From an optimization exercise on the open Yosys and OpenROAD flow, aimed at small area; shortcuts taken in it are not production practice. Only simulation tests tie the RTL to the original design; equivalence was not proved. Some runs may be left out. An edit can pass the tests and still lose a function that they never use.

Figure 1. Register map, names as in the netlist (run 1).
Other sequential cells in the stronger gray, the rest of the logic in the fainter gray.
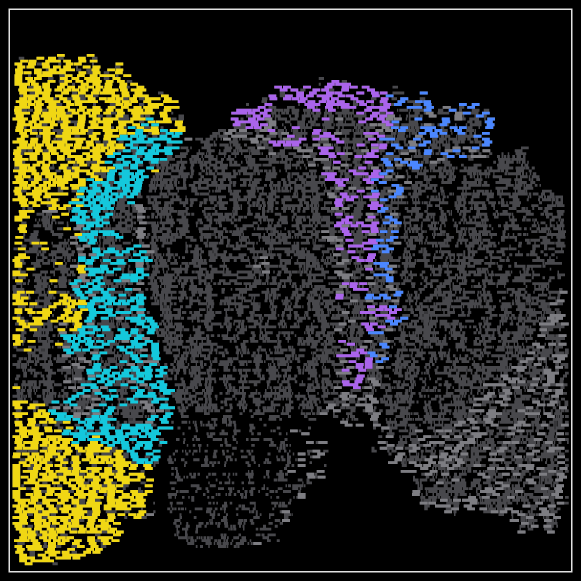
Figure 2. I/O nets highlighted (run 1).
Scale bar: 200 µm.
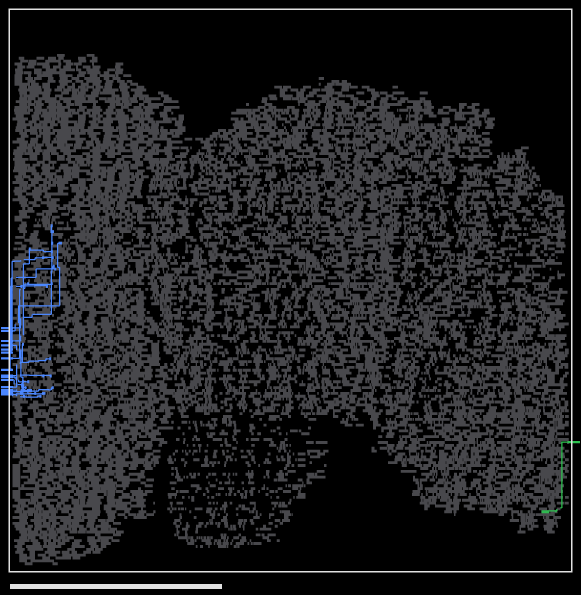
Figure 3. The clock network (run 1).
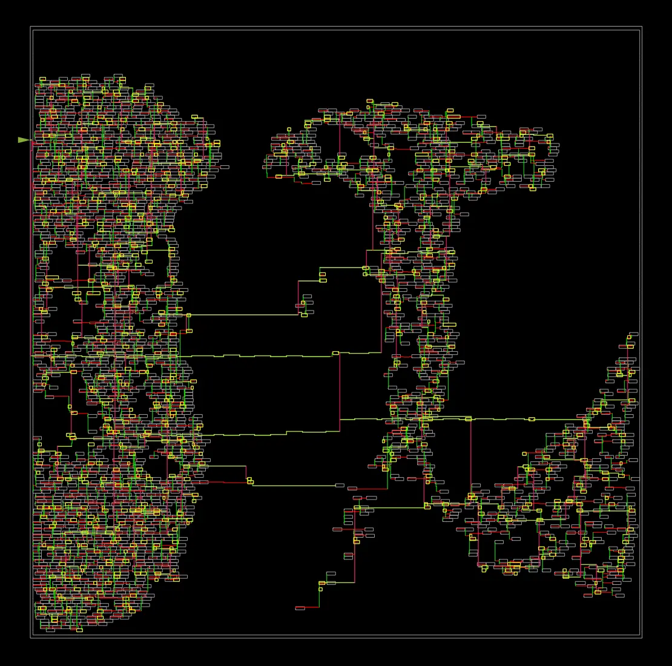
Figure 4. Sequential cells colored by instance or generate block (run 1).
Other sequential cells in the stronger gray, the rest of the logic in the fainter gray.
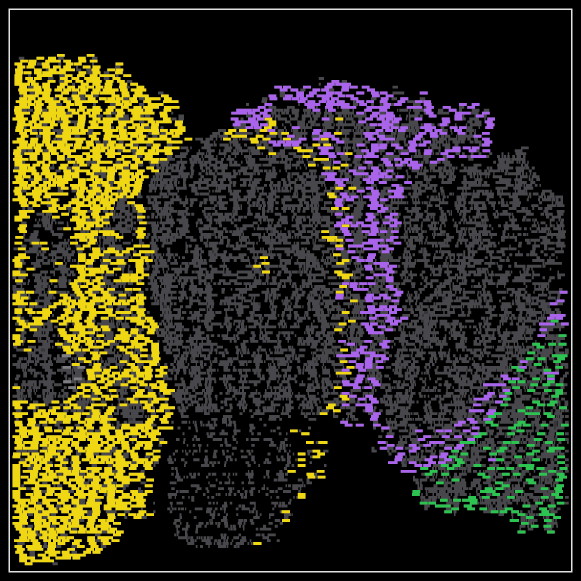
## flow/design.v in outline (module list and top-level ports)
// module butterfly: 72 lines
// module fa: 4 lines
// module ha: 4 lines
// module delay: 17 lines
// module MulComplex: 3547 lines
// module sdf4: 32 lines
// module FFT: 28 lines
module FFT #(parameter N = 64,
             parameter WIDTH = 16)
            (input clk,
             input rst,
             input enable_in,
             input signed [WIDTH-1:0] in_re,
             input signed [WIDTH-1:0] in_im,
             output enable_out,
             output signed [WIDTH-1:0] out_re,
             output signed [WIDTH-1:0] out_im);
  // ...
==> flow/run.sh <==
#!/bin/bash
# synth_recipe.tcl (not shown) runs the flow's synth.tcl, then flattens the netlist and writes it again
# the make line also repeats each setting of config.mk as NAME=value (left out here)
make -C /OpenROAD-flow-scripts/flow DESIGN_CONFIG=/design/flow/config.mk WORK_HOME=/design/flow/orfs CLKGATE_MAP_FILE= SYNTH_SCRIPT=/design/flow/synth_recipe.tcl finish
==> flow/config.mk <==
export PLATFORM = sky130hd
export DESIGN_NAME = FFT
export DESIGN_NICKNAME = FFT
export VERILOG_FILES = /design/flow/design.v
export SDC_FILE = /design/flow/constraint.sdc
export NUM_CORES = 4
export LEC_CHECK = 0
export CAP_MARGIN = 20
export CORE_MARGIN = 2
export CORE_UTILIZATION = 40
export CTS_BUF_LIST = sky130_fd_sc_hd__clkbuf_4 sky130_fd_sc_hd__clkbuf_8
export CTS_CLUSTER_SIZE = 30
export SLEW_MARGIN = 20
==> flow/constraint.sdc <==
create_clock -name core_clock -period 10.0 [get_ports {clk}]
set_input_delay 2.0000 -clock core_clock [delete_from_list [all_inputs] [get_ports {clk}]]
set_output_delay 2.0000 -clock core_clock [all_outputs]
set_load 0.01 [all_outputs]
==> run summary, run 1 <==
* Worst-path fanout max at 48
* Initial antenna violation count at 8
* DR pass1 iterations at 8
* Clock slew at reported path FFs at 0.07 ns
* Synth Instances at 9940
* CTS tree: yes
* Core area at 273600 µm²
* Post-DRT Antenna Nets at 0
* #FFs+latches synth at 2442
* Status: complete, no violations
* Max Cap Viol at 0
* Die area at 279100 µm²
* Synth async-reset ratio at 0%
* Relative slew slack at 18.35%
* Grt peak-use layer: met2
* Cts hold-fix bufs at 0
* CP dominant cell by count: fa_1
* Worst EP arrival at 10.22 ns
* Hold Fails Final Rpt at 0
* Min-Delay Path Class: reg2reg
* GRT Total Usage at 21.09%
* CTS max path bufs at 4
* Fillers at 25230
* Synth Area per Inst at 11.06 µm²
* Gr ovfl total at 0
* DRC Markers at 0
* Final Cell Area at 123000 µm²
* Met1 Use GR at 25.75%
* Cell Area, Synth at 109900 µm²
* Yosys cell types at 96
* Final Critical Period at 9.399 ns
* H-tree Lvls at 5
* Post-synthesis sequential area ratio at 44.47%
* Final Max Slew Viols at 0
* GR Layer Usage met2 at 35.49%
* Final setup vio count at 0
* Syn_nets at 11380
* Synth warn at 21
* First-pass GRT wire length at 453100 µm
* Slowest cell on the critical path: dfxtp_2
* Final nets at 11490
* Vias post-DR at 70400
* Die width at 528.3 µm
* Register area at 48930 µm²
* Setup TNS at 0 ns
* Post-DP HPWL at 207300 µm
* Post-synth top area share at 44.47%
* Drt first-iter violations at 5534
* Clock sinks at 2442
* Post-place instance area at 115000 µm²
* Top FF cell, synth: dfxtp_1
* Area contributors post-synth: dfxtp_1, fa_1, inv_1, xnor2_1, a22oi_1
* Root buffer cell: clkbuf_8
* Routability congestion estimate at 0.9401
* Layout area overhead at 11.85%
* Setup crit start kind: flip-flop
* Routed Wire Length at 293700 µm
* Reg2reg path depth at 36
* Min-Delay Path Depth at 0
* CP peak stage delay at 0.95 ns
* Initial Util at 40.18%
* Site Rows at 192
Notes on Figure 1 above:
legend:
  u_s2.u_bf2.u_delay.buffer:
    color: blue
    sequential_cells: 128
  u_s2.u_bf1.u_delay.buffer:
    color: purple
    sequential_cells: 256
  u_s1.u_bf2.u_delay.buffer:
    color: cyan
    sequential_cells: 512
  u_s1.u_bf1.u_delay.buffer:
    color: yellow
    sequential_cells: 1024
    where: a column on the left

Notes on Figure 2 above:
legend:
  enable_out:
    color: green
    direction: output
    end_cells: 1
    buffers: 1
    wire: 81.2 µm
  in_im:
    color: blue
    direction: input
    end_cells: 34
    buffers: 17
    wire: 1180 µm
I/O Pins: 68
I/O Buffers: 67

Notes on Figure 3 above:
skew final: 0.1032 ns
Skew-Pair Late Insertion Delay: 1.03 ns
Seq cells: 2442
clock buf count: 563
Num CTS Buffers: 366

Notes on Figure 4 above:
legend:
  u_s1:
    color: yellow
    sequential_cells: 1708
    where: a column on the left
  u_s2:
    color: purple
    sequential_cells: 554
  u_s3:
    color: green
    sequential_cells: 174
    where: south-east
not colored: 6

[run 1: critical path: cells and delay by family, from the launching register on]
| family | cells | cell delay [ns] |
|---|---|---|
| AOI/OAI and AO/OA | 4 | 1.50 |
| xor gates and xnor gates | 1 | 0.23 |
| adders and majority gates | 15 | 4.79 |
| buffers and inverters | 11 | 0.85 |
| DFF | 1 | 0.95 |
| and+or+nand+nor | 5 | 0.98 |
[run 1: cell families after synthesis]
logic type | count (synthesis) | share of synthesized area [%]
buf+inv | 2203 | 7.771
fa+ha+maj | 1406 | 24.93
xor+xnor | 720 | 5.736
simple gates | 1276 | 5.325
mux | 185 | 1.699
flops | 2442 | 44.47
compound gates | 1708 | 10.07
[run 1: metal layers]
layer	vias to the layer above	part of all wire, %
li1	31600	-
met1	34910	39
met2	3015	48
met3	873	6.9
met4	4	5.7
met5	-	0.014
[run 1: layout make-up]
cell class,count,share of cell area [%]
multi-input cells,5295,42.80
repair buffers,402,2.636
well taps,3589,3.652
diodes,5,0.01018
inverters,1538,4.699
flip-flops and latches,2442,39.79
clock inverters,81,0.6960
clock buffers,563,5.711
[run 1: cell usage in the layout (no fill, tap or decap), types with 28 or more instances in the layout]
master and n:
clkinv_2 39, nor2b_1 35, clkdlybuf4s50_1 66, a211o_1 29, nand3_1 54, dfxtp_1 2417, nor3_1 38, and2_1 37
ha_1 97, o21ai_0 248, mux2i_1 172, a22oi_1 508, buf_4 330, nand2b_1 33, clkbuf_4 116, a221o_1 29
a211oi_1 51, nor2_1 462, nand2_1 435, o22ai_1 28, clkbuf_8 447, xor2_1 215, xnor2_1 505, a31oi_1 83
a21oi_1 505, fa_1 1308, inv_1 1524
[run 1: cells in the mapped netlist (19+ instances only)]
library cell,n
a211o_1,31
o22ai_1,28
a221o_1,29
o21ai_1,22
buf_2,91
ha_1,98
dfxtp_1,2442
mux2i_1,172
a21oi_1,507
nand3_1,55
inv_1,1525
and2_1,37
nor2b_1,35
buf_1,53
a211oi_1,51
nand4_1,27
a21o_1,25
nor3_1,38
nand2_1,438
xnor2_1,505
a22oi_1,508
a31o_2,26
nor4_1,19
nand2b_1,34
o21ai_0,249
nor2_1,465
a22o_1,20
a31oi_1,83
clkbuf_1,494
xor2_1,215
fa_1,1308
[run 1: per-stage QoR]
stage	setup slack, ns	hold WS (ns)
2_1_floorplan	0.4830	0.3096
3_3_place_gp	-0.5192	0.3096
3_5_place_dp	-0.4962	0.3121
4_1_cts	0.5949	0.2346
5_1_grt	0.1720	0.2580
6_report	0.6006	0.2490
Figure 5. Critical path on the layout (run 1).
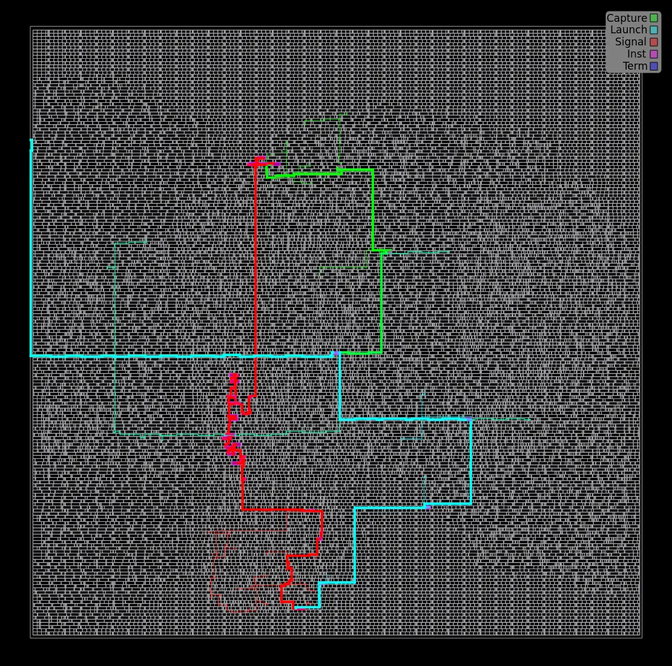

## Run 2: what changed since run 1
--- a/flow/config.mk
+++ b/flow/config.mk
@@ -9,5 +9,5 @@
 export CORE_MARGIN = 2
-export CORE_UTILIZATION = 40
-export CTS_BUF_LIST = sky130_fd_sc_hd__clkbuf_4 sky130_fd_sc_hd__clkbuf_8
-export CTS_CLUSTER_SIZE = 30
+export CORE_UTILIZATION = 60
+export CTS_BUF_LIST = sky130_fd_sc_hd__clkbuf_8
+export CTS_CLUSTER_SIZE = 24
 export SLEW_MARGIN = 20
Figure 6. Critical path on the layout (run 2).
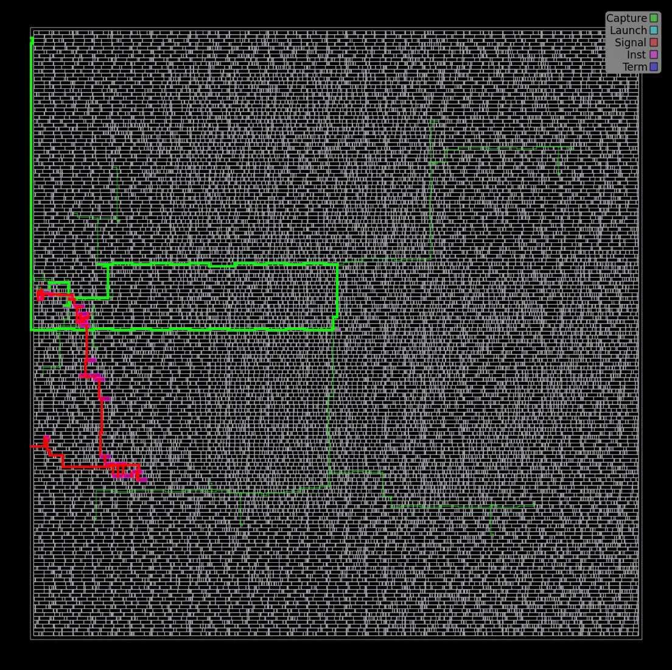
Final Critical Period: 9.530 ns
PnR worst setup slack: 0.4705 ns
Finished Core Util: 66.01%
Non-Filler Instances: 12660
setup TNS: 0 ns

Figure 7. Sizing map (run 2).
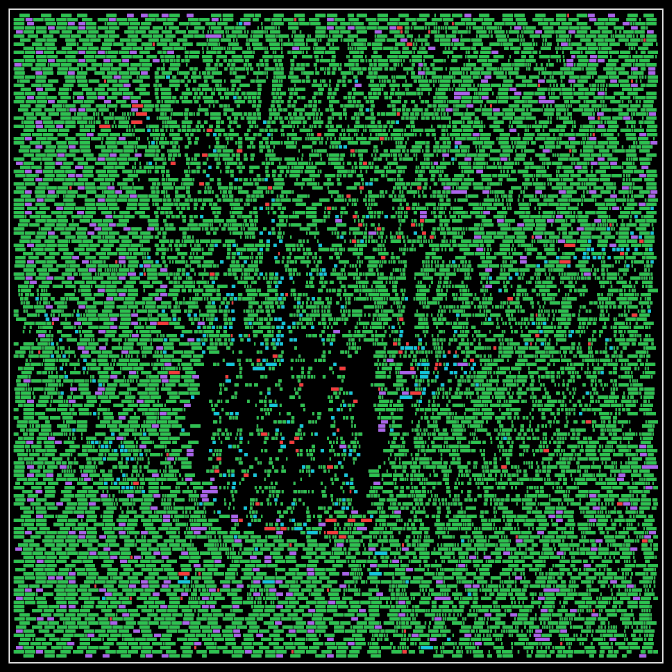
legend:
  drive 3 to 4:
    color: cyan
    cells: 323
  drive 2:
    color: red
    cells: 140
  drive 6 and up:
    color: purple
    cells: 463
  drive 1 or less:
    color: green
    cells: 9339
Signal buffers: 363
Final Cell Area: 120500 µm²
Layout area overhead: 9.579%

==> run summary, run 2 <==
* Status: complete, no violations
* Clock slew at reported path FFs at 0.06 ns (about the same)
* Worst-path fanout max at 2 (-96%)
* Initial antenna violation count at 8 (unchanged)
* Post-DP HPWL at 196300 µm (-5.3%)
* Largest net degree at the start of global routing at 116
* Post_cts resized at 0
* Top FF cell, synth: dfxtp_1
* CTS tree: yes
* Fillers at 14170 (-44%)
* Worst R2R Setup Slack at 0.71 ns
* Num CTS Buffers at 365 (-0.27%)
* Synth Instances at 9940 (unchanged)
* Cell Area, Synth at 109900 µm² (unchanged)
* Reg2reg path depth at 38 (+5.6%)
* I/O Pins at 68 (unchanged)
* Mux cell area share after synthesis at 1.699% (unchanged)
* CP endpoint kind: flip-flop
* Commonest non-fill, non-tap cell in the layout: dfxtp_1
* Max reg flops at 1024
* Die area at 186700 µm² (-33%)
* Simple-gate share of the synthesized area at 5.325% (unchanged)
* H-tree Lvls at 5 (unchanged)
* WL per Instance at 22.39 µm
* Hold Fails Final Rpt at 0 (unchanged)
* Final nets at 11450 (-0.35%)
* Layout cells sized above 1 at 9.021%
* Vias post-DR at 70390 (-0.021%)
* GRT Total Usage at 30.87% (+9.8 points)
* Post-Synth Adder-Cell Area at 24.93% (unchanged)
* Setup CP Type: in2reg
* Number of global-route vias before repair at 74080
* Main combinational cell family by area after synthesis: adder cells
* Min-Delay Path Depth at 0 (unchanged)
* First-pass GRT wire length at 437400 µm (-3.5%)
* Post-place instance area at 113200 µm² (-1.6%)
* Synth cell count leaders: dfxtp_1, inv_1, fa_1
* Routed Wire Length at 283500 µm (-3.5%)
* XOR/XNOR Fraction of Synth Area at 5.736% (unchanged)
* DIE HEIGHT at 432.1 µm
* I/O Buffers at 67 (unchanged)
* Vias/cell at 5.560
* Drt first-iter violations at 6496 (+17%)
* Post-synthesis compound-gate area fraction at 10.07% (unchanged)
* Site Rows at 157 (-18%)
* Die width at 432.1 µm (-18%)
* Top-count cell post-synth: dfxtp_1
* Core area at 182500 µm² (-33%)
* Post-synth top area share at 44.47% (unchanged)
* Final setup vio count at 0 (unchanged)
* Worst EP arrival at 10.47 ns (+0.25 ns)
* Relative slew slack at 21.08% (+2.7 points)
* #FFs+latches synth at 2442 (unchanged)
* Post-DRT Antenna Nets at 0 (unchanged)
* Routability congestion estimate at 0.9551 (+1.6%)
* F_max at 0.1049 GHz
* Synth Area per Inst at 11.06 µm² (unchanged)
* Initial Util at 60.24% (+20 points)
* Unrepaired setup endpoints after global routing: false
* Post-CTS Setup Repair Bufs at 0
* Gr ovfl total at 0 (unchanged)
* Area leader, netlist: dfxtp_1
* Clock sinks at 2442 (unchanged)
* Post-synthesis sequential area ratio at 44.47% (unchanged)
* Post-Place Setup Slack at -0.5900 ns (-0.09380 ns)
* DR pass1 iterations at 7 (-1)
* Worst-margin pin slew at 1.182 ns
* Number of synthesized flops with an enable pin at 0
* Skew final at 0.08906 ns (-0.01413 ns)
* Yosys cell types at 96 (unchanged)
* Synth async-reset ratio at 0% (unchanged)
* Hold slack at 0.2553 ns (+0.006349 ns)
* CP required at 10.94 ns
* Root buffer cell: clkbuf_8
* Skew-Pair Late Insertion Delay at 1.10 ns (+0.07 ns)
* Commonest non-fill, non-tap cells in the layout: dfxtp_1, inv_1, fa_1, a22oi_1
* Synth warn at 21 (unchanged)
* Final Max Slew Viols at 0 (unchanged)
* Crit share post-route at 95.30%
* DRC Markers at 0 (unchanged)
* Setup crit start kind: input pin
* Cts hold-fix bufs at 0 (unchanged)
* Area contributors post-synth: dfxtp_1, fa_1, inv_1, xnor2_1, a22oi_1
* Min-Delay Path Class: reg2reg
* Max Cap Viol at 0 (unchanged)
* Syn_nets at 11380 (unchanged)
* CTS max path bufs at 4 (unchanged)
* Placed cell count at 12020
Figure 8. I/O nets highlighted (run 2).
Scale bar: 100 µm.
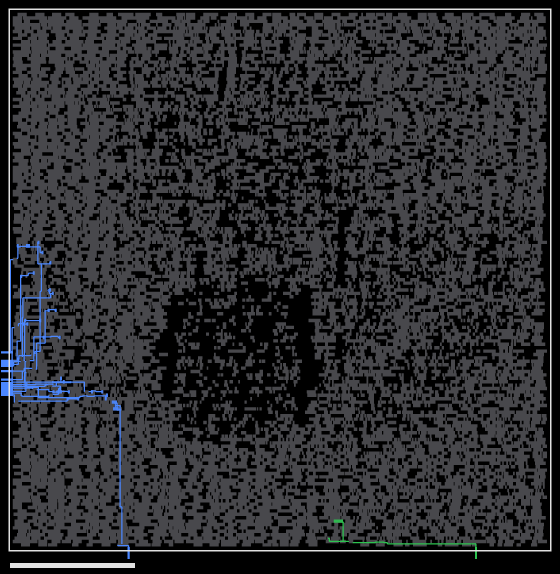
legend:
  in_im:
    color: blue
    direction: input
    end_cells: 34
    buffers: 17
    wire: 1270 µm
  enable_out:
    color: green
    direction: output
    end_cells: 1
    buffers: 1
    wire: 140 µm

[run 2: cells by family after synthesis]
kind of cell	count (synthesis)
adders and majority gates	1406
AOI/OAI and AO/OA	1708
xor gates and xnor gates	720
muxes	185
buffers and inverters	2203
DFF	2442
and+or+nand+nor	1276
[run 2: area by class of cell]
| type | count | area (µm²) | area share (%) |
|---|---|---|---|
| multi-input cells | 5295 | 52630 | 43.69 |
| flip-flops and latches | 2442 | 48930 | 40.61 |
| clock buffers | 441 | 6070 | 5.038 |
| inverters | 1538 | 5778 | 4.796 |
| well taps | 2385 | 2984 | 2.477 |
| repair buffers | 363 | 2940 | 2.441 |
| clock inverters | 186 | 1109 | 0.9202 |
| diodes | 10 | 25.02 | 0.02077 |
[run 2: metrics by stage]
| stage | utilization, % |
|---|---|
| 3_5_place_dp | 62.04 |
| 4_1_cts | 65.98 |
| 5_1_grt | 66.01 |
| 2_1_floorplan | - |
| 3_3_place_gp | 62.04 |
| 6_report | 66.01 |
[run 2: critical path, cell delays in order]
cell             delay, ns
clkdlybuf4s50_1       0.59
inv_1                 0.11
fa_1                  0.45
fa_1                  0.42
fa_1                  0.43
fa_1                  0.43
fa_1                  0.43
fa_1                  0.42
fa_1                  0.46
fa_1                  0.44
fa_1                  0.42
fa_1                  0.42
fa_1                  0.44
fa_1                  0.45
fa_1                  0.43
fa_1                  0.54
inv_1                 0.06
fa_1                  0.41
fa_1                  0.39
xnor2_1               0.21
xnor2_1               0.18
o21ai_0               0.10
a22oi_1               0.21
[run 2: per-layer routing]
metal	GRT usage (%)	vias to the layer above	part of all wire, %
met5	0	-	0.019
met4	16.00	8	5.7
met3	7.132	975	8.7
met2	49.06	3319	46
met1	39.56	34570	39
li1	-	31520	-
Figure 9. Sequential cells colored by instance or generate block (run 2).
Other sequential cells in the stronger gray, the rest of the logic in the fainter gray.
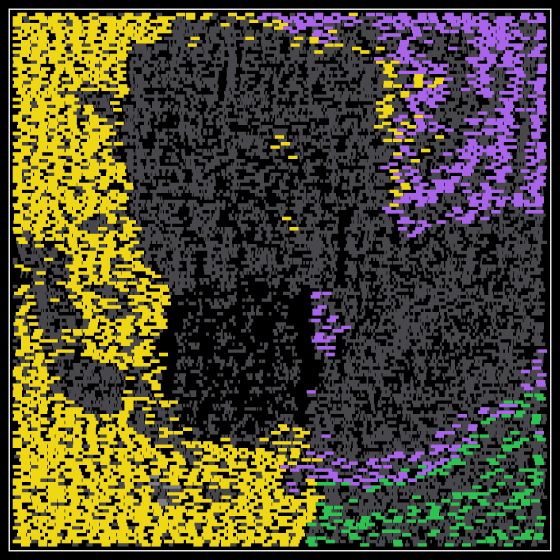

## Run 3: what changed since run 2
--- a/flow/design.v
+++ b/flow/design.v
@@ -107,4 +107,4 @@
                     output reg [5:0] cnt_out,
-                    output reg [WIDTH-1:0] y_re,
-                    output reg [WIDTH-1:0] y_im);
+                    output [WIDTH-1:0] y_re,
+                    output [WIDTH-1:0] y_im);
     wire [15:0] re_s, im_s;
@@ -3633,11 +3633,7 @@
     end endgenerate
-    reg v1;
-    reg [5:0] c1;
+    assign y_re = re_s;
+    assign y_im = im_s;
     always @(posedge clk) begin
-        v1 <= v_in & ~rst;
-        c1 <= rst ? 6'd0 : cnt_in;
-        v_out <= v1 & ~rst;
-        cnt_out <= rst ? 6'd0 : c1;
-        y_re <= re_s;
-        y_im <= im_s;
+        v_out <= v_in & ~rst;
+        cnt_out <= rst ? 6'd0 : cnt_in;
     end
--- a/flow/config.mk
+++ b/flow/config.mk
@@ -11,3 +11,4 @@
 export CTS_BUF_LIST = sky130_fd_sc_hd__clkbuf_8
-export CTS_CLUSTER_SIZE = 24
+export CTS_CLUSTER_DIAMETER = 60
+export CTS_CLUSTER_SIZE = 16
 export SLEW_MARGIN = 20
Figure 10. Sequential cells colored by instance or generate block (run 3).
Other sequential cells in the stronger gray, the rest of the logic in the fainter gray.
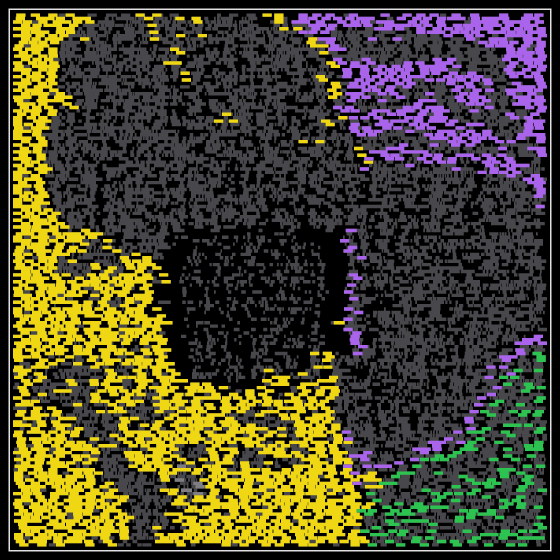
legend:
  u_s2:
    color: purple
    sequential_cells: 515
  u_s1:
    color: yellow
    sequential_cells: 1669
  u_s3:
    color: green
    sequential_cells: 174
    where: south-east
not colored: 6
Non-Filler Instances: 11990
die area: 184700 µm²
Finished Core Util: 63.87%

Figure 11. Sizing map (run 3).
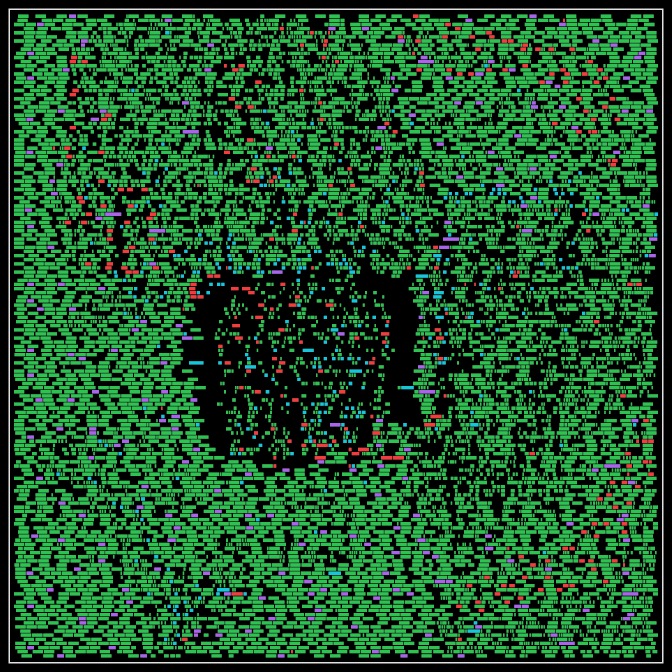
legend:
  drive 3 to 4:
    color: cyan
    cells: 326
  drive 2:
    color: red
    cells: 278
  drive 1 or less:
    color: green
    cells: 8796
  drive 6 and up:
    color: purple
    cells: 222
Final Cell Area: 115200 µm²
Layout area overhead: 5.910%
Signal buffers: 372
PnR worst setup slack: 0.6388 ns

==> run summary, run 3 <==
* Status: complete, no violations
* Die width at 429.8 µm (-0.53%)
* Routed Wire Length at 279100 µm (-1.5%)
* Initial antenna violation count at 12 (+4)
* CP endpoint kind: flip-flop
* Final nets at 11010 (-3.8%)
* WP buf/inv at 3 (unchanged)
* Cts hold-fix bufs at 0 (unchanged)
* Max Cap Viol at 0 (unchanged)
* Crit path depth at 23 (unchanged)
* F_max at 0.1068 GHz (+1.8%)
* H-tree Lvls at 4 (-1)
* Worst-margin pin slew at 1.197 ns (+0.01503 ns)
* Post-synthesis sequential area ratio at 43.51% (-0.96 points)
* Routed length on met3 at 24880 µm (+0.77%)
* Top FF cell, synth: dfxtp_1
* Worst-path fanout max at 3 (+1)
* Num CTS Buffers at 181 (-50%)
* DRC Markers at 0 (unchanged)
* I/O Buffers at 67 (unchanged)
* Post_cts resized at 0 (unchanged)
* Skew final at 0.07735 ns (-0.01171 ns)
* #FFs+latches synth at 2364 (-3.2%)
* CP required at 10.86 ns (-0.08 ns)
* Core area at 180400 µm² (-1.2%)
* Commonest non-fill, non-tap cell in the layout: dfxtp_1
* Number of synthesized flops with an enable pin at 0 (unchanged)
* DIE HEIGHT at 429.8 µm (-0.53%)
* Area contributors post-synth: dfxtp_1, fa_1, inv_1, xnor2_1, a22oi_1
* Synth warn at 21 (unchanged)
* Hold Fails Final Rpt at 0 (unchanged)
* Final Critical Period at 9.361 ns (-0.1683 ns)
* Setup TNS at 0 ns (unchanged)
* Unrepaired setup endpoints after global routing: false
* CP dominant cell by count: fa_1
* I/O Pins at 68 (unchanged)
* Area leader, netlist: dfxtp_1
* Cell Area, Synth at 108800 µm² (-1.1%)
* Site Rows at 156 (-0.64%)
* DR pass1 iterations at 6 (-1)
* Gr ovfl total at 0 (unchanged)
* Synth Area per Inst at 11.24 µm² (+1.6%)
* Routability congestion estimate at 0.9823 (+2.8%)
* Post-Place Setup Slack at -0.4666 ns (+0.1235 ns)
* WL met2 at 126500 µm (-3.3%)
* Final Max Slew Viols at 0 (unchanged)
* Synth async-reset ratio at 0% (unchanged)
* Setup CP Type: in2reg
* Top-count cell post-synth: dfxtp_1
* Post-CTS Setup Repair Bufs at 0 (unchanged)
* Vias post-DR at 68070 (-3.3%)
* Max Used Layer: met5
* Initial Util at 60.31% (+0.068 points)
* Drt first-iter violations at 6329 (-2.6%)
* Skew-Pair Late Insertion Delay at 1.02 ns (-0.08 ns)
* Clock slew at reported path FFs at 0.09 ns (+0.03 ns)
* Syn_nets at 11120 (-2.3%)
* Fillers at 14340 (+1.2%)
* Setup crit start kind: input pin
* Crit-path cells: clkdlybuf4s50_1 > inv_1 > fa_1 > fa_1 > fa_1 > fa_1 > fa_1 > fa_1 > fa_1 > fa_1 > fa_1 > fa_1 > fa_1 > fa_1 > fa_1 > fa_1 > inv_1 > fa_1 > fa_1 > xor2_1 > nand3_1 > o21ai_0 > a22oi_1
* Max reg flops at 1024 (unchanged)
* Number of global-route vias before repair at 71280 (-3.8%)
* CP delay by family, top: adder cells
* Post-DRT Antenna Nets at 0 (unchanged)
* Commonest non-fill, non-tap cells in the layout: dfxtp_1, inv_1, fa_1, xnor2_1, nand2_1
* Synth cell count leaders: dfxtp_1, inv_1, fa_1
* Worst EP arrival at 10.22 ns (-0.25 ns)
* Clock sinks at 2364 (-3.2%)
* Vias/cell at 5.676 (+2.1%)
* CP peak stage delay at 0.59 ns (about the same)
* Final setup vio count at 0 (unchanged)
* Min-Delay Path Depth at 0 (unchanged)
* Placed cell count at 11750 (-2.2%)
* GRT Total Usage at 30.71% (-0.16 points)
* Synth Instances at 9678 (-2.6%)
* Min-Delay Path Class: reg2reg
* Reg2reg path depth at 37 (-2.6%)
* WL per Instance at 23.27 µm (+3.9%)
* Post-place instance area at 111900 µm² (-1.1%)
* Post-DP HPWL at 200300 µm (+2.0%)
* Root buffer cell: clkbuf_8
* Yosys cell types at 108 (+13%)
* First-pass GRT wire length at 429000 µm (-1.9%)
* Largest net degree at the start of global routing at 121 (+4.3%)
* Worst R2R Setup Slack at 0.72 ns (about the same)
* CTS max path bufs at 3 (-1)
* Crit share post-route at 93.61% (-1.7 points)
* CTS tree: yes
* Slowest cell on the critical path: fa_1
* Relative slew slack at 20.19% (-0.89 points)
* Hold slack at 0.2741 ns (+0.01883 ns)
* Post-Route M1 WL at 111600 µm (about the same)
* Post-synth top area share at 43.51% (-0.96 points)
* Layout cells sized above 1 at 8.584% (-0.44 points)
Figure 12. Register map, names as in the netlist (run 3).
Other sequential cells in the stronger gray, the rest of the logic in the fainter gray.
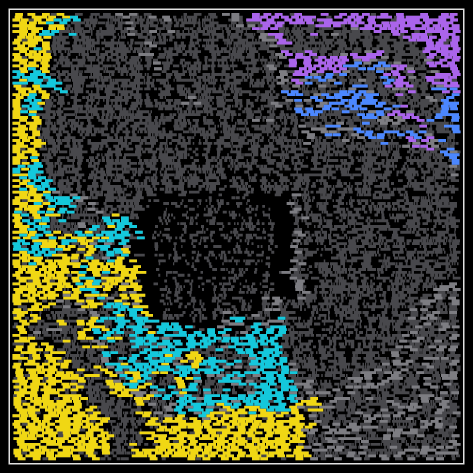
legend:
  u_s2.u_bf1.u_delay.buffer:
    color: purple
    sequential_cells: 256
    where: north-east
  u_s1.u_bf2.u_delay.buffer:
    color: cyan
    sequential_cells: 512
  u_s2.u_bf2.u_delay.buffer:
    color: blue
    sequential_cells: 128
    where: north-east
  u_s1.u_bf1.u_delay.buffer:
    color: yellow
    sequential_cells: 1024
not colored: 444
register area: 47350 µm²
sequential cell area share: 41.11%

## run 3: cell types whose count changed in the layout (fill, tap and decap cells not counted), sizes merged, moves of 18 or more
cell / before / now
nor2: 465 / 368
clkbuf: 441 / 186
dfxtp: 2442 / 2364
inv: 1659 / 1404
a21oi: 507 / 395
mux2: 13 / 97
a211oi: 52 / 32
xor2: 215 / 157
xnor2: 505 / 562
o21ai: 271 / 302
clkinv: 45 / 23
nand2: 439 / 505
nor2b: 35 / 17
## run 3: per-layer routing
layer | up-vias | global-route usage [%]
li1 | 30310 | -
met1 | 33710 | 40.39
met2 | 3163 | 47.91
met3 | 885 | 6.965
met4 | 12 | 15.67
met5 | - | 0
## run 3: kinds of logic after synthesis
family	Yosys count	share of synthesized area [%]
XOR/XNOR	719	5.796
multiplexers	256	2.467
flip-flops	2364	43.51
adder cells (fa/ha/maj)	1406	25.20
buffers and inverters	2049	7.518
AND/OR/NAND/NOR	1248	5.378
AO/OA/AOI/OAI	1636	10.13
## run 3: final cells by class
cell class                 instances  area (µm²)  share of cell area [%]
timing repair buffer             372        3005                   2.609
multi-input combinational       5265       53410                   46.37
inverter                        1382        5187                   4.503
antenna                            2       5.005                0.004344
tap                             2370        2965                   2.574
clock buffer                     186        2560                   2.222
clock inverter                    53       708.2                  0.6147
sequential                      2364       47350                   41.11
Figure 13. Critical path on the layout (run 3).
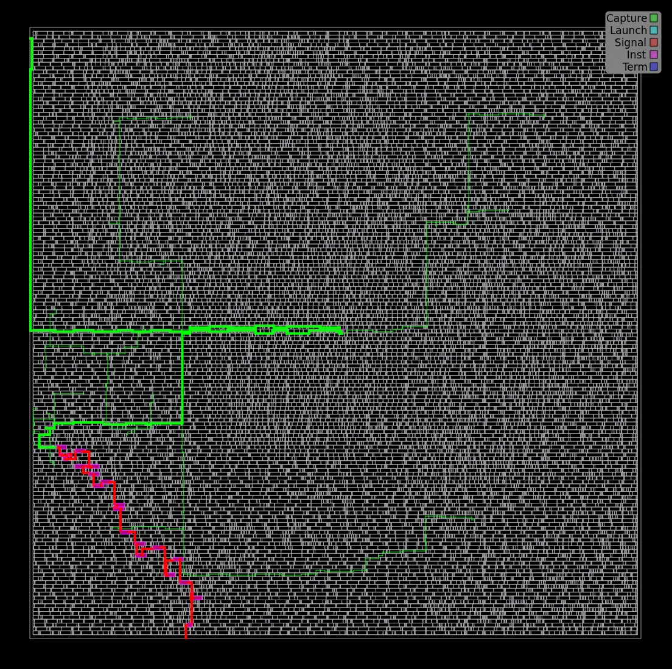

## Run 4: what changed since run 3
--- a/flow/config.mk
+++ b/flow/config.mk
@@ -7,2 +7,3 @@
 export LEC_CHECK = 0
+export ABC_AREA = 1
 export CAP_MARGIN = 20
Figure 14. Critical path on the layout (run 4).
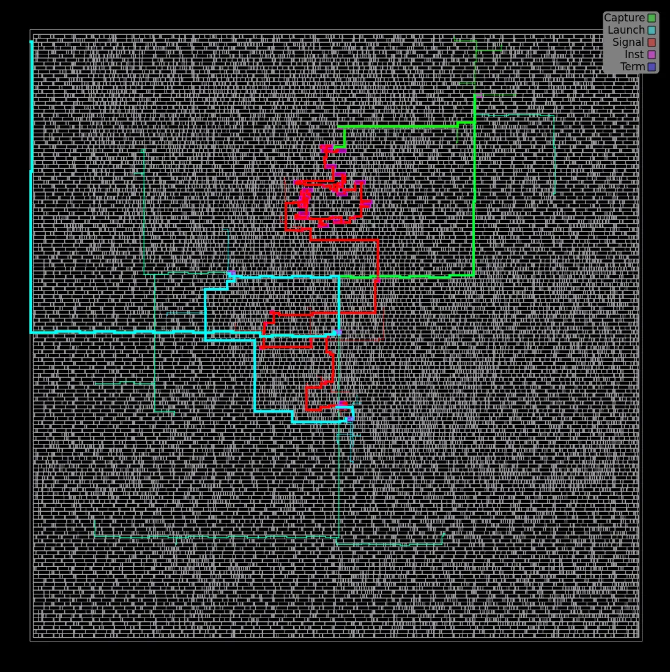
Finished Core Util: 64.34%
Final Critical Period: 9.415 ns
Non-Filler Instances: 12310
PnR worst setup slack: 0.5850 ns

Figure 15. Register map, names as in the netlist (run 4).
Other sequential cells in the stronger gray, the rest of the logic in the fainter gray.
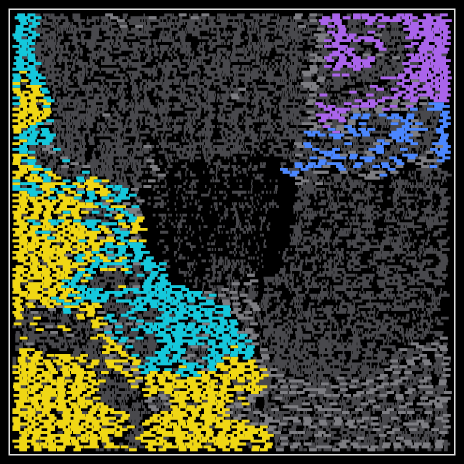
legend:
  u_s1.u_bf1.u_delay.buffer:
    color: yellow
    sequential_cells: 1024
  u_s2.u_bf1.u_delay.buffer:
    color: purple
    sequential_cells: 256
    where: north-east
  u_s1.u_bf2.u_delay.buffer:
    color: cyan
    sequential_cells: 512
  u_s2.u_bf2.u_delay.buffer:
    color: blue
    sequential_cells: 128

Figure 16. I/O nets highlighted (run 4).
Scale bar: 100 µm.
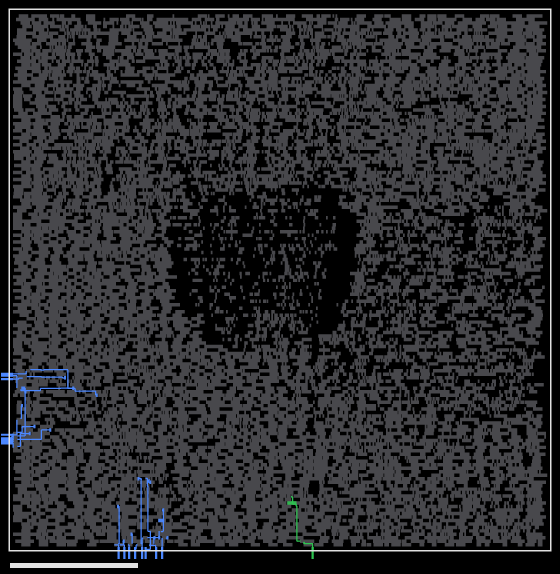
legend:
  enable_out:
    color: green
    direction: output
    end_cells: 1
    buffers: 1
    wire: 54.9 µm
  in_im:
    color: blue
    direction: input
    end_cells: 19
    buffers: 17
    wire: 600 µm

==> run summary, run 4 <==
* Worst-margin pin slew at 1.365 ns (+0.1682 ns)
* Initial Util at 60.36% (about the same)
* Max Cap Viol at 0 (unchanged)
* Num CTS Buffers at 177 (-2.2%)
* Relative slew slack at 8.853% (-11 points)
* CP endpoint kind: flip-flop
* CTS tree: yes
* Slowest cell on the critical path: fa_1
* Core area at 173800 µm² (-3.6%)
* Final Max Slew Viols at 0 (unchanged)
* I/O Buffers at 67 (unchanged)
* Die width at 422.2 µm (-1.8%)
* Largest net degree at the start of global routing at 90 (-26%)
* Placed cell count at 12080 (+2.7%)
* Post-synthesis sequential area ratio at 45.11% (+1.6 points)
* DR pass1 iterations at 10 (+4)
* Status: complete, no violations
* Synth Instances at 9866 (+1.9%)
* Reg2reg path depth at 41 (+11%)
* Worst-path fanout max at 10 (+7)
* Final nets at 11370 (+3.3%)
* Skew final at 0.06365 ns (-0.01370 ns)
* Post-synth top area share at 45.11% (+1.6 points)
* Min-Delay Path Class: reg2reg
* Commonest non-fill, non-tap cells in the layout: dfxtp_1, inv_1, fa_1, nand2_1, xor2_1
* Synth warn at 21 (unchanged)
* Setup crit start kind: flip-flop
* WL per Instance at 23.76 µm (+2.1%)
* Syn_nets at 11310 (+1.7%)
* Top FF cell, synth: dfxtp_1
* Number of synthesized flops with an enable pin at 0 (unchanged)
* Setup CP Type: reg2reg
* Routability congestion estimate at 1.035 (+5.3%)
* Clock sinks at 2364 (unchanged)
* Die area at 178200 µm² (-3.5%)
* Root buffer cell: clkbuf_8
* Yosys cell types at 54 (-50%)
* Worst R2R Setup Slack at 0.58 ns (-0.14 ns)
* Site Rows at 153 (-1.9%)
* Max reg flops at 1024 (unchanged)
* Vias post-DR at 68310 (+0.34%)
* Min-Delay Path Depth at 0 (unchanged)
* Area contributors post-synth: dfxtp_1, fa_1, xor2_1, inv_1, nand2_1
* CTS max path bufs at 3 (unchanged)
* H-tree Lvls at 4 (unchanged)
* Area leader, netlist: dfxtp_1
* First-pass GRT wire length at 440600 µm (+2.7%)
* Post-DRT Antenna Nets at 0 (unchanged)
* Synth async-reset ratio at 0% (unchanged)
* Final Cell Area at 111800 µm² (-2.9%)
* CP required at 10.83 ns (-0.03 ns)
* CP dominant cell by count: fa_1
* Fillers at 13970 (-2.5%)
* Skew-Pair Late Insertion Delay at 0.99 ns (-0.03 ns)
* Number of global-route vias before repair at 71180 (-0.13%)
* Initial antenna violation count at 8 (-4)
* #FFs+latches synth at 2364 (unchanged)
* Post-CTS Setup Repair Bufs at 0 (unchanged)
* Commonest non-fill, non-tap cell in the layout: dfxtp_1
* Synth cell count leaders: dfxtp_1, inv_1, fa_1
* Vias/cell at 5.547 (-2.3%)
* Post-place instance area at 108600 µm² (-2.9%)
* Routed Wire Length at 292600 µm (+4.8%)
## run 4: cell count changes after synthesis, moves of 137 or more
cell     before   now
o22ai_1      26   270
a21oi_1     395    89
xnor2_1     562    63
mux2i_1     159     0
a22oi_1     448    29
nor2_1      367   504
inv_1      1368  1627
xor2_1      156   746
o21ai_0     275   655
nand2_1     501  1182
## run 4: critical path, delay by kind of cell, from the launching register on
family	cells	cell delay, ns
simple gates	8	1.71
flops	1	0.38
buf+inv	13	1.14
compound gates	3	0.51
xor+xnor	1	0.20
fa+ha+maj	16	5.30
## run 4: cell type report
type	count	area, µm²	area share [%]
repair buffers	300	2457	2.197
multi-input cells	5402	49650	44.39
clock buffers	182	2505	2.240
well taps	2325	2909	2.601
diodes	9	22.52	0.02014
inverters	1688	6339	5.667
flip-flops and latches	2364	47330	42.32
clock inverters	44	629.4	0.5627
## run 4: kinds of logic after synthesis
logic type               synth area share (%)
adder cells (fa/ha/maj)                 26.13
multiplexers                          0.02146
buffers and inverters                   7.696
XOR/XNOR                                6.753
flip-flops                              45.11
AND/OR/NAND/NOR                         7.688
AO/OA/AOI/OAI                           6.610
## run 4: metal layers
metal	global-route usage, %	routed length [µm]
met4	16.95	18670
met1	43.16	112800
met5	0	13
met2	50.57	128500
met3	9.953	32580
## run 4: stage by stage
step           util (%)  hold WS, ns
2_1_floorplan         -       0.3096
3_3_place_gp      62.50       0.3096
3_5_place_dp      62.50       0.3121
4_1_cts           64.31       0.2637
5_1_grt           64.33       0.2823
6_report          64.34       0.2799
Figure 17. Sizing map (run 4).
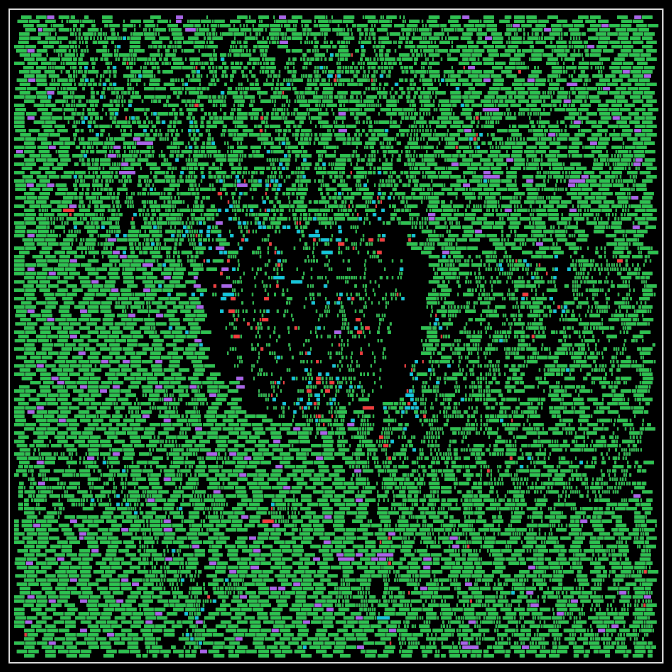

## Run 5: what changed since run 4
--- a/flow/config.mk
+++ b/flow/config.mk
@@ -7,3 +7,2 @@
 export LEC_CHECK = 0
-export ABC_AREA = 1
 export CAP_MARGIN = 20
@@ -15 +14,3 @@
 export SLEW_MARGIN = 20
+export SYNTH_HIERARCHICAL = 1
+export SYNTH_MINIMUM_KEEP_SIZE = 0
Figure 18. Sizing map (run 5).
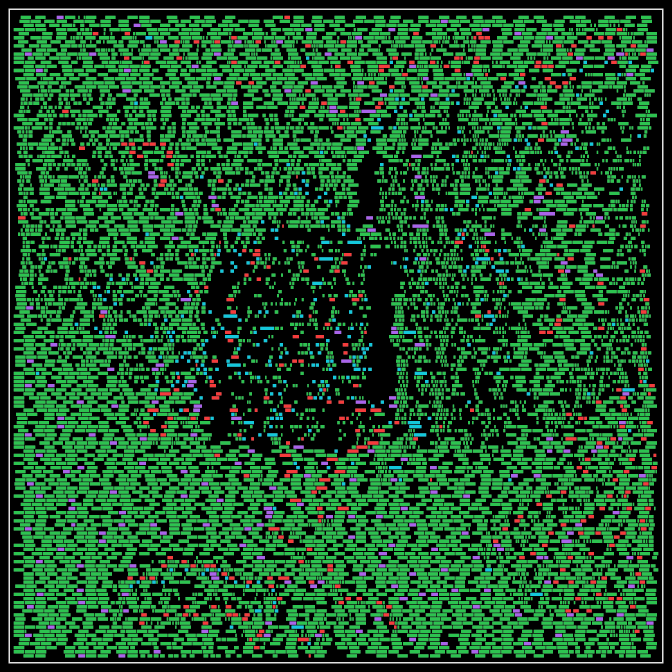
legend:
  drive 3 to 4:
    color: cyan
    cells: 340
  drive 6 and up:
    color: purple
    cells: 226
  drive 1 or less:
    color: green
    cells: 8240
  drive 2:
    color: red
    cells: 365

Figure 19. Register map, names as in the netlist (run 5).
Other sequential cells in the stronger gray, the rest of the logic in the fainter gray.
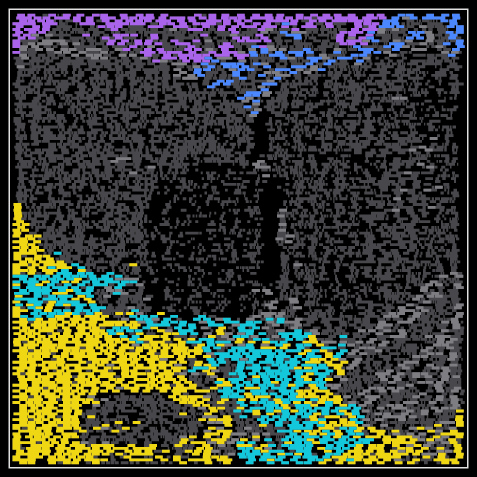
legend:
  u_s2.u_bf2.u_delay.buffer:
    color: blue
    sequential_cells: 128
  u_s1.u_bf1.u_delay.buffer:
    color: yellow
    sequential_cells: 1024
  u_s1.u_bf2.u_delay.buffer:
    color: cyan
    sequential_cells: 512
  u_s2.u_bf1.u_delay.buffer:
    color: purple
    sequential_cells: 256
    where: a band across the top
not colored: 444
register area: 47390 µm²
Finished Core Util: 63.39%

Figure 20. Critical path on the layout (run 5).
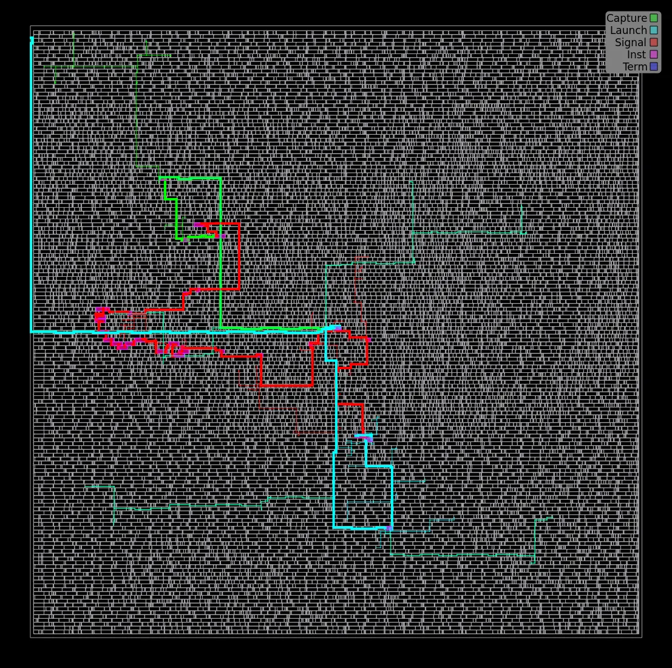
Non-Filler Instances: 11650
PnR worst setup slack: 0.3342 ns
Final Critical Period: 9.666 ns

==> run summary, run 5 <==
* Die area at 187700 µm² (+5.3%)
* Min-Delay Path Depth at 0 (unchanged)
* Synth Instances at 9373 (-5.0%)
* Root buffer cell: clkbuf_8
* Hold slack at 0.3035 ns (+0.02360 ns)
* First-pass GRT wire length at 475100 µm (+7.8%)
* Placed cell count at 11410 (-5.5%)
* Skew-Pair Late Insertion Delay at 1.01 ns (+0.02 ns)
* Num CTS Buffers at 180 (+1.7%)
* Initial antenna violation count at 16 (+8)
* Final nets at 10580 (-7.0%)
* Routed Wire Length at 317300 µm (+8.5%)
* Worst-path fanout max at 18 (+8)
* DR pass1 iterations at 9 (-1)
* Vias post-DR at 72530 (+6.2%)
* Commonest non-fill, non-tap cells in the layout: dfxtp_1, fa_1, o21ai_0, xnor2_1, nand2_1
* Site Rows at 157 (+2.6%)
* Post-synthesis sequential area ratio at 42.81% (-2.3 points)
* CP endpoint kind: flip-flop
* Min-Delay Path Class: reg2reg
* CP required at 10.87 ns (+0.04 ns)
* Synth cell count leaders: dfxtp_1, fa_1, o21ai_0
* Number of synthesized flops with an enable pin at 0 (unchanged)
* Area contributors post-synth: dfxtp_1, fa_1, xnor2_1, a22oi_1, o21ai_0
* Reg2reg path depth at 24 (-41%)
* Yosys cell types at 103 (+91%)
* Max reg flops at 1024 (unchanged)
* Number of global-route vias before repair at 73440 (+3.2%)
* Post-place instance area at 112900 µm² (+3.9%)
* Worst R2R Setup Slack at 0.33 ns (-0.25 ns)
* Core area at 183100 µm² (+5.3%)
* I/O Buffers at 67 (unchanged)
* Area leader, netlist: dfxtp_1
* Top FF cell, synth: dfxtp_1
* Final Max Slew Viols at 0 (unchanged)
* Clock sinks at 2364 (unchanged)
* CTS tree: yes
* Commonest non-fill, non-tap cell in the layout: dfxtp_1
* Post-DRT Antenna Nets at 0 (unchanged)
* Max Cap Viol at 0 (unchanged)
* Setup CP Type: reg2reg
* WL per Instance at 27.25 µm (+15%)
* H-tree Lvls at 4 (unchanged)
* Largest net degree at the start of global routing at 100 (+11%)
* Status: complete, no violations
* CTS max path bufs at 3 (unchanged)
* Post-CTS Setup Repair Bufs at 0 (unchanged)
* Setup crit start kind: flip-flop
[run 5: cell count changes after synthesis, moves of 102 or more]
cell and change:
a21oi_1 +283, a221oi_1 +120, a22oi_1 +409, buf_2 +225, inv_1 -1276, mux2_2 +198
mux2i_1 +142, nand2_1 -719, nand2b_1 +109, nor2_1 -187, o21ai_0 -159, o22ai_1 -102
xnor2_1 +421, xor2_1 -612
[run 5: layout make-up]
type,count,area [µm²]
fill,14300,67020
timing repair buffer,385,3186
sequential,2364,47390
clock inverter,42,563.0
multi-input combinational,5833,57920
inverter,364,1371
clock buffer,183,2519
antenna,11,27.53
tap,2464,3083
[run 5: logic make-up (layout without fill, tap and decap cells)]
logic type | Yosys count | in the layout | synth area share [%]
other | 0 | 11 | 0
multiplexers | 345 | 345 | 3.354
flip-flops | 2364 | 2364 | 42.81
adder cells (fa/ha/maj) | 1417 | 1417 | 25.05
AND/OR/NAND/NOR | 1247 | 1247 | 5.280
buffers and inverters | 1176 | 974 | 4.944
AO/OA/AOI/OAI | 2204 | 2204 | 13.63
XOR/XNOR | 620 | 620 | 4.926
[run 5: worst max-delay path: stages (launching register included)]
cell,delay (ns)
dfxtp_2,0.69
buf_4,0.36
or2_1,0.37
nor2_1,0.07
a221oi_1,0.44
o22a_1,0.63
a21oi_1,0.25
fa_1,0.47
fa_1,0.40
fa_1,0.39
fa_1,0.41
fa_1,0.39
fa_1,0.38
fa_1,0.39
fa_1,0.39
fa_1,0.39
fa_1,0.40
fa_1,0.39
fa_1,0.39
fa_1,0.48
nand4_1,0.10
or4_1,0.49
a211oi_1,0.23
buf_4,0.19
fa_1,0.42
[run 5: per-layer routing]
layer / vias to the layer above / track usage (%) / routed length [µm] / share of wire, %
met1: 36390 / 46.28 / 128100 / 40
met2: 3983 / 50.73 / 139200 / 44
met5: - / 0 / 20 / 0.0063
met3: 1020 / 7.767 / 29590 / 9.3
li1: 31130 / - / - / -
met4: 4 / 18.61 / 20420 / 6.4
Figure 21. Sequential cells colored by instance or generate block (run 5).
Other sequential cells in the stronger gray, the rest of the logic in the fainter gray.
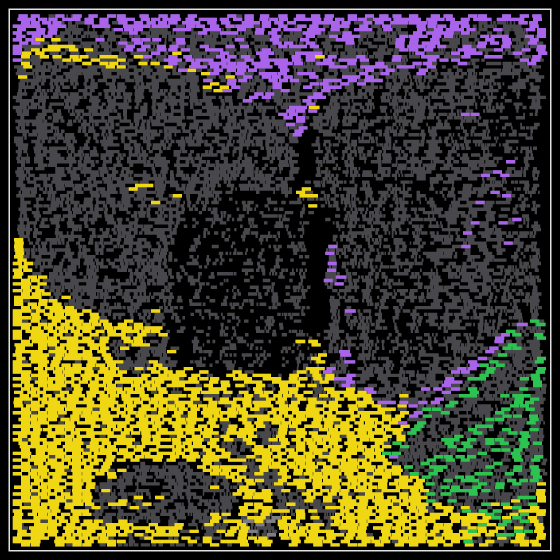

## Run 6: what changed since run 5
--- a/flow/config.mk
+++ b/flow/config.mk
@@ -7,3 +7,4 @@
 export LEC_CHECK = 0
-export CAP_MARGIN = 20
+export ABC_AREA = 1
+export CAP_MARGIN = 5
 export CORE_MARGIN = 2
@@ -13,4 +14,2 @@
 export CTS_CLUSTER_SIZE = 16
-export SLEW_MARGIN = 20
-export SYNTH_HIERARCHICAL = 1
-export SYNTH_MINIMUM_KEEP_SIZE = 0
+export SLEW_MARGIN = 5
Figure 22. Sequential cells colored by instance or generate block (run 6).
Other sequential cells in the stronger gray, the rest of the logic in the fainter gray.
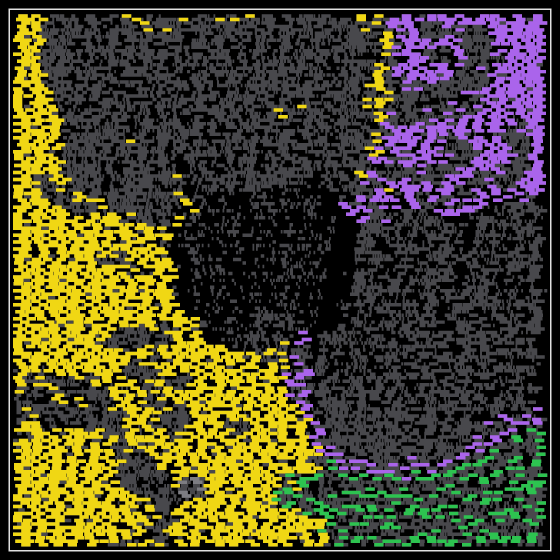
legend:
  u_s1:
    color: yellow
    sequential_cells: 1669
  u_s3:
    color: green
    sequential_cells: 174
    where: south-east
  u_s2:
    color: purple
    sequential_cells: 515
not colored: 6

Figure 23. Critical path on the layout (run 6).
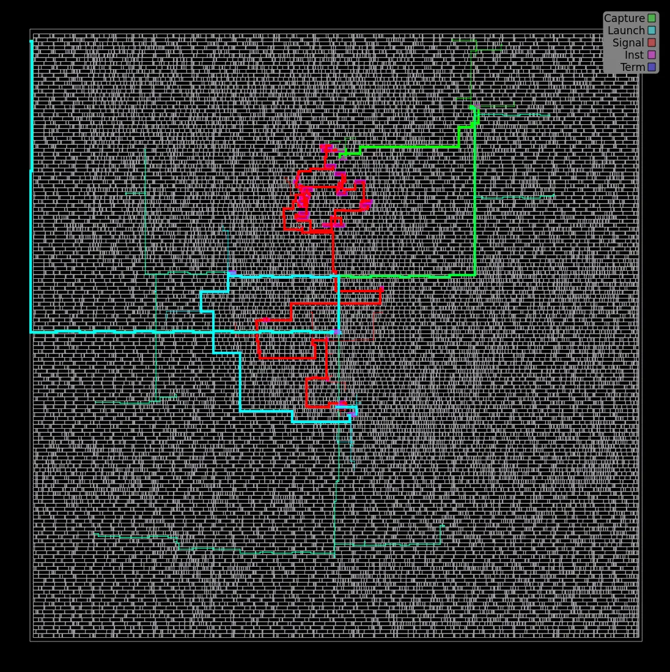
PnR worst setup slack: 0.6212 ns
Non-Filler Instances: 12310
Finished Core Util: 64.31%
Final Critical Period: 9.379 ns

Figure 24. Register map, names as in the netlist (run 6).
Other sequential cells in the stronger gray, the rest of the logic in the fainter gray.
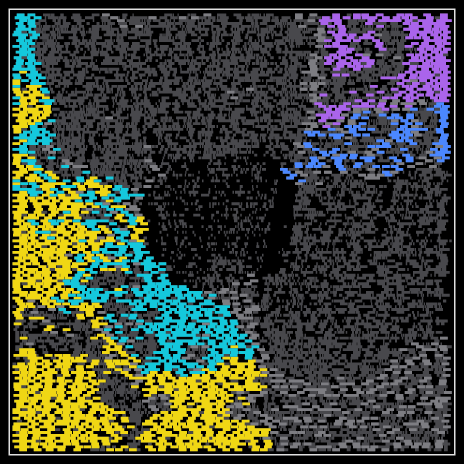
legend:
  u_s1.u_bf1.u_delay.buffer:
    color: yellow
    sequential_cells: 1024
  u_s2.u_bf2.u_delay.buffer:
    color: blue
    sequential_cells: 128
  u_s1.u_bf2.u_delay.buffer:
    color: cyan
    sequential_cells: 512
  u_s2.u_bf1.u_delay.buffer:
    color: purple
    sequential_cells: 256
    where: north-east
not colored: 444
register area: 47330 µm²
sequential cell area share: 42.34%

==> run summary, run 6 <==
* Vias post-DR at 68300 (-5.8%)
* Unrepaired setup endpoints after global routing: false
* Crit path depth at 41 (+71%)
* Number of synthesized flops with an enable pin at 0 (unchanged)
* Setup CP Type: reg2reg
* Post-DP HPWL at 219700 µm
* Crit share post-route at 93.79%
* Routability congestion estimate at 1.035
* Area contributors post-synth: dfxtp_1, fa_1, xor2_1, inv_1, nand2_1
* Synth Area per Inst at 10.63 µm²
* DIE HEIGHT at 422.2 µm
* Initial Util at 60.36%
* Multi-input gate area at 49650 µm² (-14%)
* Placed cell count at 12080 (+5.8%)
* Hold Fails Final Rpt at 0
* Max Cap Viol at 0 (unchanged)
* GRT Total Usage at 33.18%
* Core area at 173800 µm² (-5.1%)
* WL per Instance at 23.75 µm (-13%)
* Final Max Slew Viols at 0 (unchanged)
* Min-Delay Path Class: reg2reg
* Synth async-reset ratio at 0%
* Worst R2R Setup Slack at 0.62 ns (+0.29 ns)
* Synth warn at 21
* CTS tree: yes
* Setup TNS at 0 ns
* Top FF cell, synth: dfxtp_1
* H-tree Lvls at 4 (unchanged)
* Commonest non-fill, non-tap cell in the layout: dfxtp_1
* I/O Pins at 68
* CP peak stage delay at 0.47 ns (-0.22 ns)
* Max reg flops at 1024 (unchanged)
* Num CTS Buffers at 178 (-1.1%)
* Setup crit start kind: flip-flop
* Status: complete, no violations
* Routed Wire Length at 292400 µm (-7.8%)
* Post-Place Setup Slack at -0.2923 ns
* Initial antenna violation count at 8 (-8)
* Gr ovfl total at 0
* DR pass1 iterations at 9 (unchanged)
* Yosys cell types at 54 (-48%)
* CP required at 10.84 ns (-0.03 ns)
* Fillers at 14020 (-2.0%)
* First-pass GRT wire length at 440800 µm (-7.2%)
* CP dominant cell by count: fa_1
* CP delay by family, top: adder cells
* Reg2reg path depth at 41 (+71%)
* Number of global-route vias before repair at 71140 (-3.1%)
* Final setup vio count at 0
* Post-synthesis sequential area ratio at 45.11% (+2.3 points)
* Commonest non-fill, non-tap cells in the layout: dfxtp_1, inv_1, fa_1, nand2_1, xor2_1
* I/O Buffers at 67 (unchanged)
* Synth cell count leaders: dfxtp_1, inv_1, fa_1
* Post_cts resized at 0
* Worst-path fanout max at 10 (-8)
* Area leader, netlist: dfxtp_1
* CTS max path bufs at 3 (unchanged)
* CP endpoint kind: flip-flop
* Final nets at 11370 (+7.5%)
* F_max at 0.1066 GHz
* Die area at 178200 µm² (-5.0%)
* Clock sinks at 2364 (unchanged)
* Site Rows at 153 (-2.5%)
* Synth Instances at 9866 (+5.3%)
* WP buf/inv at 13 (+11)
* Slowest cell on the critical path: fa_1
* Post-synth top area share at 45.11%
* Syn_nets at 11310
* Min-Delay Path Depth at 0 (unchanged)
* Layout area overhead at 6.536%
* Post-DRT Antenna Nets at 0 (unchanged)
* Skew-Pair Late Insertion Delay at 1.00 ns (about the same)
* Vias/cell at 5.547
* Clock slew at reported path FFs at 0.09 ns
* Root buffer cell: clkbuf_8
* Top-count cell post-synth: dfxtp_1
* Largest net degree at the start of global routing at 90 (-10%)
* Skew final at 0.06964 ns
==> run 6: final cells by class <==
type                       instances  area share (%)
multi-input combinational       5402           44.41
sequential                      2364           42.34
inverter                        1688           5.671
tap                             2325           2.602
clock buffer                     181           2.229
timing repair buffer             299           2.198
clock inverter                    46          0.5294
antenna                            7         0.01567
==> run 6: layer usage <==
metal	global-route usage, %	vias up	wire, µm
met1	43.17	33280	113100
met3	9.878	1135	32470
met2	50.67	3859	128500
met5	0.2957	-	96
li1	-	30010	-
met4	16.54	9	18260
==> run 6: cells by family after synthesis <==
logic type	synth area share, %
AOI/OAI and AO/OA	6.610
xor gates and xnor gates	6.753
adders and majority gates	26.13
buffers and inverters	7.696
DFF	45.11
muxes	0.02146
and+or+nand+nor	7.688
==> run 6: stage by stage <==
stage	cell area [µm²]	hold WS [ns]
after floorplan	104900	0.3096
after global placement	108600	0.3096
after detailed placement	108600	0.3121
after CTS	111700	0.2712
after global routing	111800	0.2938
final	111800	0.2833
==> run 6: what timing repair did <==
item	CTS	global route
endpoints found under the setup margin	0	1
buffers inserted	0	1
hold buffers	0	0
Figure 25. The clock network (run 6).
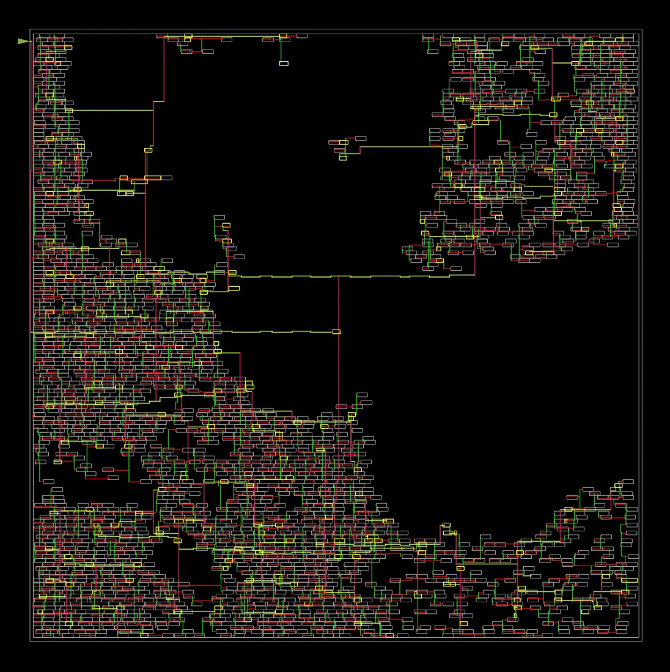

## Run 7: what changed since run 6
==> flow/flow/run.sh (new file) <==
#!/bin/bash
# Standard layout, with one netlist clean-up between synthesis and floorplan:
# flow/fixpol.py flips the polarity of full-adder cells where that removes
# inverters between chained adders (FA(~a,~b,~c) = ~FA(a,b,c)); registers and
# the function are unchanged. Each tool's output goes to a log file here.
set -euo pipefail
R=orfs/results/${FLOW_PLATFORM}/FFT/base
bash standard.sh synth > synth.log 2>&1
python3 flow/fixpol.py "$R/1_2_yosys.v" "$R/1_2_yosys_pol.v" > fixpol.log 2>&1
cp "$R/1_2_yosys.v" "$R/1_2_yosys_std.v"
mv "$R/1_2_yosys_pol.v" "$R/1_2_yosys.v"
rm -f "$R/1_synth.odb" "$R/1_synth.sdc"
bash standard.sh finish > layout.log 2>&1
==> flow/flow/fixpol.py (new file) <==
#!/usr/bin/env python3
"""Remove inverters between full adders in a Yosys gate netlist.

A full adder with all three inputs complemented gives both outputs
complemented: FA(~a,~b,~c) = (~co, ~s). For each fa cell, flipping it
(taking the complements of its inputs and producing the complements of its
outputs) is done when it lowers the inverter count. Only sky130 fa and inv
cells are touched; the function of the netlist is unchanged.
Usage: fixpol.py in.v out.v (a few greedy rounds over all fa cells)
"""
import re, sys, collections

INV = "sky130_fd_sc_hd__inv_1"
src = open(sys.argv[1]).read()

cell_re = re.compile(r'^(\s*)(sky130_fd_sc_hd__\w+)\s+(\S+)\s*\((.*?)\);\n', re.S | re.M)
pin_re = re.compile(r'\.(\w+)\(([^()]*)\)')
OUTP = {"X", "Y", "Q", "Q_N", "SUM", "COUT", "HI", "LO", "GCLK"}

cells = {}      # name -> [type, {pin: net}]
order = []
for m in cell_re.finditer(src):
    typ, name, body = m.group(2), m.group(3), m.group(4)
    pins = {p: n.strip() for p, n in pin_re.findall(body)}
    cells[name] = [typ, pins]
    order.append(name)

# nets used outside cells (assign statements, ports) count as fixed loads
rest = cell_re.sub("", src)
ext = collections.Counter()
for line in rest.split("\n"):
    s = line.strip()
    if s.startswith("assign"):
        for tok in re.findall(r'\\\S+(?:\s*\[\d+\])?|[A-Za-z_][\w$]*(?:\s*\[\d+\])?', s[6:]):
            ext[re.sub(r'\s+', ' ', tok).strip()] += 1
    elif s.startswith("output") or s.startswith("input"):
        pass

def norm(n):
    return re.sub(r'\s+', ' ', n).strip()
def emit(n):
    return n + " " if n.startswith("\\") else n

drv = {}
loads = collections.defaultdict(set)   # net -> set of (cell, pin)
def rebuild():
    drv.clear(); loads.clear()
    for nm, (t, pins) in cells.items():
        for p, n in pins.items():
            n = norm(n)
            if p in OUTP: drv[n] = (nm, p)
            else: loads[n].add((nm, p))
rebuild()

def is_inv(nm): return cells[nm][0] == INV
def inv_out_of(net):
    """an existing inverter driven by net, or None"""
    for (c, p) in loads.get(net, ()):
        if is_inv(c): return c
    return None
def ext_use(net):
    return ext.get(net, 0) > 0 or net.split(" [")[0] in ports

ports = set()
for m in re.finditer(r'^\s*(?:input|output)\s+(?:\[[^\]]*\]\s*)?([^;]+);', src, re.M):
    for nm in m.group(1).split(","):
        ports.add(nm.strip())

newid = [0]
def fresh():
    newid[0] += 1
    return "_pol%d_" % newid[0]
new_wires = []

def gain(fa):
    t, pins = cells[fa]
    g = 0
    for p in ("A", "B", "CIN"):
        n = norm(pins[p])
        d = drv.get(n)
        if d and is_inv(d[0]):
            # the inverter goes away if this is its only load and the net is not used elsewhere
            iv_out = n
            if len(loads[iv_out]) == 1 and not ext_use(iv_out): g += 1
        else:
            if inv_out_of(n) is None: g -= 1
    for p in ("SUM", "COUT"):
        n = norm(pins[p])
        ls = loads[n]
        invs = [c for c, q in ls if is_inv(c)]
        others = [c for c, q in ls if not is_inv(c)]
        g += len(invs)
        if others or ext_use(n): g -= 1
    return g

def flip(fa):
    t, pins = cells[fa]
    for p in ("A", "B", "CIN"):
        n = norm(pins[p])
        d = drv.get(n)
        if d and is_inv(d[0]):
            src_net = norm(cells[d[0]][1]["A"])
            pins[p] = src_net
            loads[n].discard((fa, p)); loads[src_net].add((fa, p))
            if not loads[n] and not ext_use(n):
                del cells[d[0]]; loads[src_net].discard((d[0], "A")); del drv[n]
        else:
            iv = inv_out_of(n)
            if iv is None:
                w = fresh(); new_wires.append(w)
                iv = fresh().replace("_pol", "_polinv")
                cells[iv] = [INV, {"A": n, "Y": w}]
                loads[n].add((iv, "A")); drv[w] = (iv, "Y")
            w = norm(cells[iv][1]["Y"])
            pins[p] = w
            loads[n].discard((fa, p)); loads[w].add((fa, p))
    for p in ("SUM", "COUT"):
        n = norm(pins[p])
        w = fresh(); new_wires.append(w)       # new net: complement of n
        pins[p] = w; drv[w] = (fa, p); del drv[n]
        ls = list(loads[n])
        keep_n = False
        for (c, q) in ls:
            if is_inv(c):
                # inverter n -> m: m equals w now; move m's loads onto w
                m = norm(cells[c][1]["Y"])
                if ext_use(m):
                    # m is used outside cells: keep a buffer-free path by making this
                    # inverter drive n from w instead
                    keep_n = True
                    continue
                for (c2, q2) in list(loads[m]):
                    cells[c2][1][q2] = w; loads[w].add((c2, q2))
                del loads[m]; del drv[m]
                del cells[c]
                loads[n].discard((c, q))
            else:
                keep_n = True
        if keep_n or ext_use(n):
            # n is still needed: an inverter from w
            iv = fresh().replace("_pol", "_polinv")
            cells[iv] = [INV, {"A": w, "Y": n}]
            drv[n] = (iv, "Y"); loads[w].add((iv, "A"))
            # inverters that used to load n and were kept (ext use) still load n
        else:
            if n in loads and not loads[n]: del loads[n]

def count_inv(): return sum(1 for c in cells.values() if c[0] == INV)
rounds = 0
before = count_inv()
for rnd in range(12):
    rounds += 1
    moved = 0
    fas = [c for c in list(cells) if cells.get(c, [None])[0] == "sky130_fd_sc_hd__fa_1"]
    if rnd % 2 == 1:
        fas.reverse()
    for fa in fas:
        if fa in cells:
            g = gain(fa)
            if g > 0 or (g == 0 and rnd < 8 and rnd % 2 == 0):
                flip(fa); moved += 1
    sys.stderr.write("round %d: %d flips, %d inverters\n" % (rnd, moved, count_inv()))
after = count_inv()
sys.stderr.write("inverters %d -> %d in %d rounds\n" % (before, after, rounds))

# write back
out = []
pos = 0
emitted = set()
ms = list(cell_re.finditer(src))
for m in ms:
    out.append(src[pos:m.start()])
    pos = m.end()
    nm = m.group(3)
    if nm in cells:
        t, pins = cells[nm]
        out.append("%s%s %s (\n%s\n%s);\n" % (m.group(1), t, nm, ",\n".join("%s  .%s(%s)" % (m.group(1), p, emit(n)) for p, n in pins.items()), m.group(1)))
        emitted.add(nm)
tail = src[pos:]
extra = []
decl = "".join("  wire %s;\n" % w for w in new_wires)
out[0] = out[0] + decl
for nm, (t, pins) in cells.items():
    if nm not in emitted:
        extra.append("  %s %s (\n%s\n  );\n" % (t, nm, ",\n".join("    .%s(%s)" % (p, emit(n)) for p, n in pins.items())))
i = tail.rindex("endmodule")
tail = tail[:i] + "".join(extra) + tail[i:]
open(sys.argv[2], "w").write("".join(out) + tail)
==> flow/standard.sh (new file) <==
#!/bin/bash
# synth_recipe.tcl (not shown) runs the flow's synth.tcl, then flattens the netlist and writes it again
# the make line also repeats each setting of config.mk as NAME=value (left out here)
make -C /OpenROAD-flow-scripts/flow DESIGN_CONFIG=/design/flow/config.mk WORK_HOME=/design/flow/orfs CLKGATE_MAP_FILE= SYNTH_SCRIPT=/design/flow/synth_recipe.tcl "${@:-finish}"
removed: flow/run.sh
Figure 26. The clock network (run 7).
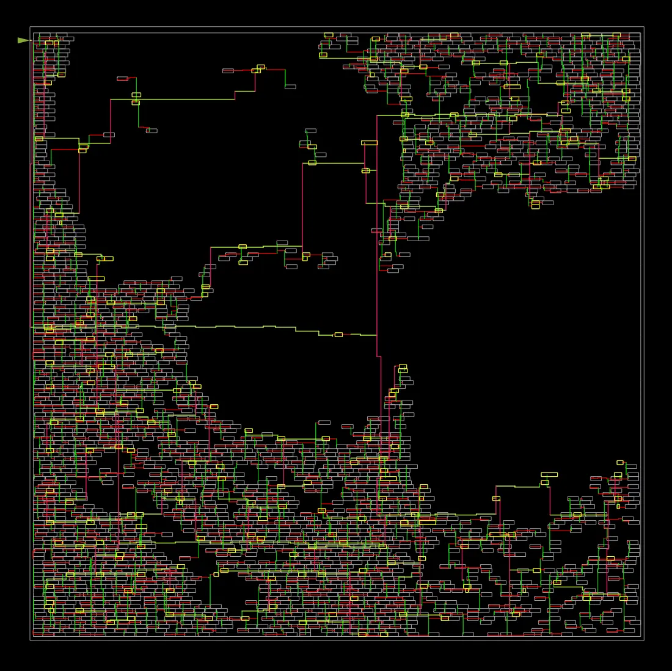
Num CTS Buffers: 178
Skew-Pair Late Insertion Delay: 1.01 ns
clock buf count: 181
skew final: 0.1151 ns

Figure 27. Sizing map (run 7).
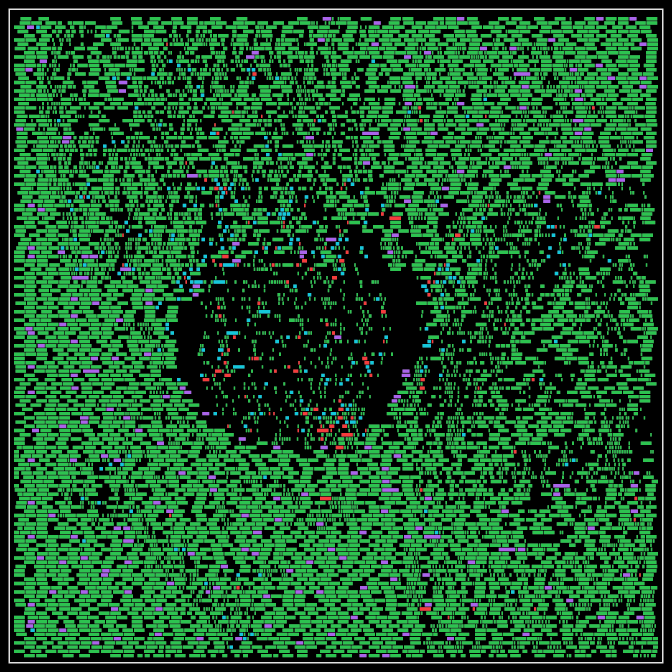
legend:
  drive 3 to 4:
    color: cyan
    cells: 249
  drive 1 or less:
    color: green
    cells: 8790
  drive 2:
    color: red
    cells: 125
  drive 6 and up:
    color: purple
    cells: 214
Final Cell Area: 109500 µm²
Signal buffers: 302
PnR worst setup slack: 0.4297 ns
Layout area overhead: 6.606%

==> run summary, run 7 <==
* Number of global-route vias before repair at 69630 (-2.1%)
* Final nets at 10780 (-5.2%)
* Max Cap Viol at 0 (unchanged)
* Min-Delay Path Depth at 0 (unchanged)
* Met3 Resource Use GR at 9.362% (-0.52 points)
* Unrepaired setup endpoints after global routing: false
* Final Critical Period at 9.570 ns (+0.1915 ns)
* Vias/cell at 5.670 (+2.2%)
* Setup TNS at 0 ns (unchanged)
* Commonest non-fill, non-tap cells in the layout: dfxtp_1, fa_1, nand2_1, inv_1, xor2_1
* Cell Area, Synth at 102700 µm²
* GR Layer Usage met2 at 52.67% (+2.0 points)
* CP peak stage delay at 0.51 ns (+0.04 ns)
* Post-DRT Antenna Nets at 0 (unchanged)
* Post-Place Setup Slack at -0.3213 ns (-0.02895 ns)
* Post-place instance area at 106300 µm² (-2.1%)
* Initial Util at 60.52% (+0.16 points)
* Root buffer cell: clkbuf_8
* Commonest non-fill, non-tap cell in the layout: dfxtp_1
* CP dominant cell by count: fa_1
* Post-CTS Setup Repair Bufs at 0 (unchanged)
* Setup CP Type: reg2reg
* Synth Area per Inst at 11.08 µm² (+4.2%)
* Core area at 169700 µm² (-2.4%)
* First-pass GRT wire length at 436900 µm (-0.88%)
* Worst R2R Setup Slack at 0.43 ns (-0.19 ns)
* Multi-input gate area at 49660 µm² (about the same)
* Slowest cell on the critical path: fa_1
* Die area at 174400 µm² (-2.1%)
* Status: complete, no violations
* Post-DP HPWL at 222400 µm (+1.2%)
* Worst-path fanout max at 8 (-2)
* Met1 Use GR at 43.16% (about the same)
* H-tree Lvls at 4 (unchanged)
* CP endpoint kind: flip-flop
* Gr ovfl total at 0 (unchanged)
* DR pass1 iterations at 8 (-1)
* Clock slew at reported path FFs at 0.09 ns (about the same)
* Hold Fails Final Rpt at 0 (unchanged)
* DIE HEIGHT at 417.7 µm (-1.1%)
* Final Max Slew Viols at 0 (unchanged)
* Fillers at 13170 (-6.0%)
* CTS tree: yes
* Synth Instances at 9267 (-6.1%)
* Grt peak-use layer: met2
* Vias post-DR at 65770 (-3.7%)
* Reg2reg path depth at 39 (-4.9%)
* Final setup vio count at 0 (unchanged)
* Setup crit start kind: flip-flop
* Largest net degree at the start of global routing at 92 (+2.2%)
* Routability congestion estimate at 1.056 (+2.0%)
* Initial antenna violation count at 7 (-1)
* CTS max path bufs at 3 (unchanged)
* I/O Buffers at 67 (unchanged)
* Clock sinks at 2364 (unchanged)
* WL per Instance at 25.25 µm (+6.3%)
* CP required at 10.86 ns (+0.02 ns)
* Site Rows at 151 (-1.3%)
* F_max at 0.1045 GHz (-2.0%)
* Syn_nets at 10710 (-5.3%)
* Min-Delay Path Class: reg2reg
* Die width at 417.7 µm
* Max reg flops at 1024 (unchanged)
Figure 28. Critical path on the layout (run 7).
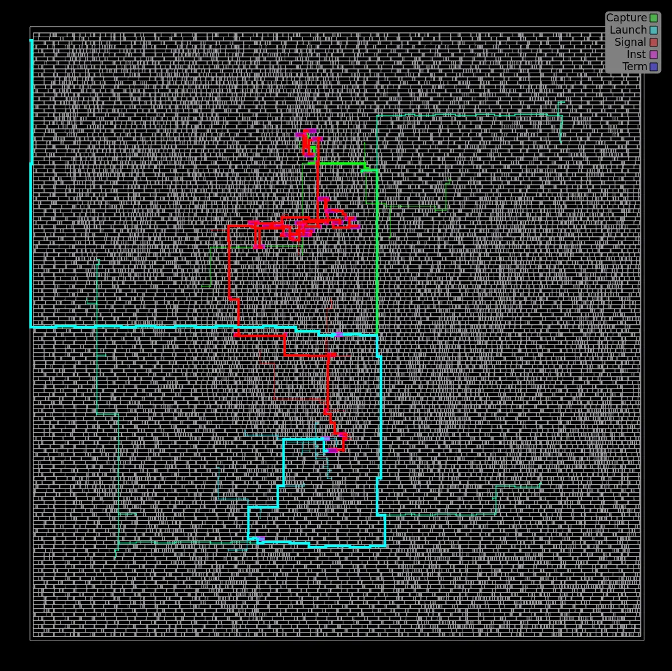
Non-Filler Instances: 11600
Finished Core Util: 64.52%

==> run 7: timing repair <==
item                       4_1_cts  5_1_grt
resized for setup                0        5
setup endpoints to repair        0        1
hold buffers                     0        0
==> run 7: cell type report <==
type                    count  area share [%]
inverters                1089           3.737
multi-input cells        5402           45.37
clock buffers             181           2.276
clock inverters            40          0.5738
repair buffers            302           2.259
diodes                      4        0.009145
flip-flops and latches   2364           43.24
well taps                2218           2.535
==> run 7: worst max-delay path, delay by kind of cell, from the launching register on <==
family / cells / cell delay [ns]
fa+ha+maj: 16 / 5.65
flops: 1 / 0.40
buf+inv: 10 / 0.84
simple gates: 9 / 1.96
xor+xnor: 1 / 0.20
compound gates: 3 / 0.43
==> run 7: per-layer routing <==
layer / part of all wire [%] / wire length (µm)
met5: 0.075 / 219
met4: 7.2 / 21100
met3: 9.8 / 28710
met2: 45 / 131300
met1: 38 / 111500
==> run 7: metrics by stage <==
step | utilization (%) | hold WS (ns)
after floorplan | - | 0.3096
after global placement | 62.66 | 0.3095
after detailed placement | 62.66 | 0.3121
after CTS | 64.50 | 0.2401
after global routing | 64.51 | 0.2555
final | 64.52 | 0.2387
Figure 29. I/O nets highlighted (run 7).
Scale bar: 100 µm.
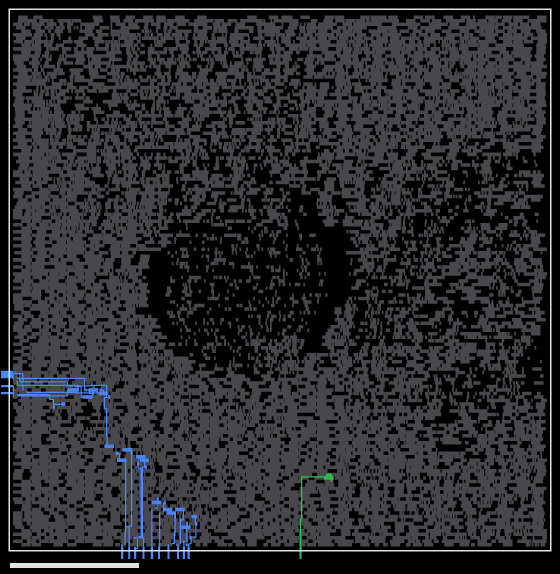

## Run 8: what changed since run 7
==> flow/flow/run.sh (replaced) <==
#!/bin/bash
# Standard layout, with two changes:
# - between synthesis and floorplan, flow/fixpol.py flips the polarity of
#   full-adder cells where that removes inverters between chained adders
#   (FA(~a,~b,~c) = ~FA(a,b,c)); registers and the function are unchanged;
# - every port still gets a buffer, but the smallest one (buf_1).
# Each tool's output goes to a log file here.
set -euo pipefail
R=orfs/results/${FLOW_PLATFORM}/FFT/base
bash standard.sh synth > synth.log 2>&1
python3 flow/fixpol.py "$R/1_2_yosys.v" "$R/1_2_yosys_pol.v" > fixpol.log 2>&1
cp "$R/1_2_yosys.v" "$R/1_2_yosys_std.v"
mv "$R/1_2_yosys_pol.v" "$R/1_2_yosys.v"
rm -f "$R/1_synth.odb" "$R/1_synth.sdc"
BUFFER_PORTS_ARGS="-buffer_cell sky130_fd_sc_hd__buf_1" bash standard.sh finish > layout.log 2>&1
Figure 30. I/O nets highlighted (run 8).
Scale bar: 100 µm.
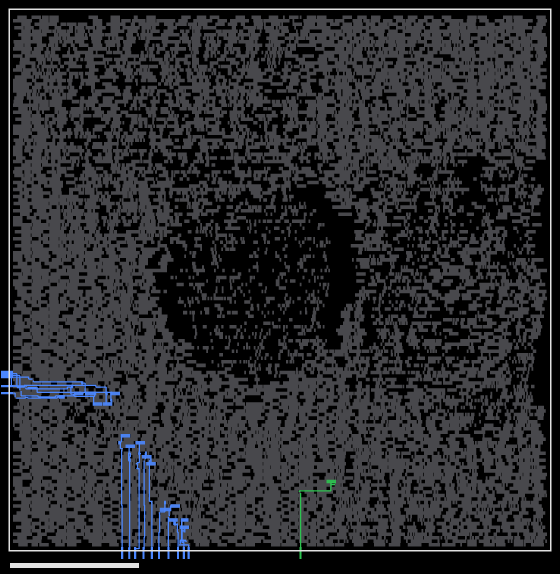
legend:
  enable_out:
    color: green
    direction: output
    end_cells: 1
    buffers: 1
    wire: 82.1 µm
  in_im:
    color: blue
    direction: input
    end_cells: 33
    buffers: 17
    wire: 1050 µm

Figure 31. Sequential cells colored by instance or generate block (run 8).
Other sequential cells in the stronger gray, the rest of the logic in the fainter gray.
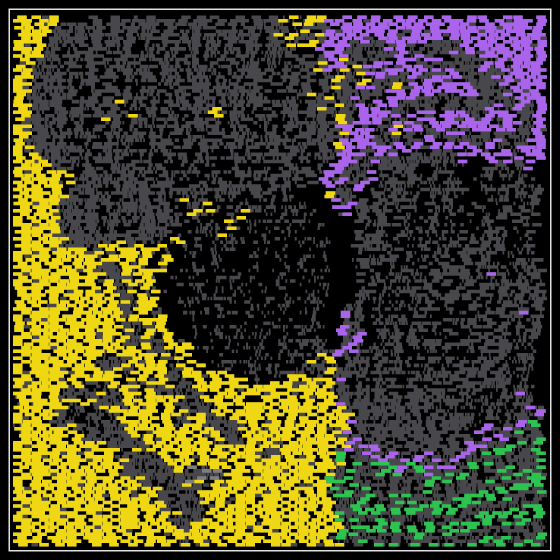
legend:
  u_s3:
    color: green
    sequential_cells: 174
    where: south-east
  u_s2:
    color: purple
    sequential_cells: 515
  u_s1:
    color: yellow
    sequential_cells: 1669
not colored: 6
Finished Core Util: 64.30%
Non-Filler Instances: 11620
die area: 174400 µm²

==> run summary, run 8 <==
* Gr ovfl total at 0 (unchanged)
* Worst R2R Setup Slack at 0.53 ns (+0.10 ns)
* Site Rows at 151 (unchanged)
* CTS tree: yes
* CTS max path bufs at 3 (unchanged)
* Initial Util at 60.52% (unchanged)
* Final Max Slew Viols at 0 (unchanged)
* Setup TNS at 0 ns (unchanged)
* Layout area overhead at 6.252%
* Largest net degree at the start of global routing at 92 (unchanged)
* CP endpoint kind: flip-flop
* DR pass1 iterations at 8 (unchanged)
* Synth Instances at 9267 (unchanged)
* Final setup vio count at 0 (unchanged)
* Max reg flops at 1024 (unchanged)
* Post-DP HPWL at 224200 µm (+0.82%)
* Root buffer cell: clkbuf_8
* Max Cap Viol at 0 (unchanged)
* Cell Area, Synth at 102700 µm² (unchanged)
* Commonest non-fill, non-tap cell in the layout: dfxtp_1
* I/O Buffers at 67 (unchanged)
* Post-DRT Antenna Nets at 0 (unchanged)
* Die width at 417.7 µm (unchanged)
* CP peak stage delay at 0.59 ns (+0.08 ns)
* Status: complete, no violations
* H-tree Lvls at 4 (unchanged)
* Number of global-route vias before repair at 69920 (+0.42%)
* Syn_nets at 10710 (unchanged)
* CP dominant cell by count: fa_1
* Hold Fails Final Rpt at 0 (unchanged)
* F_max at 0.1056 GHz (+1.0%)
* Synth Area per Inst at 11.08 µm² (unchanged)
* Setup crit start kind: flip-flop
* Min-Delay Path Depth at 0 (unchanged)
* Commonest non-fill, non-tap cells in the layout: dfxtp_1, fa_1, nand2_1, inv_1, xor2_1
* First-pass GRT wire length at 441100 µm (+0.95%)
* Routability congestion estimate at 1.071 (+1.4%)
* Num CTS Buffers at 178 (unchanged)
* Clock slew at reported path FFs at 0.09 ns (about the same)
Figure 32. Sizing map (run 8).
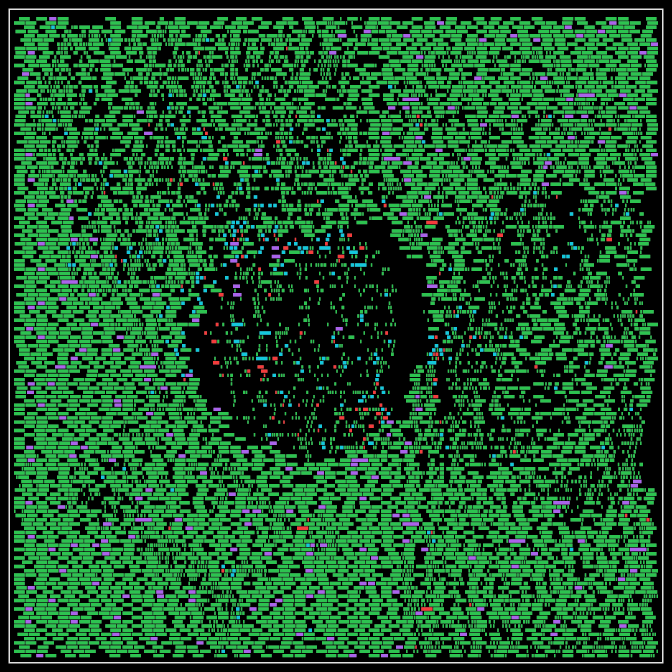
legend:
  drive 2:
    color: red
    cells: 117
  drive 3 to 4:
    color: cyan
    cells: 250
  drive 1 or less:
    color: green
    cells: 8797
  drive 6 and up:
    color: purple
    cells: 215
Final Cell Area: 109100 µm²
Signal buffers: 300

==> run 8: worst max-delay path, delay by kind of cell (launching register included) <==
kind	cells	cell delay (ns)
buffers and inverters	12	1.10
and+or+nand+nor	9	1.80
adders and majority gates	15	5.34
DFF	1	0.59
xor gates and xnor gates	1	0.12
AOI/OAI and AO/OA	3	0.44
==> run 8: metrics by stage <==
| stage | setup WS (ns) | area [µm²] |
|---|---|---|
| 6_report | 0.5265 | 109100 |
| 5_1_grt | 0.01938 | 109100 |
| 4_1_cts | 0.5320 | 109000 |
| 3_5_place_dp | 0.003026 | 105900 |
| 3_3_place_gp | 0.03859 | 105900 |
| 2_1_floorplan | 0.5438 | 102700 |
==> run 8: metal layers <==
| metal | vias to the layer above | GRT usage, % | share of wire, % |
|---|---|---|---|
| met2 | 3507 | 53.30 | 45 |
| li1 | 28810 | - | - |
| met3 | 1180 | 9.613 | 9.6 |
| met4 | 6 | 21.28 | 7.7 |
| met1 | 32410 | 42.96 | 38 |
| met5 | - | 0.9725 | 0.093 |
==> run 8: cell type report <==
type / instances / area, µm²
Fill cell: 13210 / 60570
Multi-Input combinational cell: 5402 / 49660
Sequential cell: 2364 / 47330
Inverter: 1089 / 4090
Tap cell: 2218 / 2775
Clock buffer: 182 / 2505
Timing Repair Buffer: 300 / 2013
Clock inverter: 42 / 680.7
Antenna cell: 18 / 45.04
Figure 33. The clock network (run 8).
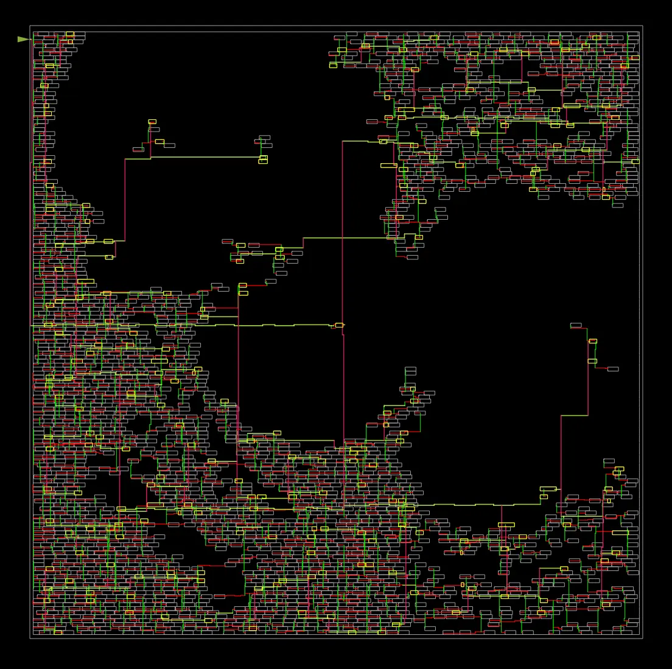

--- run 9: outline of the changes from run 8 ---
flow/design.v: 3700 -> 3908 lines; modules unchanged: 2
  FFT: edited, 28 -> 3900 lines
  removed: butterfly, delay, MulComplex, sdf4
==> flow/run.sh (new file) <==
#!/bin/bash
# synth_recipe.tcl (not shown) runs the flow's synth.tcl, then flattens the netlist and writes it again
# the make line also repeats each setting of config.mk as NAME=value (left out here)
make -C /OpenROAD-flow-scripts/flow DESIGN_CONFIG=/design/flow/config.mk WORK_HOME=/design/flow/orfs CLKGATE_MAP_FILE= SYNTH_SCRIPT=/design/flow/synth_recipe.tcl finish
--- a/flow/config.mk
+++ b/flow/config.mk
@@ -6,6 +6,5 @@
 export NUM_CORES = 4
 export LEC_CHECK = 0
-export ABC_AREA = 1
-export CAP_MARGIN = 5
+export CAP_MARGIN = 20
 export CORE_MARGIN = 2
 export CORE_UTILIZATION = 60
@@ -13,3 +12,5 @@
 export CTS_CLUSTER_DIAMETER = 60
 export CTS_CLUSTER_SIZE = 16
-export SLEW_MARGIN = 5
+export SLEW_MARGIN = 20
+export SYNTH_HIERARCHICAL = 1
+export SYNTH_MINIMUM_KEEP_SIZE = 0
removed: flow/flow/run.sh
removed: flow/flow/fixpol.py
removed: flow/standard.sh
Figure 34. The clock network (run 9).
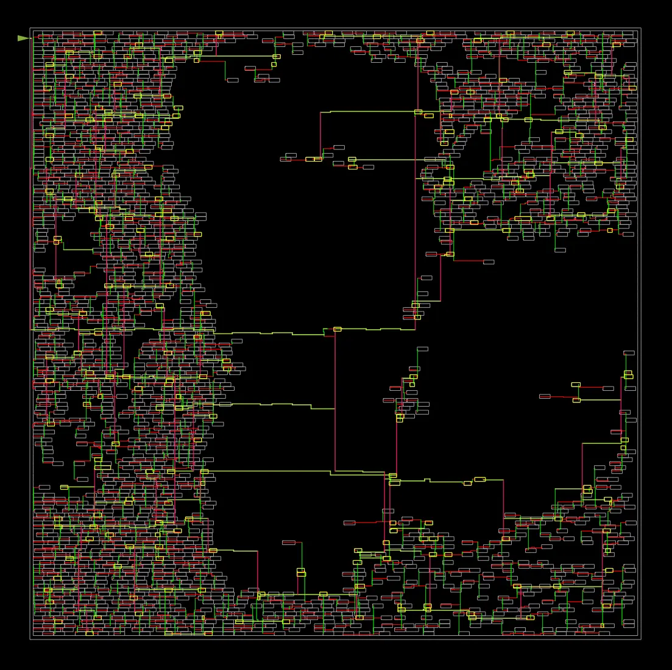
clock buf count: 187
Skew-Pair Late Insertion Delay: 1.00 ns

Figure 35. The metal 3 layer (run 9).
Scale bar: 100 µm.
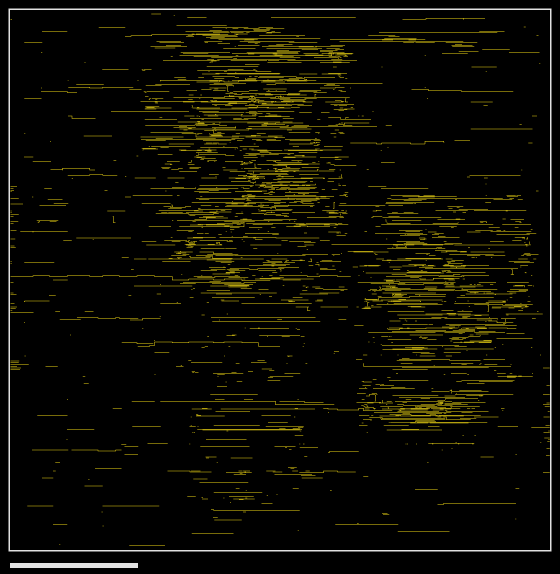
nets with wire on the layer: 874
longest straight run: 115 µm
wire length on this layer: 22.8 mm
met3 Resource Use GR: 6.468%
vias post-DR: 64310
Routed Wire Length: 283500 µm

Figure 36. Register map, names as in the netlist (run 9).
Other sequential cells in the stronger gray, the rest of the logic in the fainter gray.
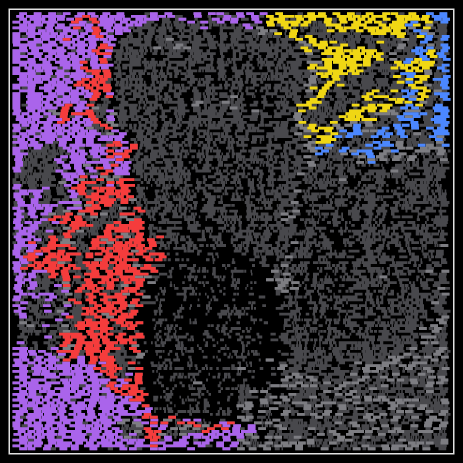
legend:
  s2a_buf:
    color: yellow
    sequential_cells: 256
    where: north-east
  s1b_buf:
    color: red
    sequential_cells: 512
  s2b_buf:
    color: blue
    sequential_cells: 128
    where: north-east
  s1a_buf:
    color: purple
    sequential_cells: 1024
not colored: 444

==> run summary, run 9 <==
* Slowest cell on the critical path: or4_1
* H-tree Lvls at 4 (unchanged)
* Post-synthesis sequential area ratio at 45.38%
* Gr ovfl total at 0 (unchanged)
* Max Cap Viol at 0 (unchanged)
* Synth Instances at 8492 (-8.4%)
* CP required at 10.85 ns
* Post-synth top area share at 45.38%
* Area leader, netlist: dfxtp_1
* F_max at 0.1024 GHz (-3.0%)
* Number of synthesized flops with an enable pin at 0
* Min-Delay Path Class: reg2reg
* Crit share post-route at 97.69%
* Commonest non-fill, non-tap cell in the layout: dfxtp_1
* Skew final at 0.05330 ns
* First-pass GRT wire length at 428400 µm (-2.9%)
* CP dominant cell by count: fa_1
* Vias/cell at 5.908
* Synth async-reset ratio at 0%
* Clock sinks at 2364
* Site Rows at 153 (+1.3%)
* Synth warn at 13
* DIE HEIGHT at 420.9 µm
* Largest net degree at the start of global routing at 99 (+7.6%)
* Layout cells sized above 1 at 10.92%
* Die width at 420.9 µm (+0.77%)
* Post-DRT Antenna Nets at 0 (unchanged)
* CTS max path bufs at 3 (unchanged)
* Max reg flops at 1024 (unchanged)
* Worst-margin pin slew at 1.163 ns
* I/O Pins at 68
* Final nets at 9963
* WL per Instance at 26.04 µm
* Synth cell count leaders: dfxtp_1, fa_1, xnor2_1
* Commonest non-fill, non-tap cells in the layout: dfxtp_1, fa_1, xnor2_1, a22oi_1, a21oi_1
* Final Cell Area at 111700 µm² (+2.4%)
* Drt first-iter violations at 5580
* Final Critical Period at 9.769 ns
* CP endpoint kind: flip-flop
* Finished Core Util at 64.47% (+0.17 points)
* Top FF cell, synth: dfxtp_1
* Top-count cell post-synth: dfxtp_1
* Multi-input gate area at 53100 µm² (+6.9%)
* Unrepaired setup endpoints after global routing: true
* DR pass1 iterations at 9 (+1)
* Cell Area, Synth at 104300 µm² (+1.6%)
* Core area at 173200 µm²
* Post-CTS Setup Repair Bufs at 0
* Post-Place Setup Slack at -0.2651 ns (-0.2682 ns)
* Setup crit start kind: flip-flop
* Root buffer cell: clkbuf_8
* PnR worst setup slack at 0.2308 ns (-0.2957 ns)
* Initial Util at 60.19% (-0.32 points)
* Layout area overhead at 7.110%
* Routability congestion estimate at 1.002 (-6.4%)
* Cts hold-fix bufs at 0
* Final Max Slew Viols at 0 (unchanged)
* Worst-path fanout max at 6
* Post-DP HPWL at 204600 µm (-8.7%)
* GRT Total Usage at 32.27%
* Status: complete, no violations
* Num CTS Buffers at 181 (+1.7%)
* Yosys cell types at 86
* Area contributors post-synth: dfxtp_1, fa_1, xnor2_1, a22oi_1, mux2_2
* Worst R2R Setup Slack at 0.23 ns (-0.30 ns)
* DRC Markers at 0
* Relative slew slack at 22.47%
* Number of global-route vias before repair at 67690 (-3.2%)
* Worst EP arrival at 10.62 ns
* Final setup vio count at 0 (unchanged)
* Initial antenna violation count at 8
* Post-place instance area at 108500 µm² (+2.5%)
* Reg2reg path depth at 25
* Fillers at 13170 (-0.30%)
* #FFs+latches synth at 2364
* Min-Delay Path Depth at 0 (unchanged)
* Setup CP Type: reg2reg
* Die area at 177200 µm² (+1.6%)
* Syn_nets at 9953 (-7.1%)
* Register area at 47370 µm² (about the same)
* CTS tree: yes
* CP peak stage delay at 0.53 ns (-0.06 ns)
* I/O Buffers at 67 (unchanged)
* Hold Fails Final Rpt at 0 (unchanged)
* Synth Area per Inst at 12.28 µm² (+11%)
* Clock slew at reported path FFs at 0.09 ns (about the same)
==> run 9: worst max-delay path: cells and delay by family (launching register included) <==
family	cells	cell delay [ns]
adder cells (fa/ha/maj)	18	7.37
AND/OR/NAND/NOR	4	1.44
flip-flops	1	0.40
XOR/XNOR	1	0.17
AO/OA/AOI/OAI	1	0.16
buffers and inverters	1	0.10
==> run 9: repair_timing <==
item	in CTS	in global routing
gates resized for setup	1	9
setup endpoints to repair	3	6
endpoints found under the hold margin	0	0
cloned	0	0
==> run 9: area by class of cell <==
type	instances	share of cell area (%)
well taps	2325	2.604
inverters	367	1.233
repair buffers	466	3.383
clock inverters	49	0.5220
clock buffers	187	2.304
multi-input cells	5122	47.54
diodes	5	0.01120
flip-flops and latches	2364	42.40
==> run 9: stage by stage <==
stage                     cells  setup TNS [ns]  hold slack [ns]
after floorplan            8492               0           0.3096
after global placement    10640         -0.3367           0.3095
after detailed placement  10640         -0.5945           0.3121
after CTS                 10880               0           0.2750
after global routing      10880      -0.0009512           0.2968
final                     10890               0           0.2857
==> run 9: per-layer routing <==
metal | wire, µm | GRT usage (%) | vias to the layer above
li1 | - | - | 27930
met1 | 111100 | 41.45 | 32350
met2 | 132500 | 51.78 | 3217
met3 | 22780 | 6.468 | 805
met4 | 17130 | 17.30 | 0
met5 | 0 | 0 | -
==> run 9: kinds of logic after synthesis <==
| logic type | Yosys count | synth area share [%] |
|---|---|---|
| buf+inv | 1006 | 3.861 |
| xor+xnor | 739 | 6.207 |
| compound gates | 1607 | 9.994 |
| simple gates | 1061 | 4.883 |
| mux | 289 | 3.004 |
| fa+ha+maj | 1426 | 26.67 |
| flops | 2364 | 45.38 |
Figure 37. I/O nets highlighted (run 9).
Scale bar: 100 µm.
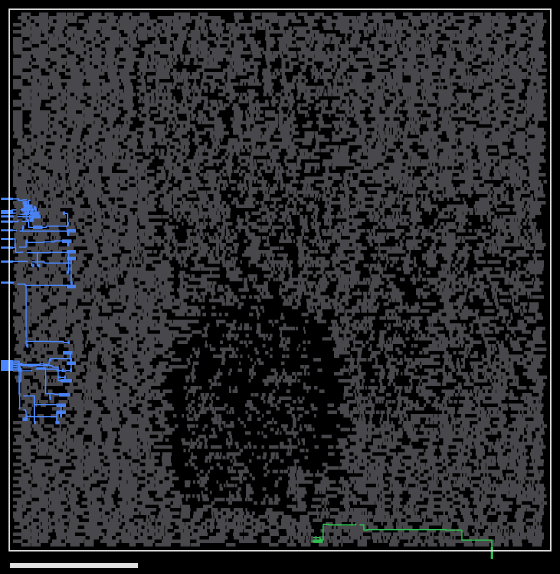

## Run 10: what changed since run 9
--- a/flow/design.v
+++ b/flow/design.v
@@ -54,3 +54,2 @@
     assign s1a_b_re[15] = s1a_a_re[15] ^ s1a_nx_re[15] ^ s1a_cb_re[15];
-    assign s1a_b_im[15] = s1a_a_im[15] ^ s1a_nx_im[15] ^ s1a_cb_im[15];
     assign s1a_nb_re[0] = s1a_x_re[0] ^ s1a_a_re[0];
@@ -61,2 +60,3 @@
     assign s1a_nb_re[15] = s1a_x_re[15] ^ s1a_na_re[15] ^ s1a_cn_re[15];
+    assign s1a_b_im[15] = s1a_a_im[15] ^ s1a_nx_im[15] ^ s1a_cb_im[15];
     always @(posedge clk) begin
@@ -68,4 +68,2 @@
     reg [15:0] s1a_y_re, s1a_y_im;
-    reg s1a_v_out;
-    reg [5:0] s1a_cnt_out;
     always @(posedge clk) begin
@@ -73,2 +71,6 @@
         s1a_y_im <= s1a_ph ? s1a_a_im : s1a_d_im;
+    end
+    reg s1a_v_out;
+    reg [5:0] s1a_cnt_out;
+    always @(posedge clk) begin
         if (rst)
@@ -113,4 +115,4 @@
     assign s1b_b_re[15] = s1b_a_re[15] ^ s1b_nx_re[15] ^ s1b_cb_re[15];
-    assign s1b_b_im[15] = s1b_a_im[15] ^ s1b_nx_im[15] ^ s1b_cb_im[15];
     assign s1b_nb_re = s1b_b_re;
+    assign s1b_b_im[15] = s1b_a_im[15] ^ s1b_nx_im[15] ^ s1b_cb_im[15];
     always @(posedge clk) begin
@@ -122,4 +124,2 @@
     reg [15:0] s1b_y_re, s1b_y_im;
-    reg s1b_v_out;
-    reg [5:0] s1b_cnt_out;
     always @(posedge clk) begin
@@ -127,2 +127,6 @@
         s1b_y_im <= s1b_ph ? s1b_a_im : s1b_d_im;
+    end
+    reg s1b_v_out;
+    reg [5:0] s1b_cnt_out;
+    always @(posedge clk) begin
         if (rst)
@@ -2047,3 +2051,2 @@
     assign s2a_b_re[15] = s2a_a_re[15] ^ s2a_nx_re[15] ^ s2a_cb_re[15];
-    assign s2a_b_im[15] = s2a_a_im[15] ^ s2a_nx_im[15] ^ s2a_cb_im[15];
     assign s2a_nb_re[0] = s2a_x_re[0] ^ s2a_a_re[0];
@@ -2054,2 +2057,3 @@
     assign s2a_nb_re[15] = s2a_x_re[15] ^ s2a_na_re[15] ^ s2a_cn_re[15];
+    assign s2a_b_im[15] = s2a_a_im[15] ^ s2a_nx_im[15] ^ s2a_cb_im[15];
     always @(posedge clk) begin
@@ -2061,4 +2065,2 @@
     reg [15:0] s2a_y_re, s2a_y_im;
-    reg s2a_v_out;
-    reg [5:0] s2a_cnt_out;
     always @(posedge clk) begin
@@ -2066,2 +2068,6 @@
         s2a_y_im <= s2a_ph ? s2a_a_im : s2a_d_im;
+    end
+    reg s2a_v_out;
+    reg [5:0] s2a_cnt_out;
+    always @(posedge clk) begin
         if (rst)
@@ -2106,4 +2112,4 @@
     assign s2b_b_re[15] = s2b_a_re[15] ^ s2b_nx_re[15] ^ s2b_cb_re[15];
-    assign s2b_b_im[15] = s2b_a_im[15] ^ s2b_nx_im[15] ^ s2b_cb_im[15];
     assign s2b_nb_re = s2b_b_re;
+    assign s2b_b_im[15] = s2b_a_im[15] ^ s2b_nx_im[15] ^ s2b_cb_im[15];
     always @(posedge clk) begin
@@ -2115,4 +2121,2 @@
     reg [15:0] s2b_y_re, s2b_y_im;
-    reg s2b_v_out;
-    reg [5:0] s2b_cnt_out;
     always @(posedge clk) begin
@@ -2120,2 +2124,6 @@
         s2b_y_im <= s2b_ph ? s2b_a_im : s2b_d_im;
+    end
+    reg s2b_v_out;
+    reg [5:0] s2b_cnt_out;
+    always @(posedge clk) begin
         if (rst)
@@ -3820,3 +3828,2 @@
     assign s3a_b_re[15] = s3a_a_re[15] ^ s3a_nx_re[15] ^ s3a_cb_re[15];
-    assign s3a_b_im[15] = s3a_a_im[15] ^ s3a_nx_im[15] ^ s3a_cb_im[15];
     assign s3a_nb_re[0] = s3a_x_re[0] ^ s3a_a_re[0];
@@ -3827,2 +3834,3 @@
     assign s3a_nb_re[15] = s3a_x_re[15] ^ s3a_na_re[15] ^ s3a_cn_re[15];
+    assign s3a_b_im[15] = s3a_a_im[15] ^ s3a_nx_im[15] ^ s3a_cb_im[15];
     always @(posedge clk) begin
@@ -3834,4 +3842,2 @@
     reg [15:0] s3a_y_re, s3a_y_im;
-    reg s3a_v_out;
-    reg [5:0] s3a_cnt_out;
     always @(posedge clk) begin
@@ -3839,12 +3845,18 @@
         s3a_y_im <= s3a_ph ? s3a_a_im : s3a_d_im;
+    end
+    reg [2:0] s3a_v_sh;
+    wire s3a_v_out = s3a_v_sh[2];
+    always @(posedge clk) begin
         if (rst)
-            s3a_v_out <= 1'b0;
-        else if (s3a_v_in && s3a_cnt_in == 6'd2)
-            s3a_v_out <= 1'b1;
-        else if (s3a_cnt_out == 6'd63)
-            s3a_v_out <= 1'b0;
+            s3a_v_sh <= {3{1'b0}};
+        else
+            s3a_v_sh <= {s3a_v_sh[1:0], s3a_v_in};
+    end
+    reg s3a_p;
+    wire [5:0] s3a_cnt_out = {5'd0, s3a_p};
+    always @(posedge clk) begin
         if (rst || !s3a_v_out)
-            s3a_cnt_out <= 6'd0;
+            s3a_p <= 1'b0;
         else
-            s3a_cnt_out <= s3a_cnt_out + 1'b1;
+            s3a_p <= ~s3a_p;
     end
@@ -3879,4 +3891,4 @@
     assign s3b_b_re[15] = s3b_a_re[15] ^ s3b_nx_re[15] ^ s3b_cb_re[15];
-    assign s3b_b_im[15] = s3b_a_im[15] ^ s3b_nx_im[15] ^ s3b_cb_im[15];
     assign s3b_nb_re = s3b_b_re;
+    assign s3b_b_im[15] = s3b_a_im[15] ^ s3b_nx_im[15] ^ s3b_cb_im[15];
     always @(posedge clk) begin
@@ -3888,4 +3900,2 @@
     reg [15:0] s3b_y_re, s3b_y_im;
-    reg s3b_v_out;
-    reg [5:0] s3b_cnt_out;
     always @(posedge clk) begin
@@ -3893,13 +3903,12 @@
         s3b_y_im <= s3b_ph ? s3b_a_im : s3b_d_im;
+    end
+    reg [1:0] s3b_v_sh;
+    wire s3b_v_out = s3b_v_sh[1];
+    always @(posedge clk) begin
         if (rst)
-            s3b_v_out <= 1'b0;
-        else if (s3b_v_in && s3b_cnt_in == 6'd1)
-            s3b_v_out <= 1'b1;
-        else if (s3b_cnt_out == 6'd63)
-            s3b_v_out <= 1'b0;
-        if (rst || !s3b_v_out)
-            s3b_cnt_out <= 6'd0;
+            s3b_v_sh <= {2{1'b0}};
         else
-            s3b_cnt_out <= s3b_cnt_out + 1'b1;
+            s3b_v_sh <= {s3b_v_sh[0:0], s3b_v_in};
     end
+    wire [5:0] s3b_cnt_out = 6'd0;
     assign enable_out = s3b_v_out;
==> flow/flow/run.sh (new file) <==
#!/bin/bash
# Standard layout, with two changes:
# - between synthesis and floorplan, flow/fixpol.py flips the polarity of
#   full-adder cells where that removes inverters between chained adders
#   (FA(~a,~b,~c) = ~FA(a,b,c)); registers and the function are unchanged;
# - every port still gets a buffer, but the smallest one (buf_1).
# Each tool's output goes to a log file here.
set -euo pipefail
R=orfs/results/${FLOW_PLATFORM}/FFT/base
bash standard.sh synth > synth.log 2>&1
python3 flow/fixpol.py "$R/1_2_yosys.v" "$R/1_2_yosys_pol.v" > fixpol.log 2>&1
cp "$R/1_2_yosys.v" "$R/1_2_yosys_std.v"
mv "$R/1_2_yosys_pol.v" "$R/1_2_yosys.v"
rm -f "$R/1_synth.odb" "$R/1_synth.sdc"
BUFFER_PORTS_ARGS="-buffer_cell sky130_fd_sc_hd__buf_1" bash standard.sh finish > layout.log 2>&1
==> flow/flow/fixpol.py (new file) <==
#!/usr/bin/env python3
"""Remove inverters between full adders in a Yosys gate netlist.

A full adder with all three inputs complemented gives both outputs
complemented: FA(~a,~b,~c) = (~co, ~s). For each fa cell, flipping it
(taking the complements of its inputs and producing the complements of its
outputs) is done when it lowers the inverter count. Only sky130 fa and inv
cells are touched; the function of the netlist is unchanged.
Usage: fixpol.py in.v out.v (a few greedy rounds over all fa cells)
"""
import re, sys, collections

INV = "sky130_fd_sc_hd__inv_1"
src = open(sys.argv[1]).read()

cell_re = re.compile(r'^(\s*)(sky130_fd_sc_hd__\w+)\s+(\S+)\s*\((.*?)\);\n', re.S | re.M)
pin_re = re.compile(r'\.(\w+)\(([^()]*)\)')
OUTP = {"X", "Y", "Q", "Q_N", "SUM", "COUT", "HI", "LO", "GCLK"}

cells = {}      # name -> [type, {pin: net}]
order = []
for m in cell_re.finditer(src):
    typ, name, body = m.group(2), m.group(3), m.group(4)
    pins = {p: n.strip() for p, n in pin_re.findall(body)}
    cells[name] = [typ, pins]
    order.append(name)

# nets used outside cells (assign statements, ports) count as fixed loads
rest = cell_re.sub("", src)
ext = collections.Counter()
for line in rest.split("\n"):
    s = line.strip()
    if s.startswith("assign"):
        for tok in re.findall(r'\\\S+(?:\s*\[\d+\])?|[A-Za-z_][\w$]*(?:\s*\[\d+\])?', s[6:]):
            ext[re.sub(r'\s+', ' ', tok).strip()] += 1
    elif s.startswith("output") or s.startswith("input"):
        pass

def norm(n):
    return re.sub(r'\s+', ' ', n).strip()
def emit(n):
    return n + " " if n.startswith("\\") else n

drv = {}
loads = collections.defaultdict(set)   # net -> set of (cell, pin)
def rebuild():
    drv.clear(); loads.clear()
    for nm, (t, pins) in cells.items():
        for p, n in pins.items():
            n = norm(n)
            if p in OUTP: drv[n] = (nm, p)
            else: loads[n].add((nm, p))
rebuild()

def is_inv(nm): return cells[nm][0] == INV
def inv_out_of(net):
    """an existing inverter driven by net, or None"""
    for (c, p) in loads.get(net, ()):
        if is_inv(c): return c
    return None
def ext_use(net):
    return ext.get(net, 0) > 0 or net.split(" [")[0] in ports

ports = set()
for m in re.finditer(r'^\s*(?:input|output)\s+(?:\[[^\]]*\]\s*)?([^;]+);', src, re.M):
    for nm in m.group(1).split(","):
        ports.add(nm.strip())

newid = [0]
def fresh():
    newid[0] += 1
    return "_pol%d_" % newid[0]
new_wires = []

def gain(fa):
    t, pins = cells[fa]
    g = 0
    for p in ("A", "B", "CIN"):
        n = norm(pins[p])
        d = drv.get(n)
        if d and is_inv(d[0]):
            # the inverter goes away if this is its only load and the net is not used elsewhere
            iv_out = n
            if len(loads[iv_out]) == 1 and not ext_use(iv_out): g += 1
        else:
            if inv_out_of(n) is None: g -= 1
    for p in ("SUM", "COUT"):
        n = norm(pins[p])
        ls = loads[n]
        invs = [c for c, q in ls if is_inv(c)]
        others = [c for c, q in ls if not is_inv(c)]
        g += len(invs)
        if others or ext_use(n): g -= 1
    return g

def flip(fa):
    t, pins = cells[fa]
    for p in ("A", "B", "CIN"):
        n = norm(pins[p])
        d = drv.get(n)
        if d and is_inv(d[0]):
            src_net = norm(cells[d[0]][1]["A"])
            pins[p] = src_net
            loads[n].discard((fa, p)); loads[src_net].add((fa, p))
            if not loads[n] and not ext_use(n):
                del cells[d[0]]; loads[src_net].discard((d[0], "A")); del drv[n]
        else:
            iv = inv_out_of(n)
            if iv is None:
                w = fresh(); new_wires.append(w)
                iv = fresh().replace("_pol", "_polinv")
                cells[iv] = [INV, {"A": n, "Y": w}]
                loads[n].add((iv, "A")); drv[w] = (iv, "Y")
            w = norm(cells[iv][1]["Y"])
            pins[p] = w
            loads[n].discard((fa, p)); loads[w].add((fa, p))
    for p in ("SUM", "COUT"):
        n = norm(pins[p])
        w = fresh(); new_wires.append(w)       # new net: complement of n
        pins[p] = w; drv[w] = (fa, p); del drv[n]
        ls = list(loads[n])
        keep_n = False
        for (c, q) in ls:
            if is_inv(c):
                # inverter n -> m: m equals w now; move m's loads onto w
                m = norm(cells[c][1]["Y"])
                if ext_use(m):
                    # m is used outside cells: keep a buffer-free path by making this
                    # inverter drive n from w instead
                    keep_n = True
                    continue
                for (c2, q2) in list(loads[m]):
                    cells[c2][1][q2] = w; loads[w].add((c2, q2))
                del loads[m]; del drv[m]
                del cells[c]
                loads[n].discard((c, q))
            else:
                keep_n = True
        if keep_n or ext_use(n):
            # n is still needed: an inverter from w
            iv = fresh().replace("_pol", "_polinv")
            cells[iv] = [INV, {"A": w, "Y": n}]
            drv[n] = (iv, "Y"); loads[w].add((iv, "A"))
            # inverters that used to load n and were kept (ext use) still load n
        else:
            if n in loads and not loads[n]: del loads[n]

def count_inv(): return sum(1 for c in cells.values() if c[0] == INV)
rounds = 0
before = count_inv()
for rnd in range(12):
    rounds += 1
    moved = 0
    fas = [c for c in list(cells) if cells.get(c, [None])[0] == "sky130_fd_sc_hd__fa_1"]
    if rnd % 2 == 1:
        fas.reverse()
    for fa in fas:
        if fa in cells:
            g = gain(fa)
            if g > 0 or (g == 0 and rnd < 8 and rnd % 2 == 0):
                flip(fa); moved += 1
    sys.stderr.write("round %d: %d flips, %d inverters\n" % (rnd, moved, count_inv()))
after = count_inv()
sys.stderr.write("inverters %d -> %d in %d rounds\n" % (before, after, rounds))

# write back
out = []
pos = 0
emitted = set()
ms = list(cell_re.finditer(src))
for m in ms:
    out.append(src[pos:m.start()])
    pos = m.end()
    nm = m.group(3)
    if nm in cells:
        t, pins = cells[nm]
        out.append("%s%s %s (\n%s\n%s);\n" % (m.group(1), t, nm, ",\n".join("%s  .%s(%s)" % (m.group(1), p, emit(n)) for p, n in pins.items()), m.group(1)))
        emitted.add(nm)
tail = src[pos:]
extra = []
decl = "".join("  wire %s;\n" % w for w in new_wires)
out[0] = out[0] + decl
for nm, (t, pins) in cells.items():
    if nm not in emitted:
        extra.append("  %s %s (\n%s\n  );\n" % (t, nm, ",\n".join("    .%s(%s)" % (p, emit(n)) for p, n in pins.items())))
i = tail.rindex("endmodule")
tail = tail[:i] + "".join(extra) + tail[i:]
open(sys.argv[2], "w").write("".join(out) + tail)
==> flow/standard.sh (new file) <==
#!/bin/bash
# synth_recipe.tcl (not shown) runs the flow's synth.tcl, then flattens the netlist and writes it again
# the make line also repeats each setting of config.mk as NAME=value (left out here)
make -C /OpenROAD-flow-scripts/flow DESIGN_CONFIG=/design/flow/config.mk WORK_HOME=/design/flow/orfs CLKGATE_MAP_FILE= SYNTH_SCRIPT=/design/flow/synth_recipe.tcl "${@:-finish}"
--- a/flow/config.mk
+++ b/flow/config.mk
@@ -7,3 +7,4 @@
 export LEC_CHECK = 0
-export CAP_MARGIN = 20
+export ABC_AREA = 1
+export CAP_MARGIN = 5
 export CORE_MARGIN = 2
@@ -13,4 +14,2 @@
 export CTS_CLUSTER_SIZE = 16
-export SLEW_MARGIN = 20
-export SYNTH_HIERARCHICAL = 1
-export SYNTH_MINIMUM_KEEP_SIZE = 0
+export SLEW_MARGIN = 5
removed: flow/run.sh
Figure 38. I/O nets highlighted (run 10).
Scale bar: 100 µm.
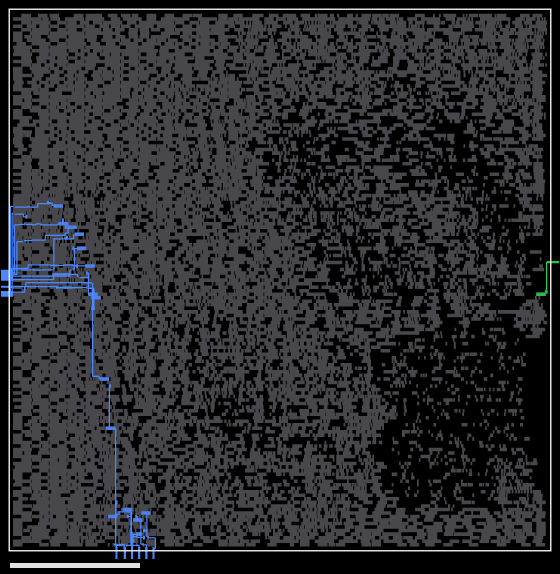
legend:
  enable_out:
    color: green
    direction: output
    end_cells: 1
    buffers: 1
    wire: 29.6 µm
  in_im:
    color: blue
    direction: input
    end_cells: 32
    buffers: 18
    wire: 1240 µm

Figure 39. Sizing map (run 10).
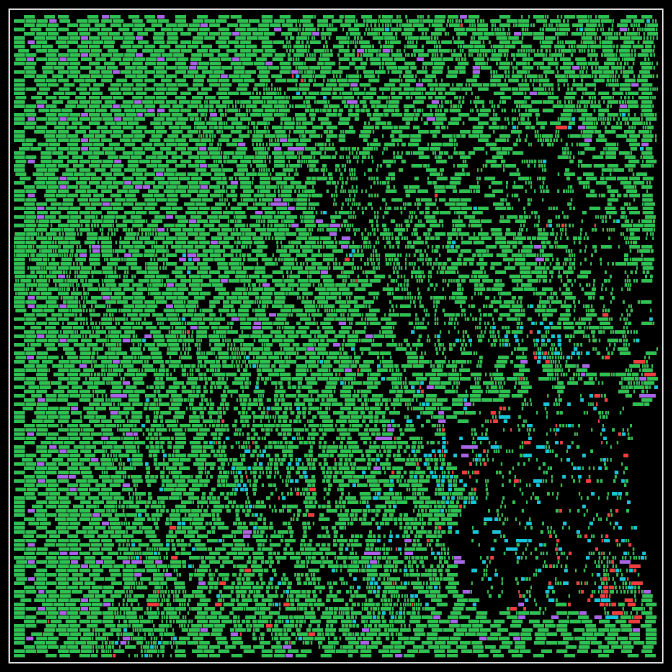
legend:
  drive 3 to 4:
    color: cyan
    cells: 296
  drive 2:
    color: red
    cells: 143
  drive 1 or less:
    color: green
    cells: 8533
  drive 6 and up:
    color: purple
    cells: 212

==> run summary, run 10 <==
* Worst-margin pin slew at 1.193 ns (+0.03007 ns)
* Vias/cell at 5.615 (-5.0%)
* Cell Area, Synth at 102000 µm² (-2.2%)
* CP peak stage delay at 0.55 ns (+0.02 ns)
* Commonest non-fill, non-tap cell in the layout: dfxtp_1
* Drt first-iter violations at 6490 (+16%)
* Register area at 47100 µm² (-0.56%)
* Gr ovfl total at 0 (unchanged)
* Initial antenna violation count at 12 (+4)
* Skew final at 0.1055 ns (+0.05219 ns)
* I/O Pins at 68 (unchanged)
* Routed Wire Length at 289700 µm (+2.2%)
* Routability congestion estimate at 1.001 (-0.15%)
* WL met2 at 129200 µm (-2.5%)
* WL per Instance at 25.39 µm (-2.5%)
* Layout cells sized above 1 at 7.088% (-3.8 points)
* Setup CP Type: reg2reg
* Crit share post-route at 95.51% (-2.2 points)
* Site Rows at 151 (-1.3%)
* Commonest non-fill, non-tap cells in the layout: dfxtp_1, fa_1, inv_1, nand2_1, xor2_1
* Largest net degree at the start of global routing at 89 (-10%)
* Multi-input gate area at 49210 µm² (-7.3%)
* Relative slew slack at 20.27% (-2.2 points)
* CTS max path bufs at 3 (unchanged)
* Root buffer cell: clkbuf_8
* Die area at 173400 µm² (-2.1%)
* CP dominant cell by count: fa_1
* CTS tree: yes
* Worst EP arrival at 10.38 ns (-0.24 ns)
* I/O Buffers at 67 (unchanged)
* Status: complete, no violations
* Worst R2R Setup Slack at 0.45 ns (+0.22 ns)
* Max reg flops at 1024 (unchanged)
* Min-Delay Path Class: reg2reg
* Slowest cell on the critical path: fa_1
* GRT Total Usage at 34.26% (+2.0 points)
* Final setup vio count at 0 (unchanged)
* Hold Fails Final Rpt at 0 (unchanged)
* F_max at 0.1047 GHz (+2.3%)
* Core area at 169100 µm² (-2.4%)
* Worst-path fanout max at 8 (+2)
* Hold slack at 0.2773 ns (-0.008366 ns)
* Number of global-route vias before repair at 68370 (+0.99%)
* Synth Area per Inst at 11.27 µm² (-8.2%)
* Setup crit start kind: flip-flop
* Num CTS Buffers at 177 (-2.2%)
* H-tree Lvls at 4 (unchanged)
* Clock slew at reported path FFs at 0.10 ns (about the same)
* Syn_nets at 10490 (+5.4%)
* Min-Delay Path Depth at 0 (unchanged)
* Initial Util at 60.34% (+0.14 points)
* CP required at 10.83 ns (-0.02 ns)
* Final Max Slew Viols at 0 (unchanged)
* DIE HEIGHT at 416.4 µm (-1.1%)
* Cts hold-fix bufs at 0 (unchanged)
* Post-Route M1 WL at 116300 µm (+4.7%)
* Synth warn at 7 (-6)
* First-pass GRT wire length at 436500 µm (+1.9%)
* Skew-Pair Late Insertion Delay at 1.02 ns (+0.02 ns)
* Vias post-DR at 64050 (-0.40%)
* Max Used Layer: met5
* Die width at 416.4 µm (-1.1%)
* Synth Instances at 9050 (+6.6%)
* Clock sinks at 2352 (-0.51%)
* CP endpoint kind: flip-flop
* Layout area overhead at 6.425%
* DRC Markers at 0 (unchanged)
* Post-DP HPWL at 221500 µm (+8.3%)
* Post-DRT Antenna Nets at 0 (unchanged)
* Fillers at 13060 (-0.86%)
* Reg2reg path depth at 37 (+48%)
* Routed length on met3 at 30320 µm (+33%)
* Final nets at 10580 (+6.2%)
* Max Cap Viol at 0 (unchanged)
* DR pass1 iterations at 6 (-3)
Figure 40. Critical path on the layout (run 10).
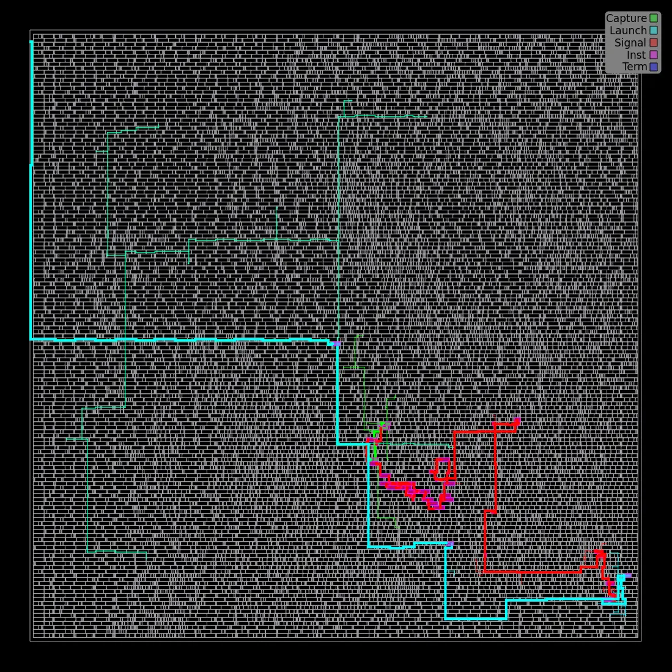
PnR worst setup slack: 0.4488 ns
Finished Core Util: 64.21%
Final Critical Period: 9.551 ns
Non-Filler Instances: 11410

-- run 10: cell types whose count changed in the layout (fill, tap and decap cells not counted), sizes merged, moves of 77 or more --
cell,previous run,this run
a21oi,415,134
a22oi,477,85
and2,90,1
inv,401,1118
mux2,192,1
mux2i,97,0
nand2,403,1066
nand3,51,128
nor2,241,374
o21ai,320,556
o22ai,51,359
xnor2,645,87
xor2,94,730
-- run 10: stage by stage --
stage | worst slack [ns] | cells | instance area [µm²] | setup TNS [ns]
2_1_floorplan | 0.6197 | 9050 | 102000 | 0
3_3_place_gp | -0.09842 | 11180 | 105300 | -0.1942
3_5_place_dp | -0.1951 | 11180 | 105300 | -0.3812
4_1_cts | 0.1617 | 11400 | 108400 | 0
5_1_grt | -0.004001 | 11410 | 108600 | -0.004001
6_report | 0.4488 | 11410 | 108600 | 0
-- run 10: final cells by class --
cell class	instances	area share, %
Multi-Input combinational cell	5173	45.32
Sequential cell	2352	43.38
Inverter	1112	3.848
Tap cell	2218	2.556
Clock buffer	180	2.282
Timing Repair Buffer	326	2.022
Clock inverter	41	0.5808
Antenna cell	5	0.01152
-- run 10: worst max-delay path: cells and delay by family, from the launching register on --
| kind | cells | cell delay, ns |
|---|---|---|
| xor+xnor | 1 | 0.19 |
| simple gates | 11 | 1.55 |
| flops | 1 | 0.39 |
| buf+inv | 8 | 0.68 |
| compound gates | 1 | 0.12 |
| fa+ha+maj | 16 | 6.44 |
-- run 10: repair_timing --
item | in CTS | in global routing
setup endpoints to repair | 1 | 3
pin swaps | 0 | 4
gates cloned | 0 | 0
setup buffers | 0 | 5
resized for setup | 1 | 33
-- run 10: layer usage --
layer  GRT usage [%]  up-vias
met5               0        -
met4           14.31        8
met3           9.733      822
met2           52.64     3154
met1           45.86    31780
li1                -    28280

-- what the ideal ports hide --
In the flow no input, the clock included, has a driving cell. The finished layouts below were timed again as built, in two steps.
Step 1 sets driving cells, clkbuf_16 on the clock port and buf_2 on the other inputs (assumed; they add their load-dependent delay and slew).
Step 2 times the ports against the registers' clock, not the clock port: input delays grow and output delays shrink by t, the midpoint of the rising clock arrivals with the driver on.
Slacks: ideal ports / drivers / drivers and shift; pairs: ideal ports / drivers.
run	t, ns	slack for setup (ns)	latest minus earliest clock arrival (ns)	worst slew at a driven data input, ns	cell pins on the clock port's net
run 1	1.050	0.601 / 0.601 / -0.382	0.159 / 0.159	0.08	1
run 2	1.099	0.470 / 0.521 / -0.578	0.165 / 0.166	0.14	1
run 3	1.075	0.639 / 0.696 / -0.380	0.101 / 0.101	0.07	1
run 4	1.042	0.585 / 0.585 / -0.185	0.071 / 0.070	0.07	1
run 5	1.069	0.334 / 0.334 / 0.117	0.057 / 0.057	0.05	1
run 6	1.043	0.621 / 0.621 / -0.180	0.077 / 0.077	0.07	1
run 7	1.028	0.430 / 0.430 / -0.237	0.132 / 0.132	0.05	1
run 8	1.035	0.526 / 0.526 / 0.077	0.122 / 0.122	0.09	1
run 9	1.056	0.231 / 0.231 / -0.285	0.059 / 0.059	0.06	1
run 10	1.055	0.449 / 0.449 / -0.218	0.110 / 0.110	0.09	1
Met with ideal ports but missed after step 2: setup timing in 8 of these runs. For run 2, which loses most, drivers alone change the setup slack by +0.051 ns; drivers and shift together by -1.048 ns.
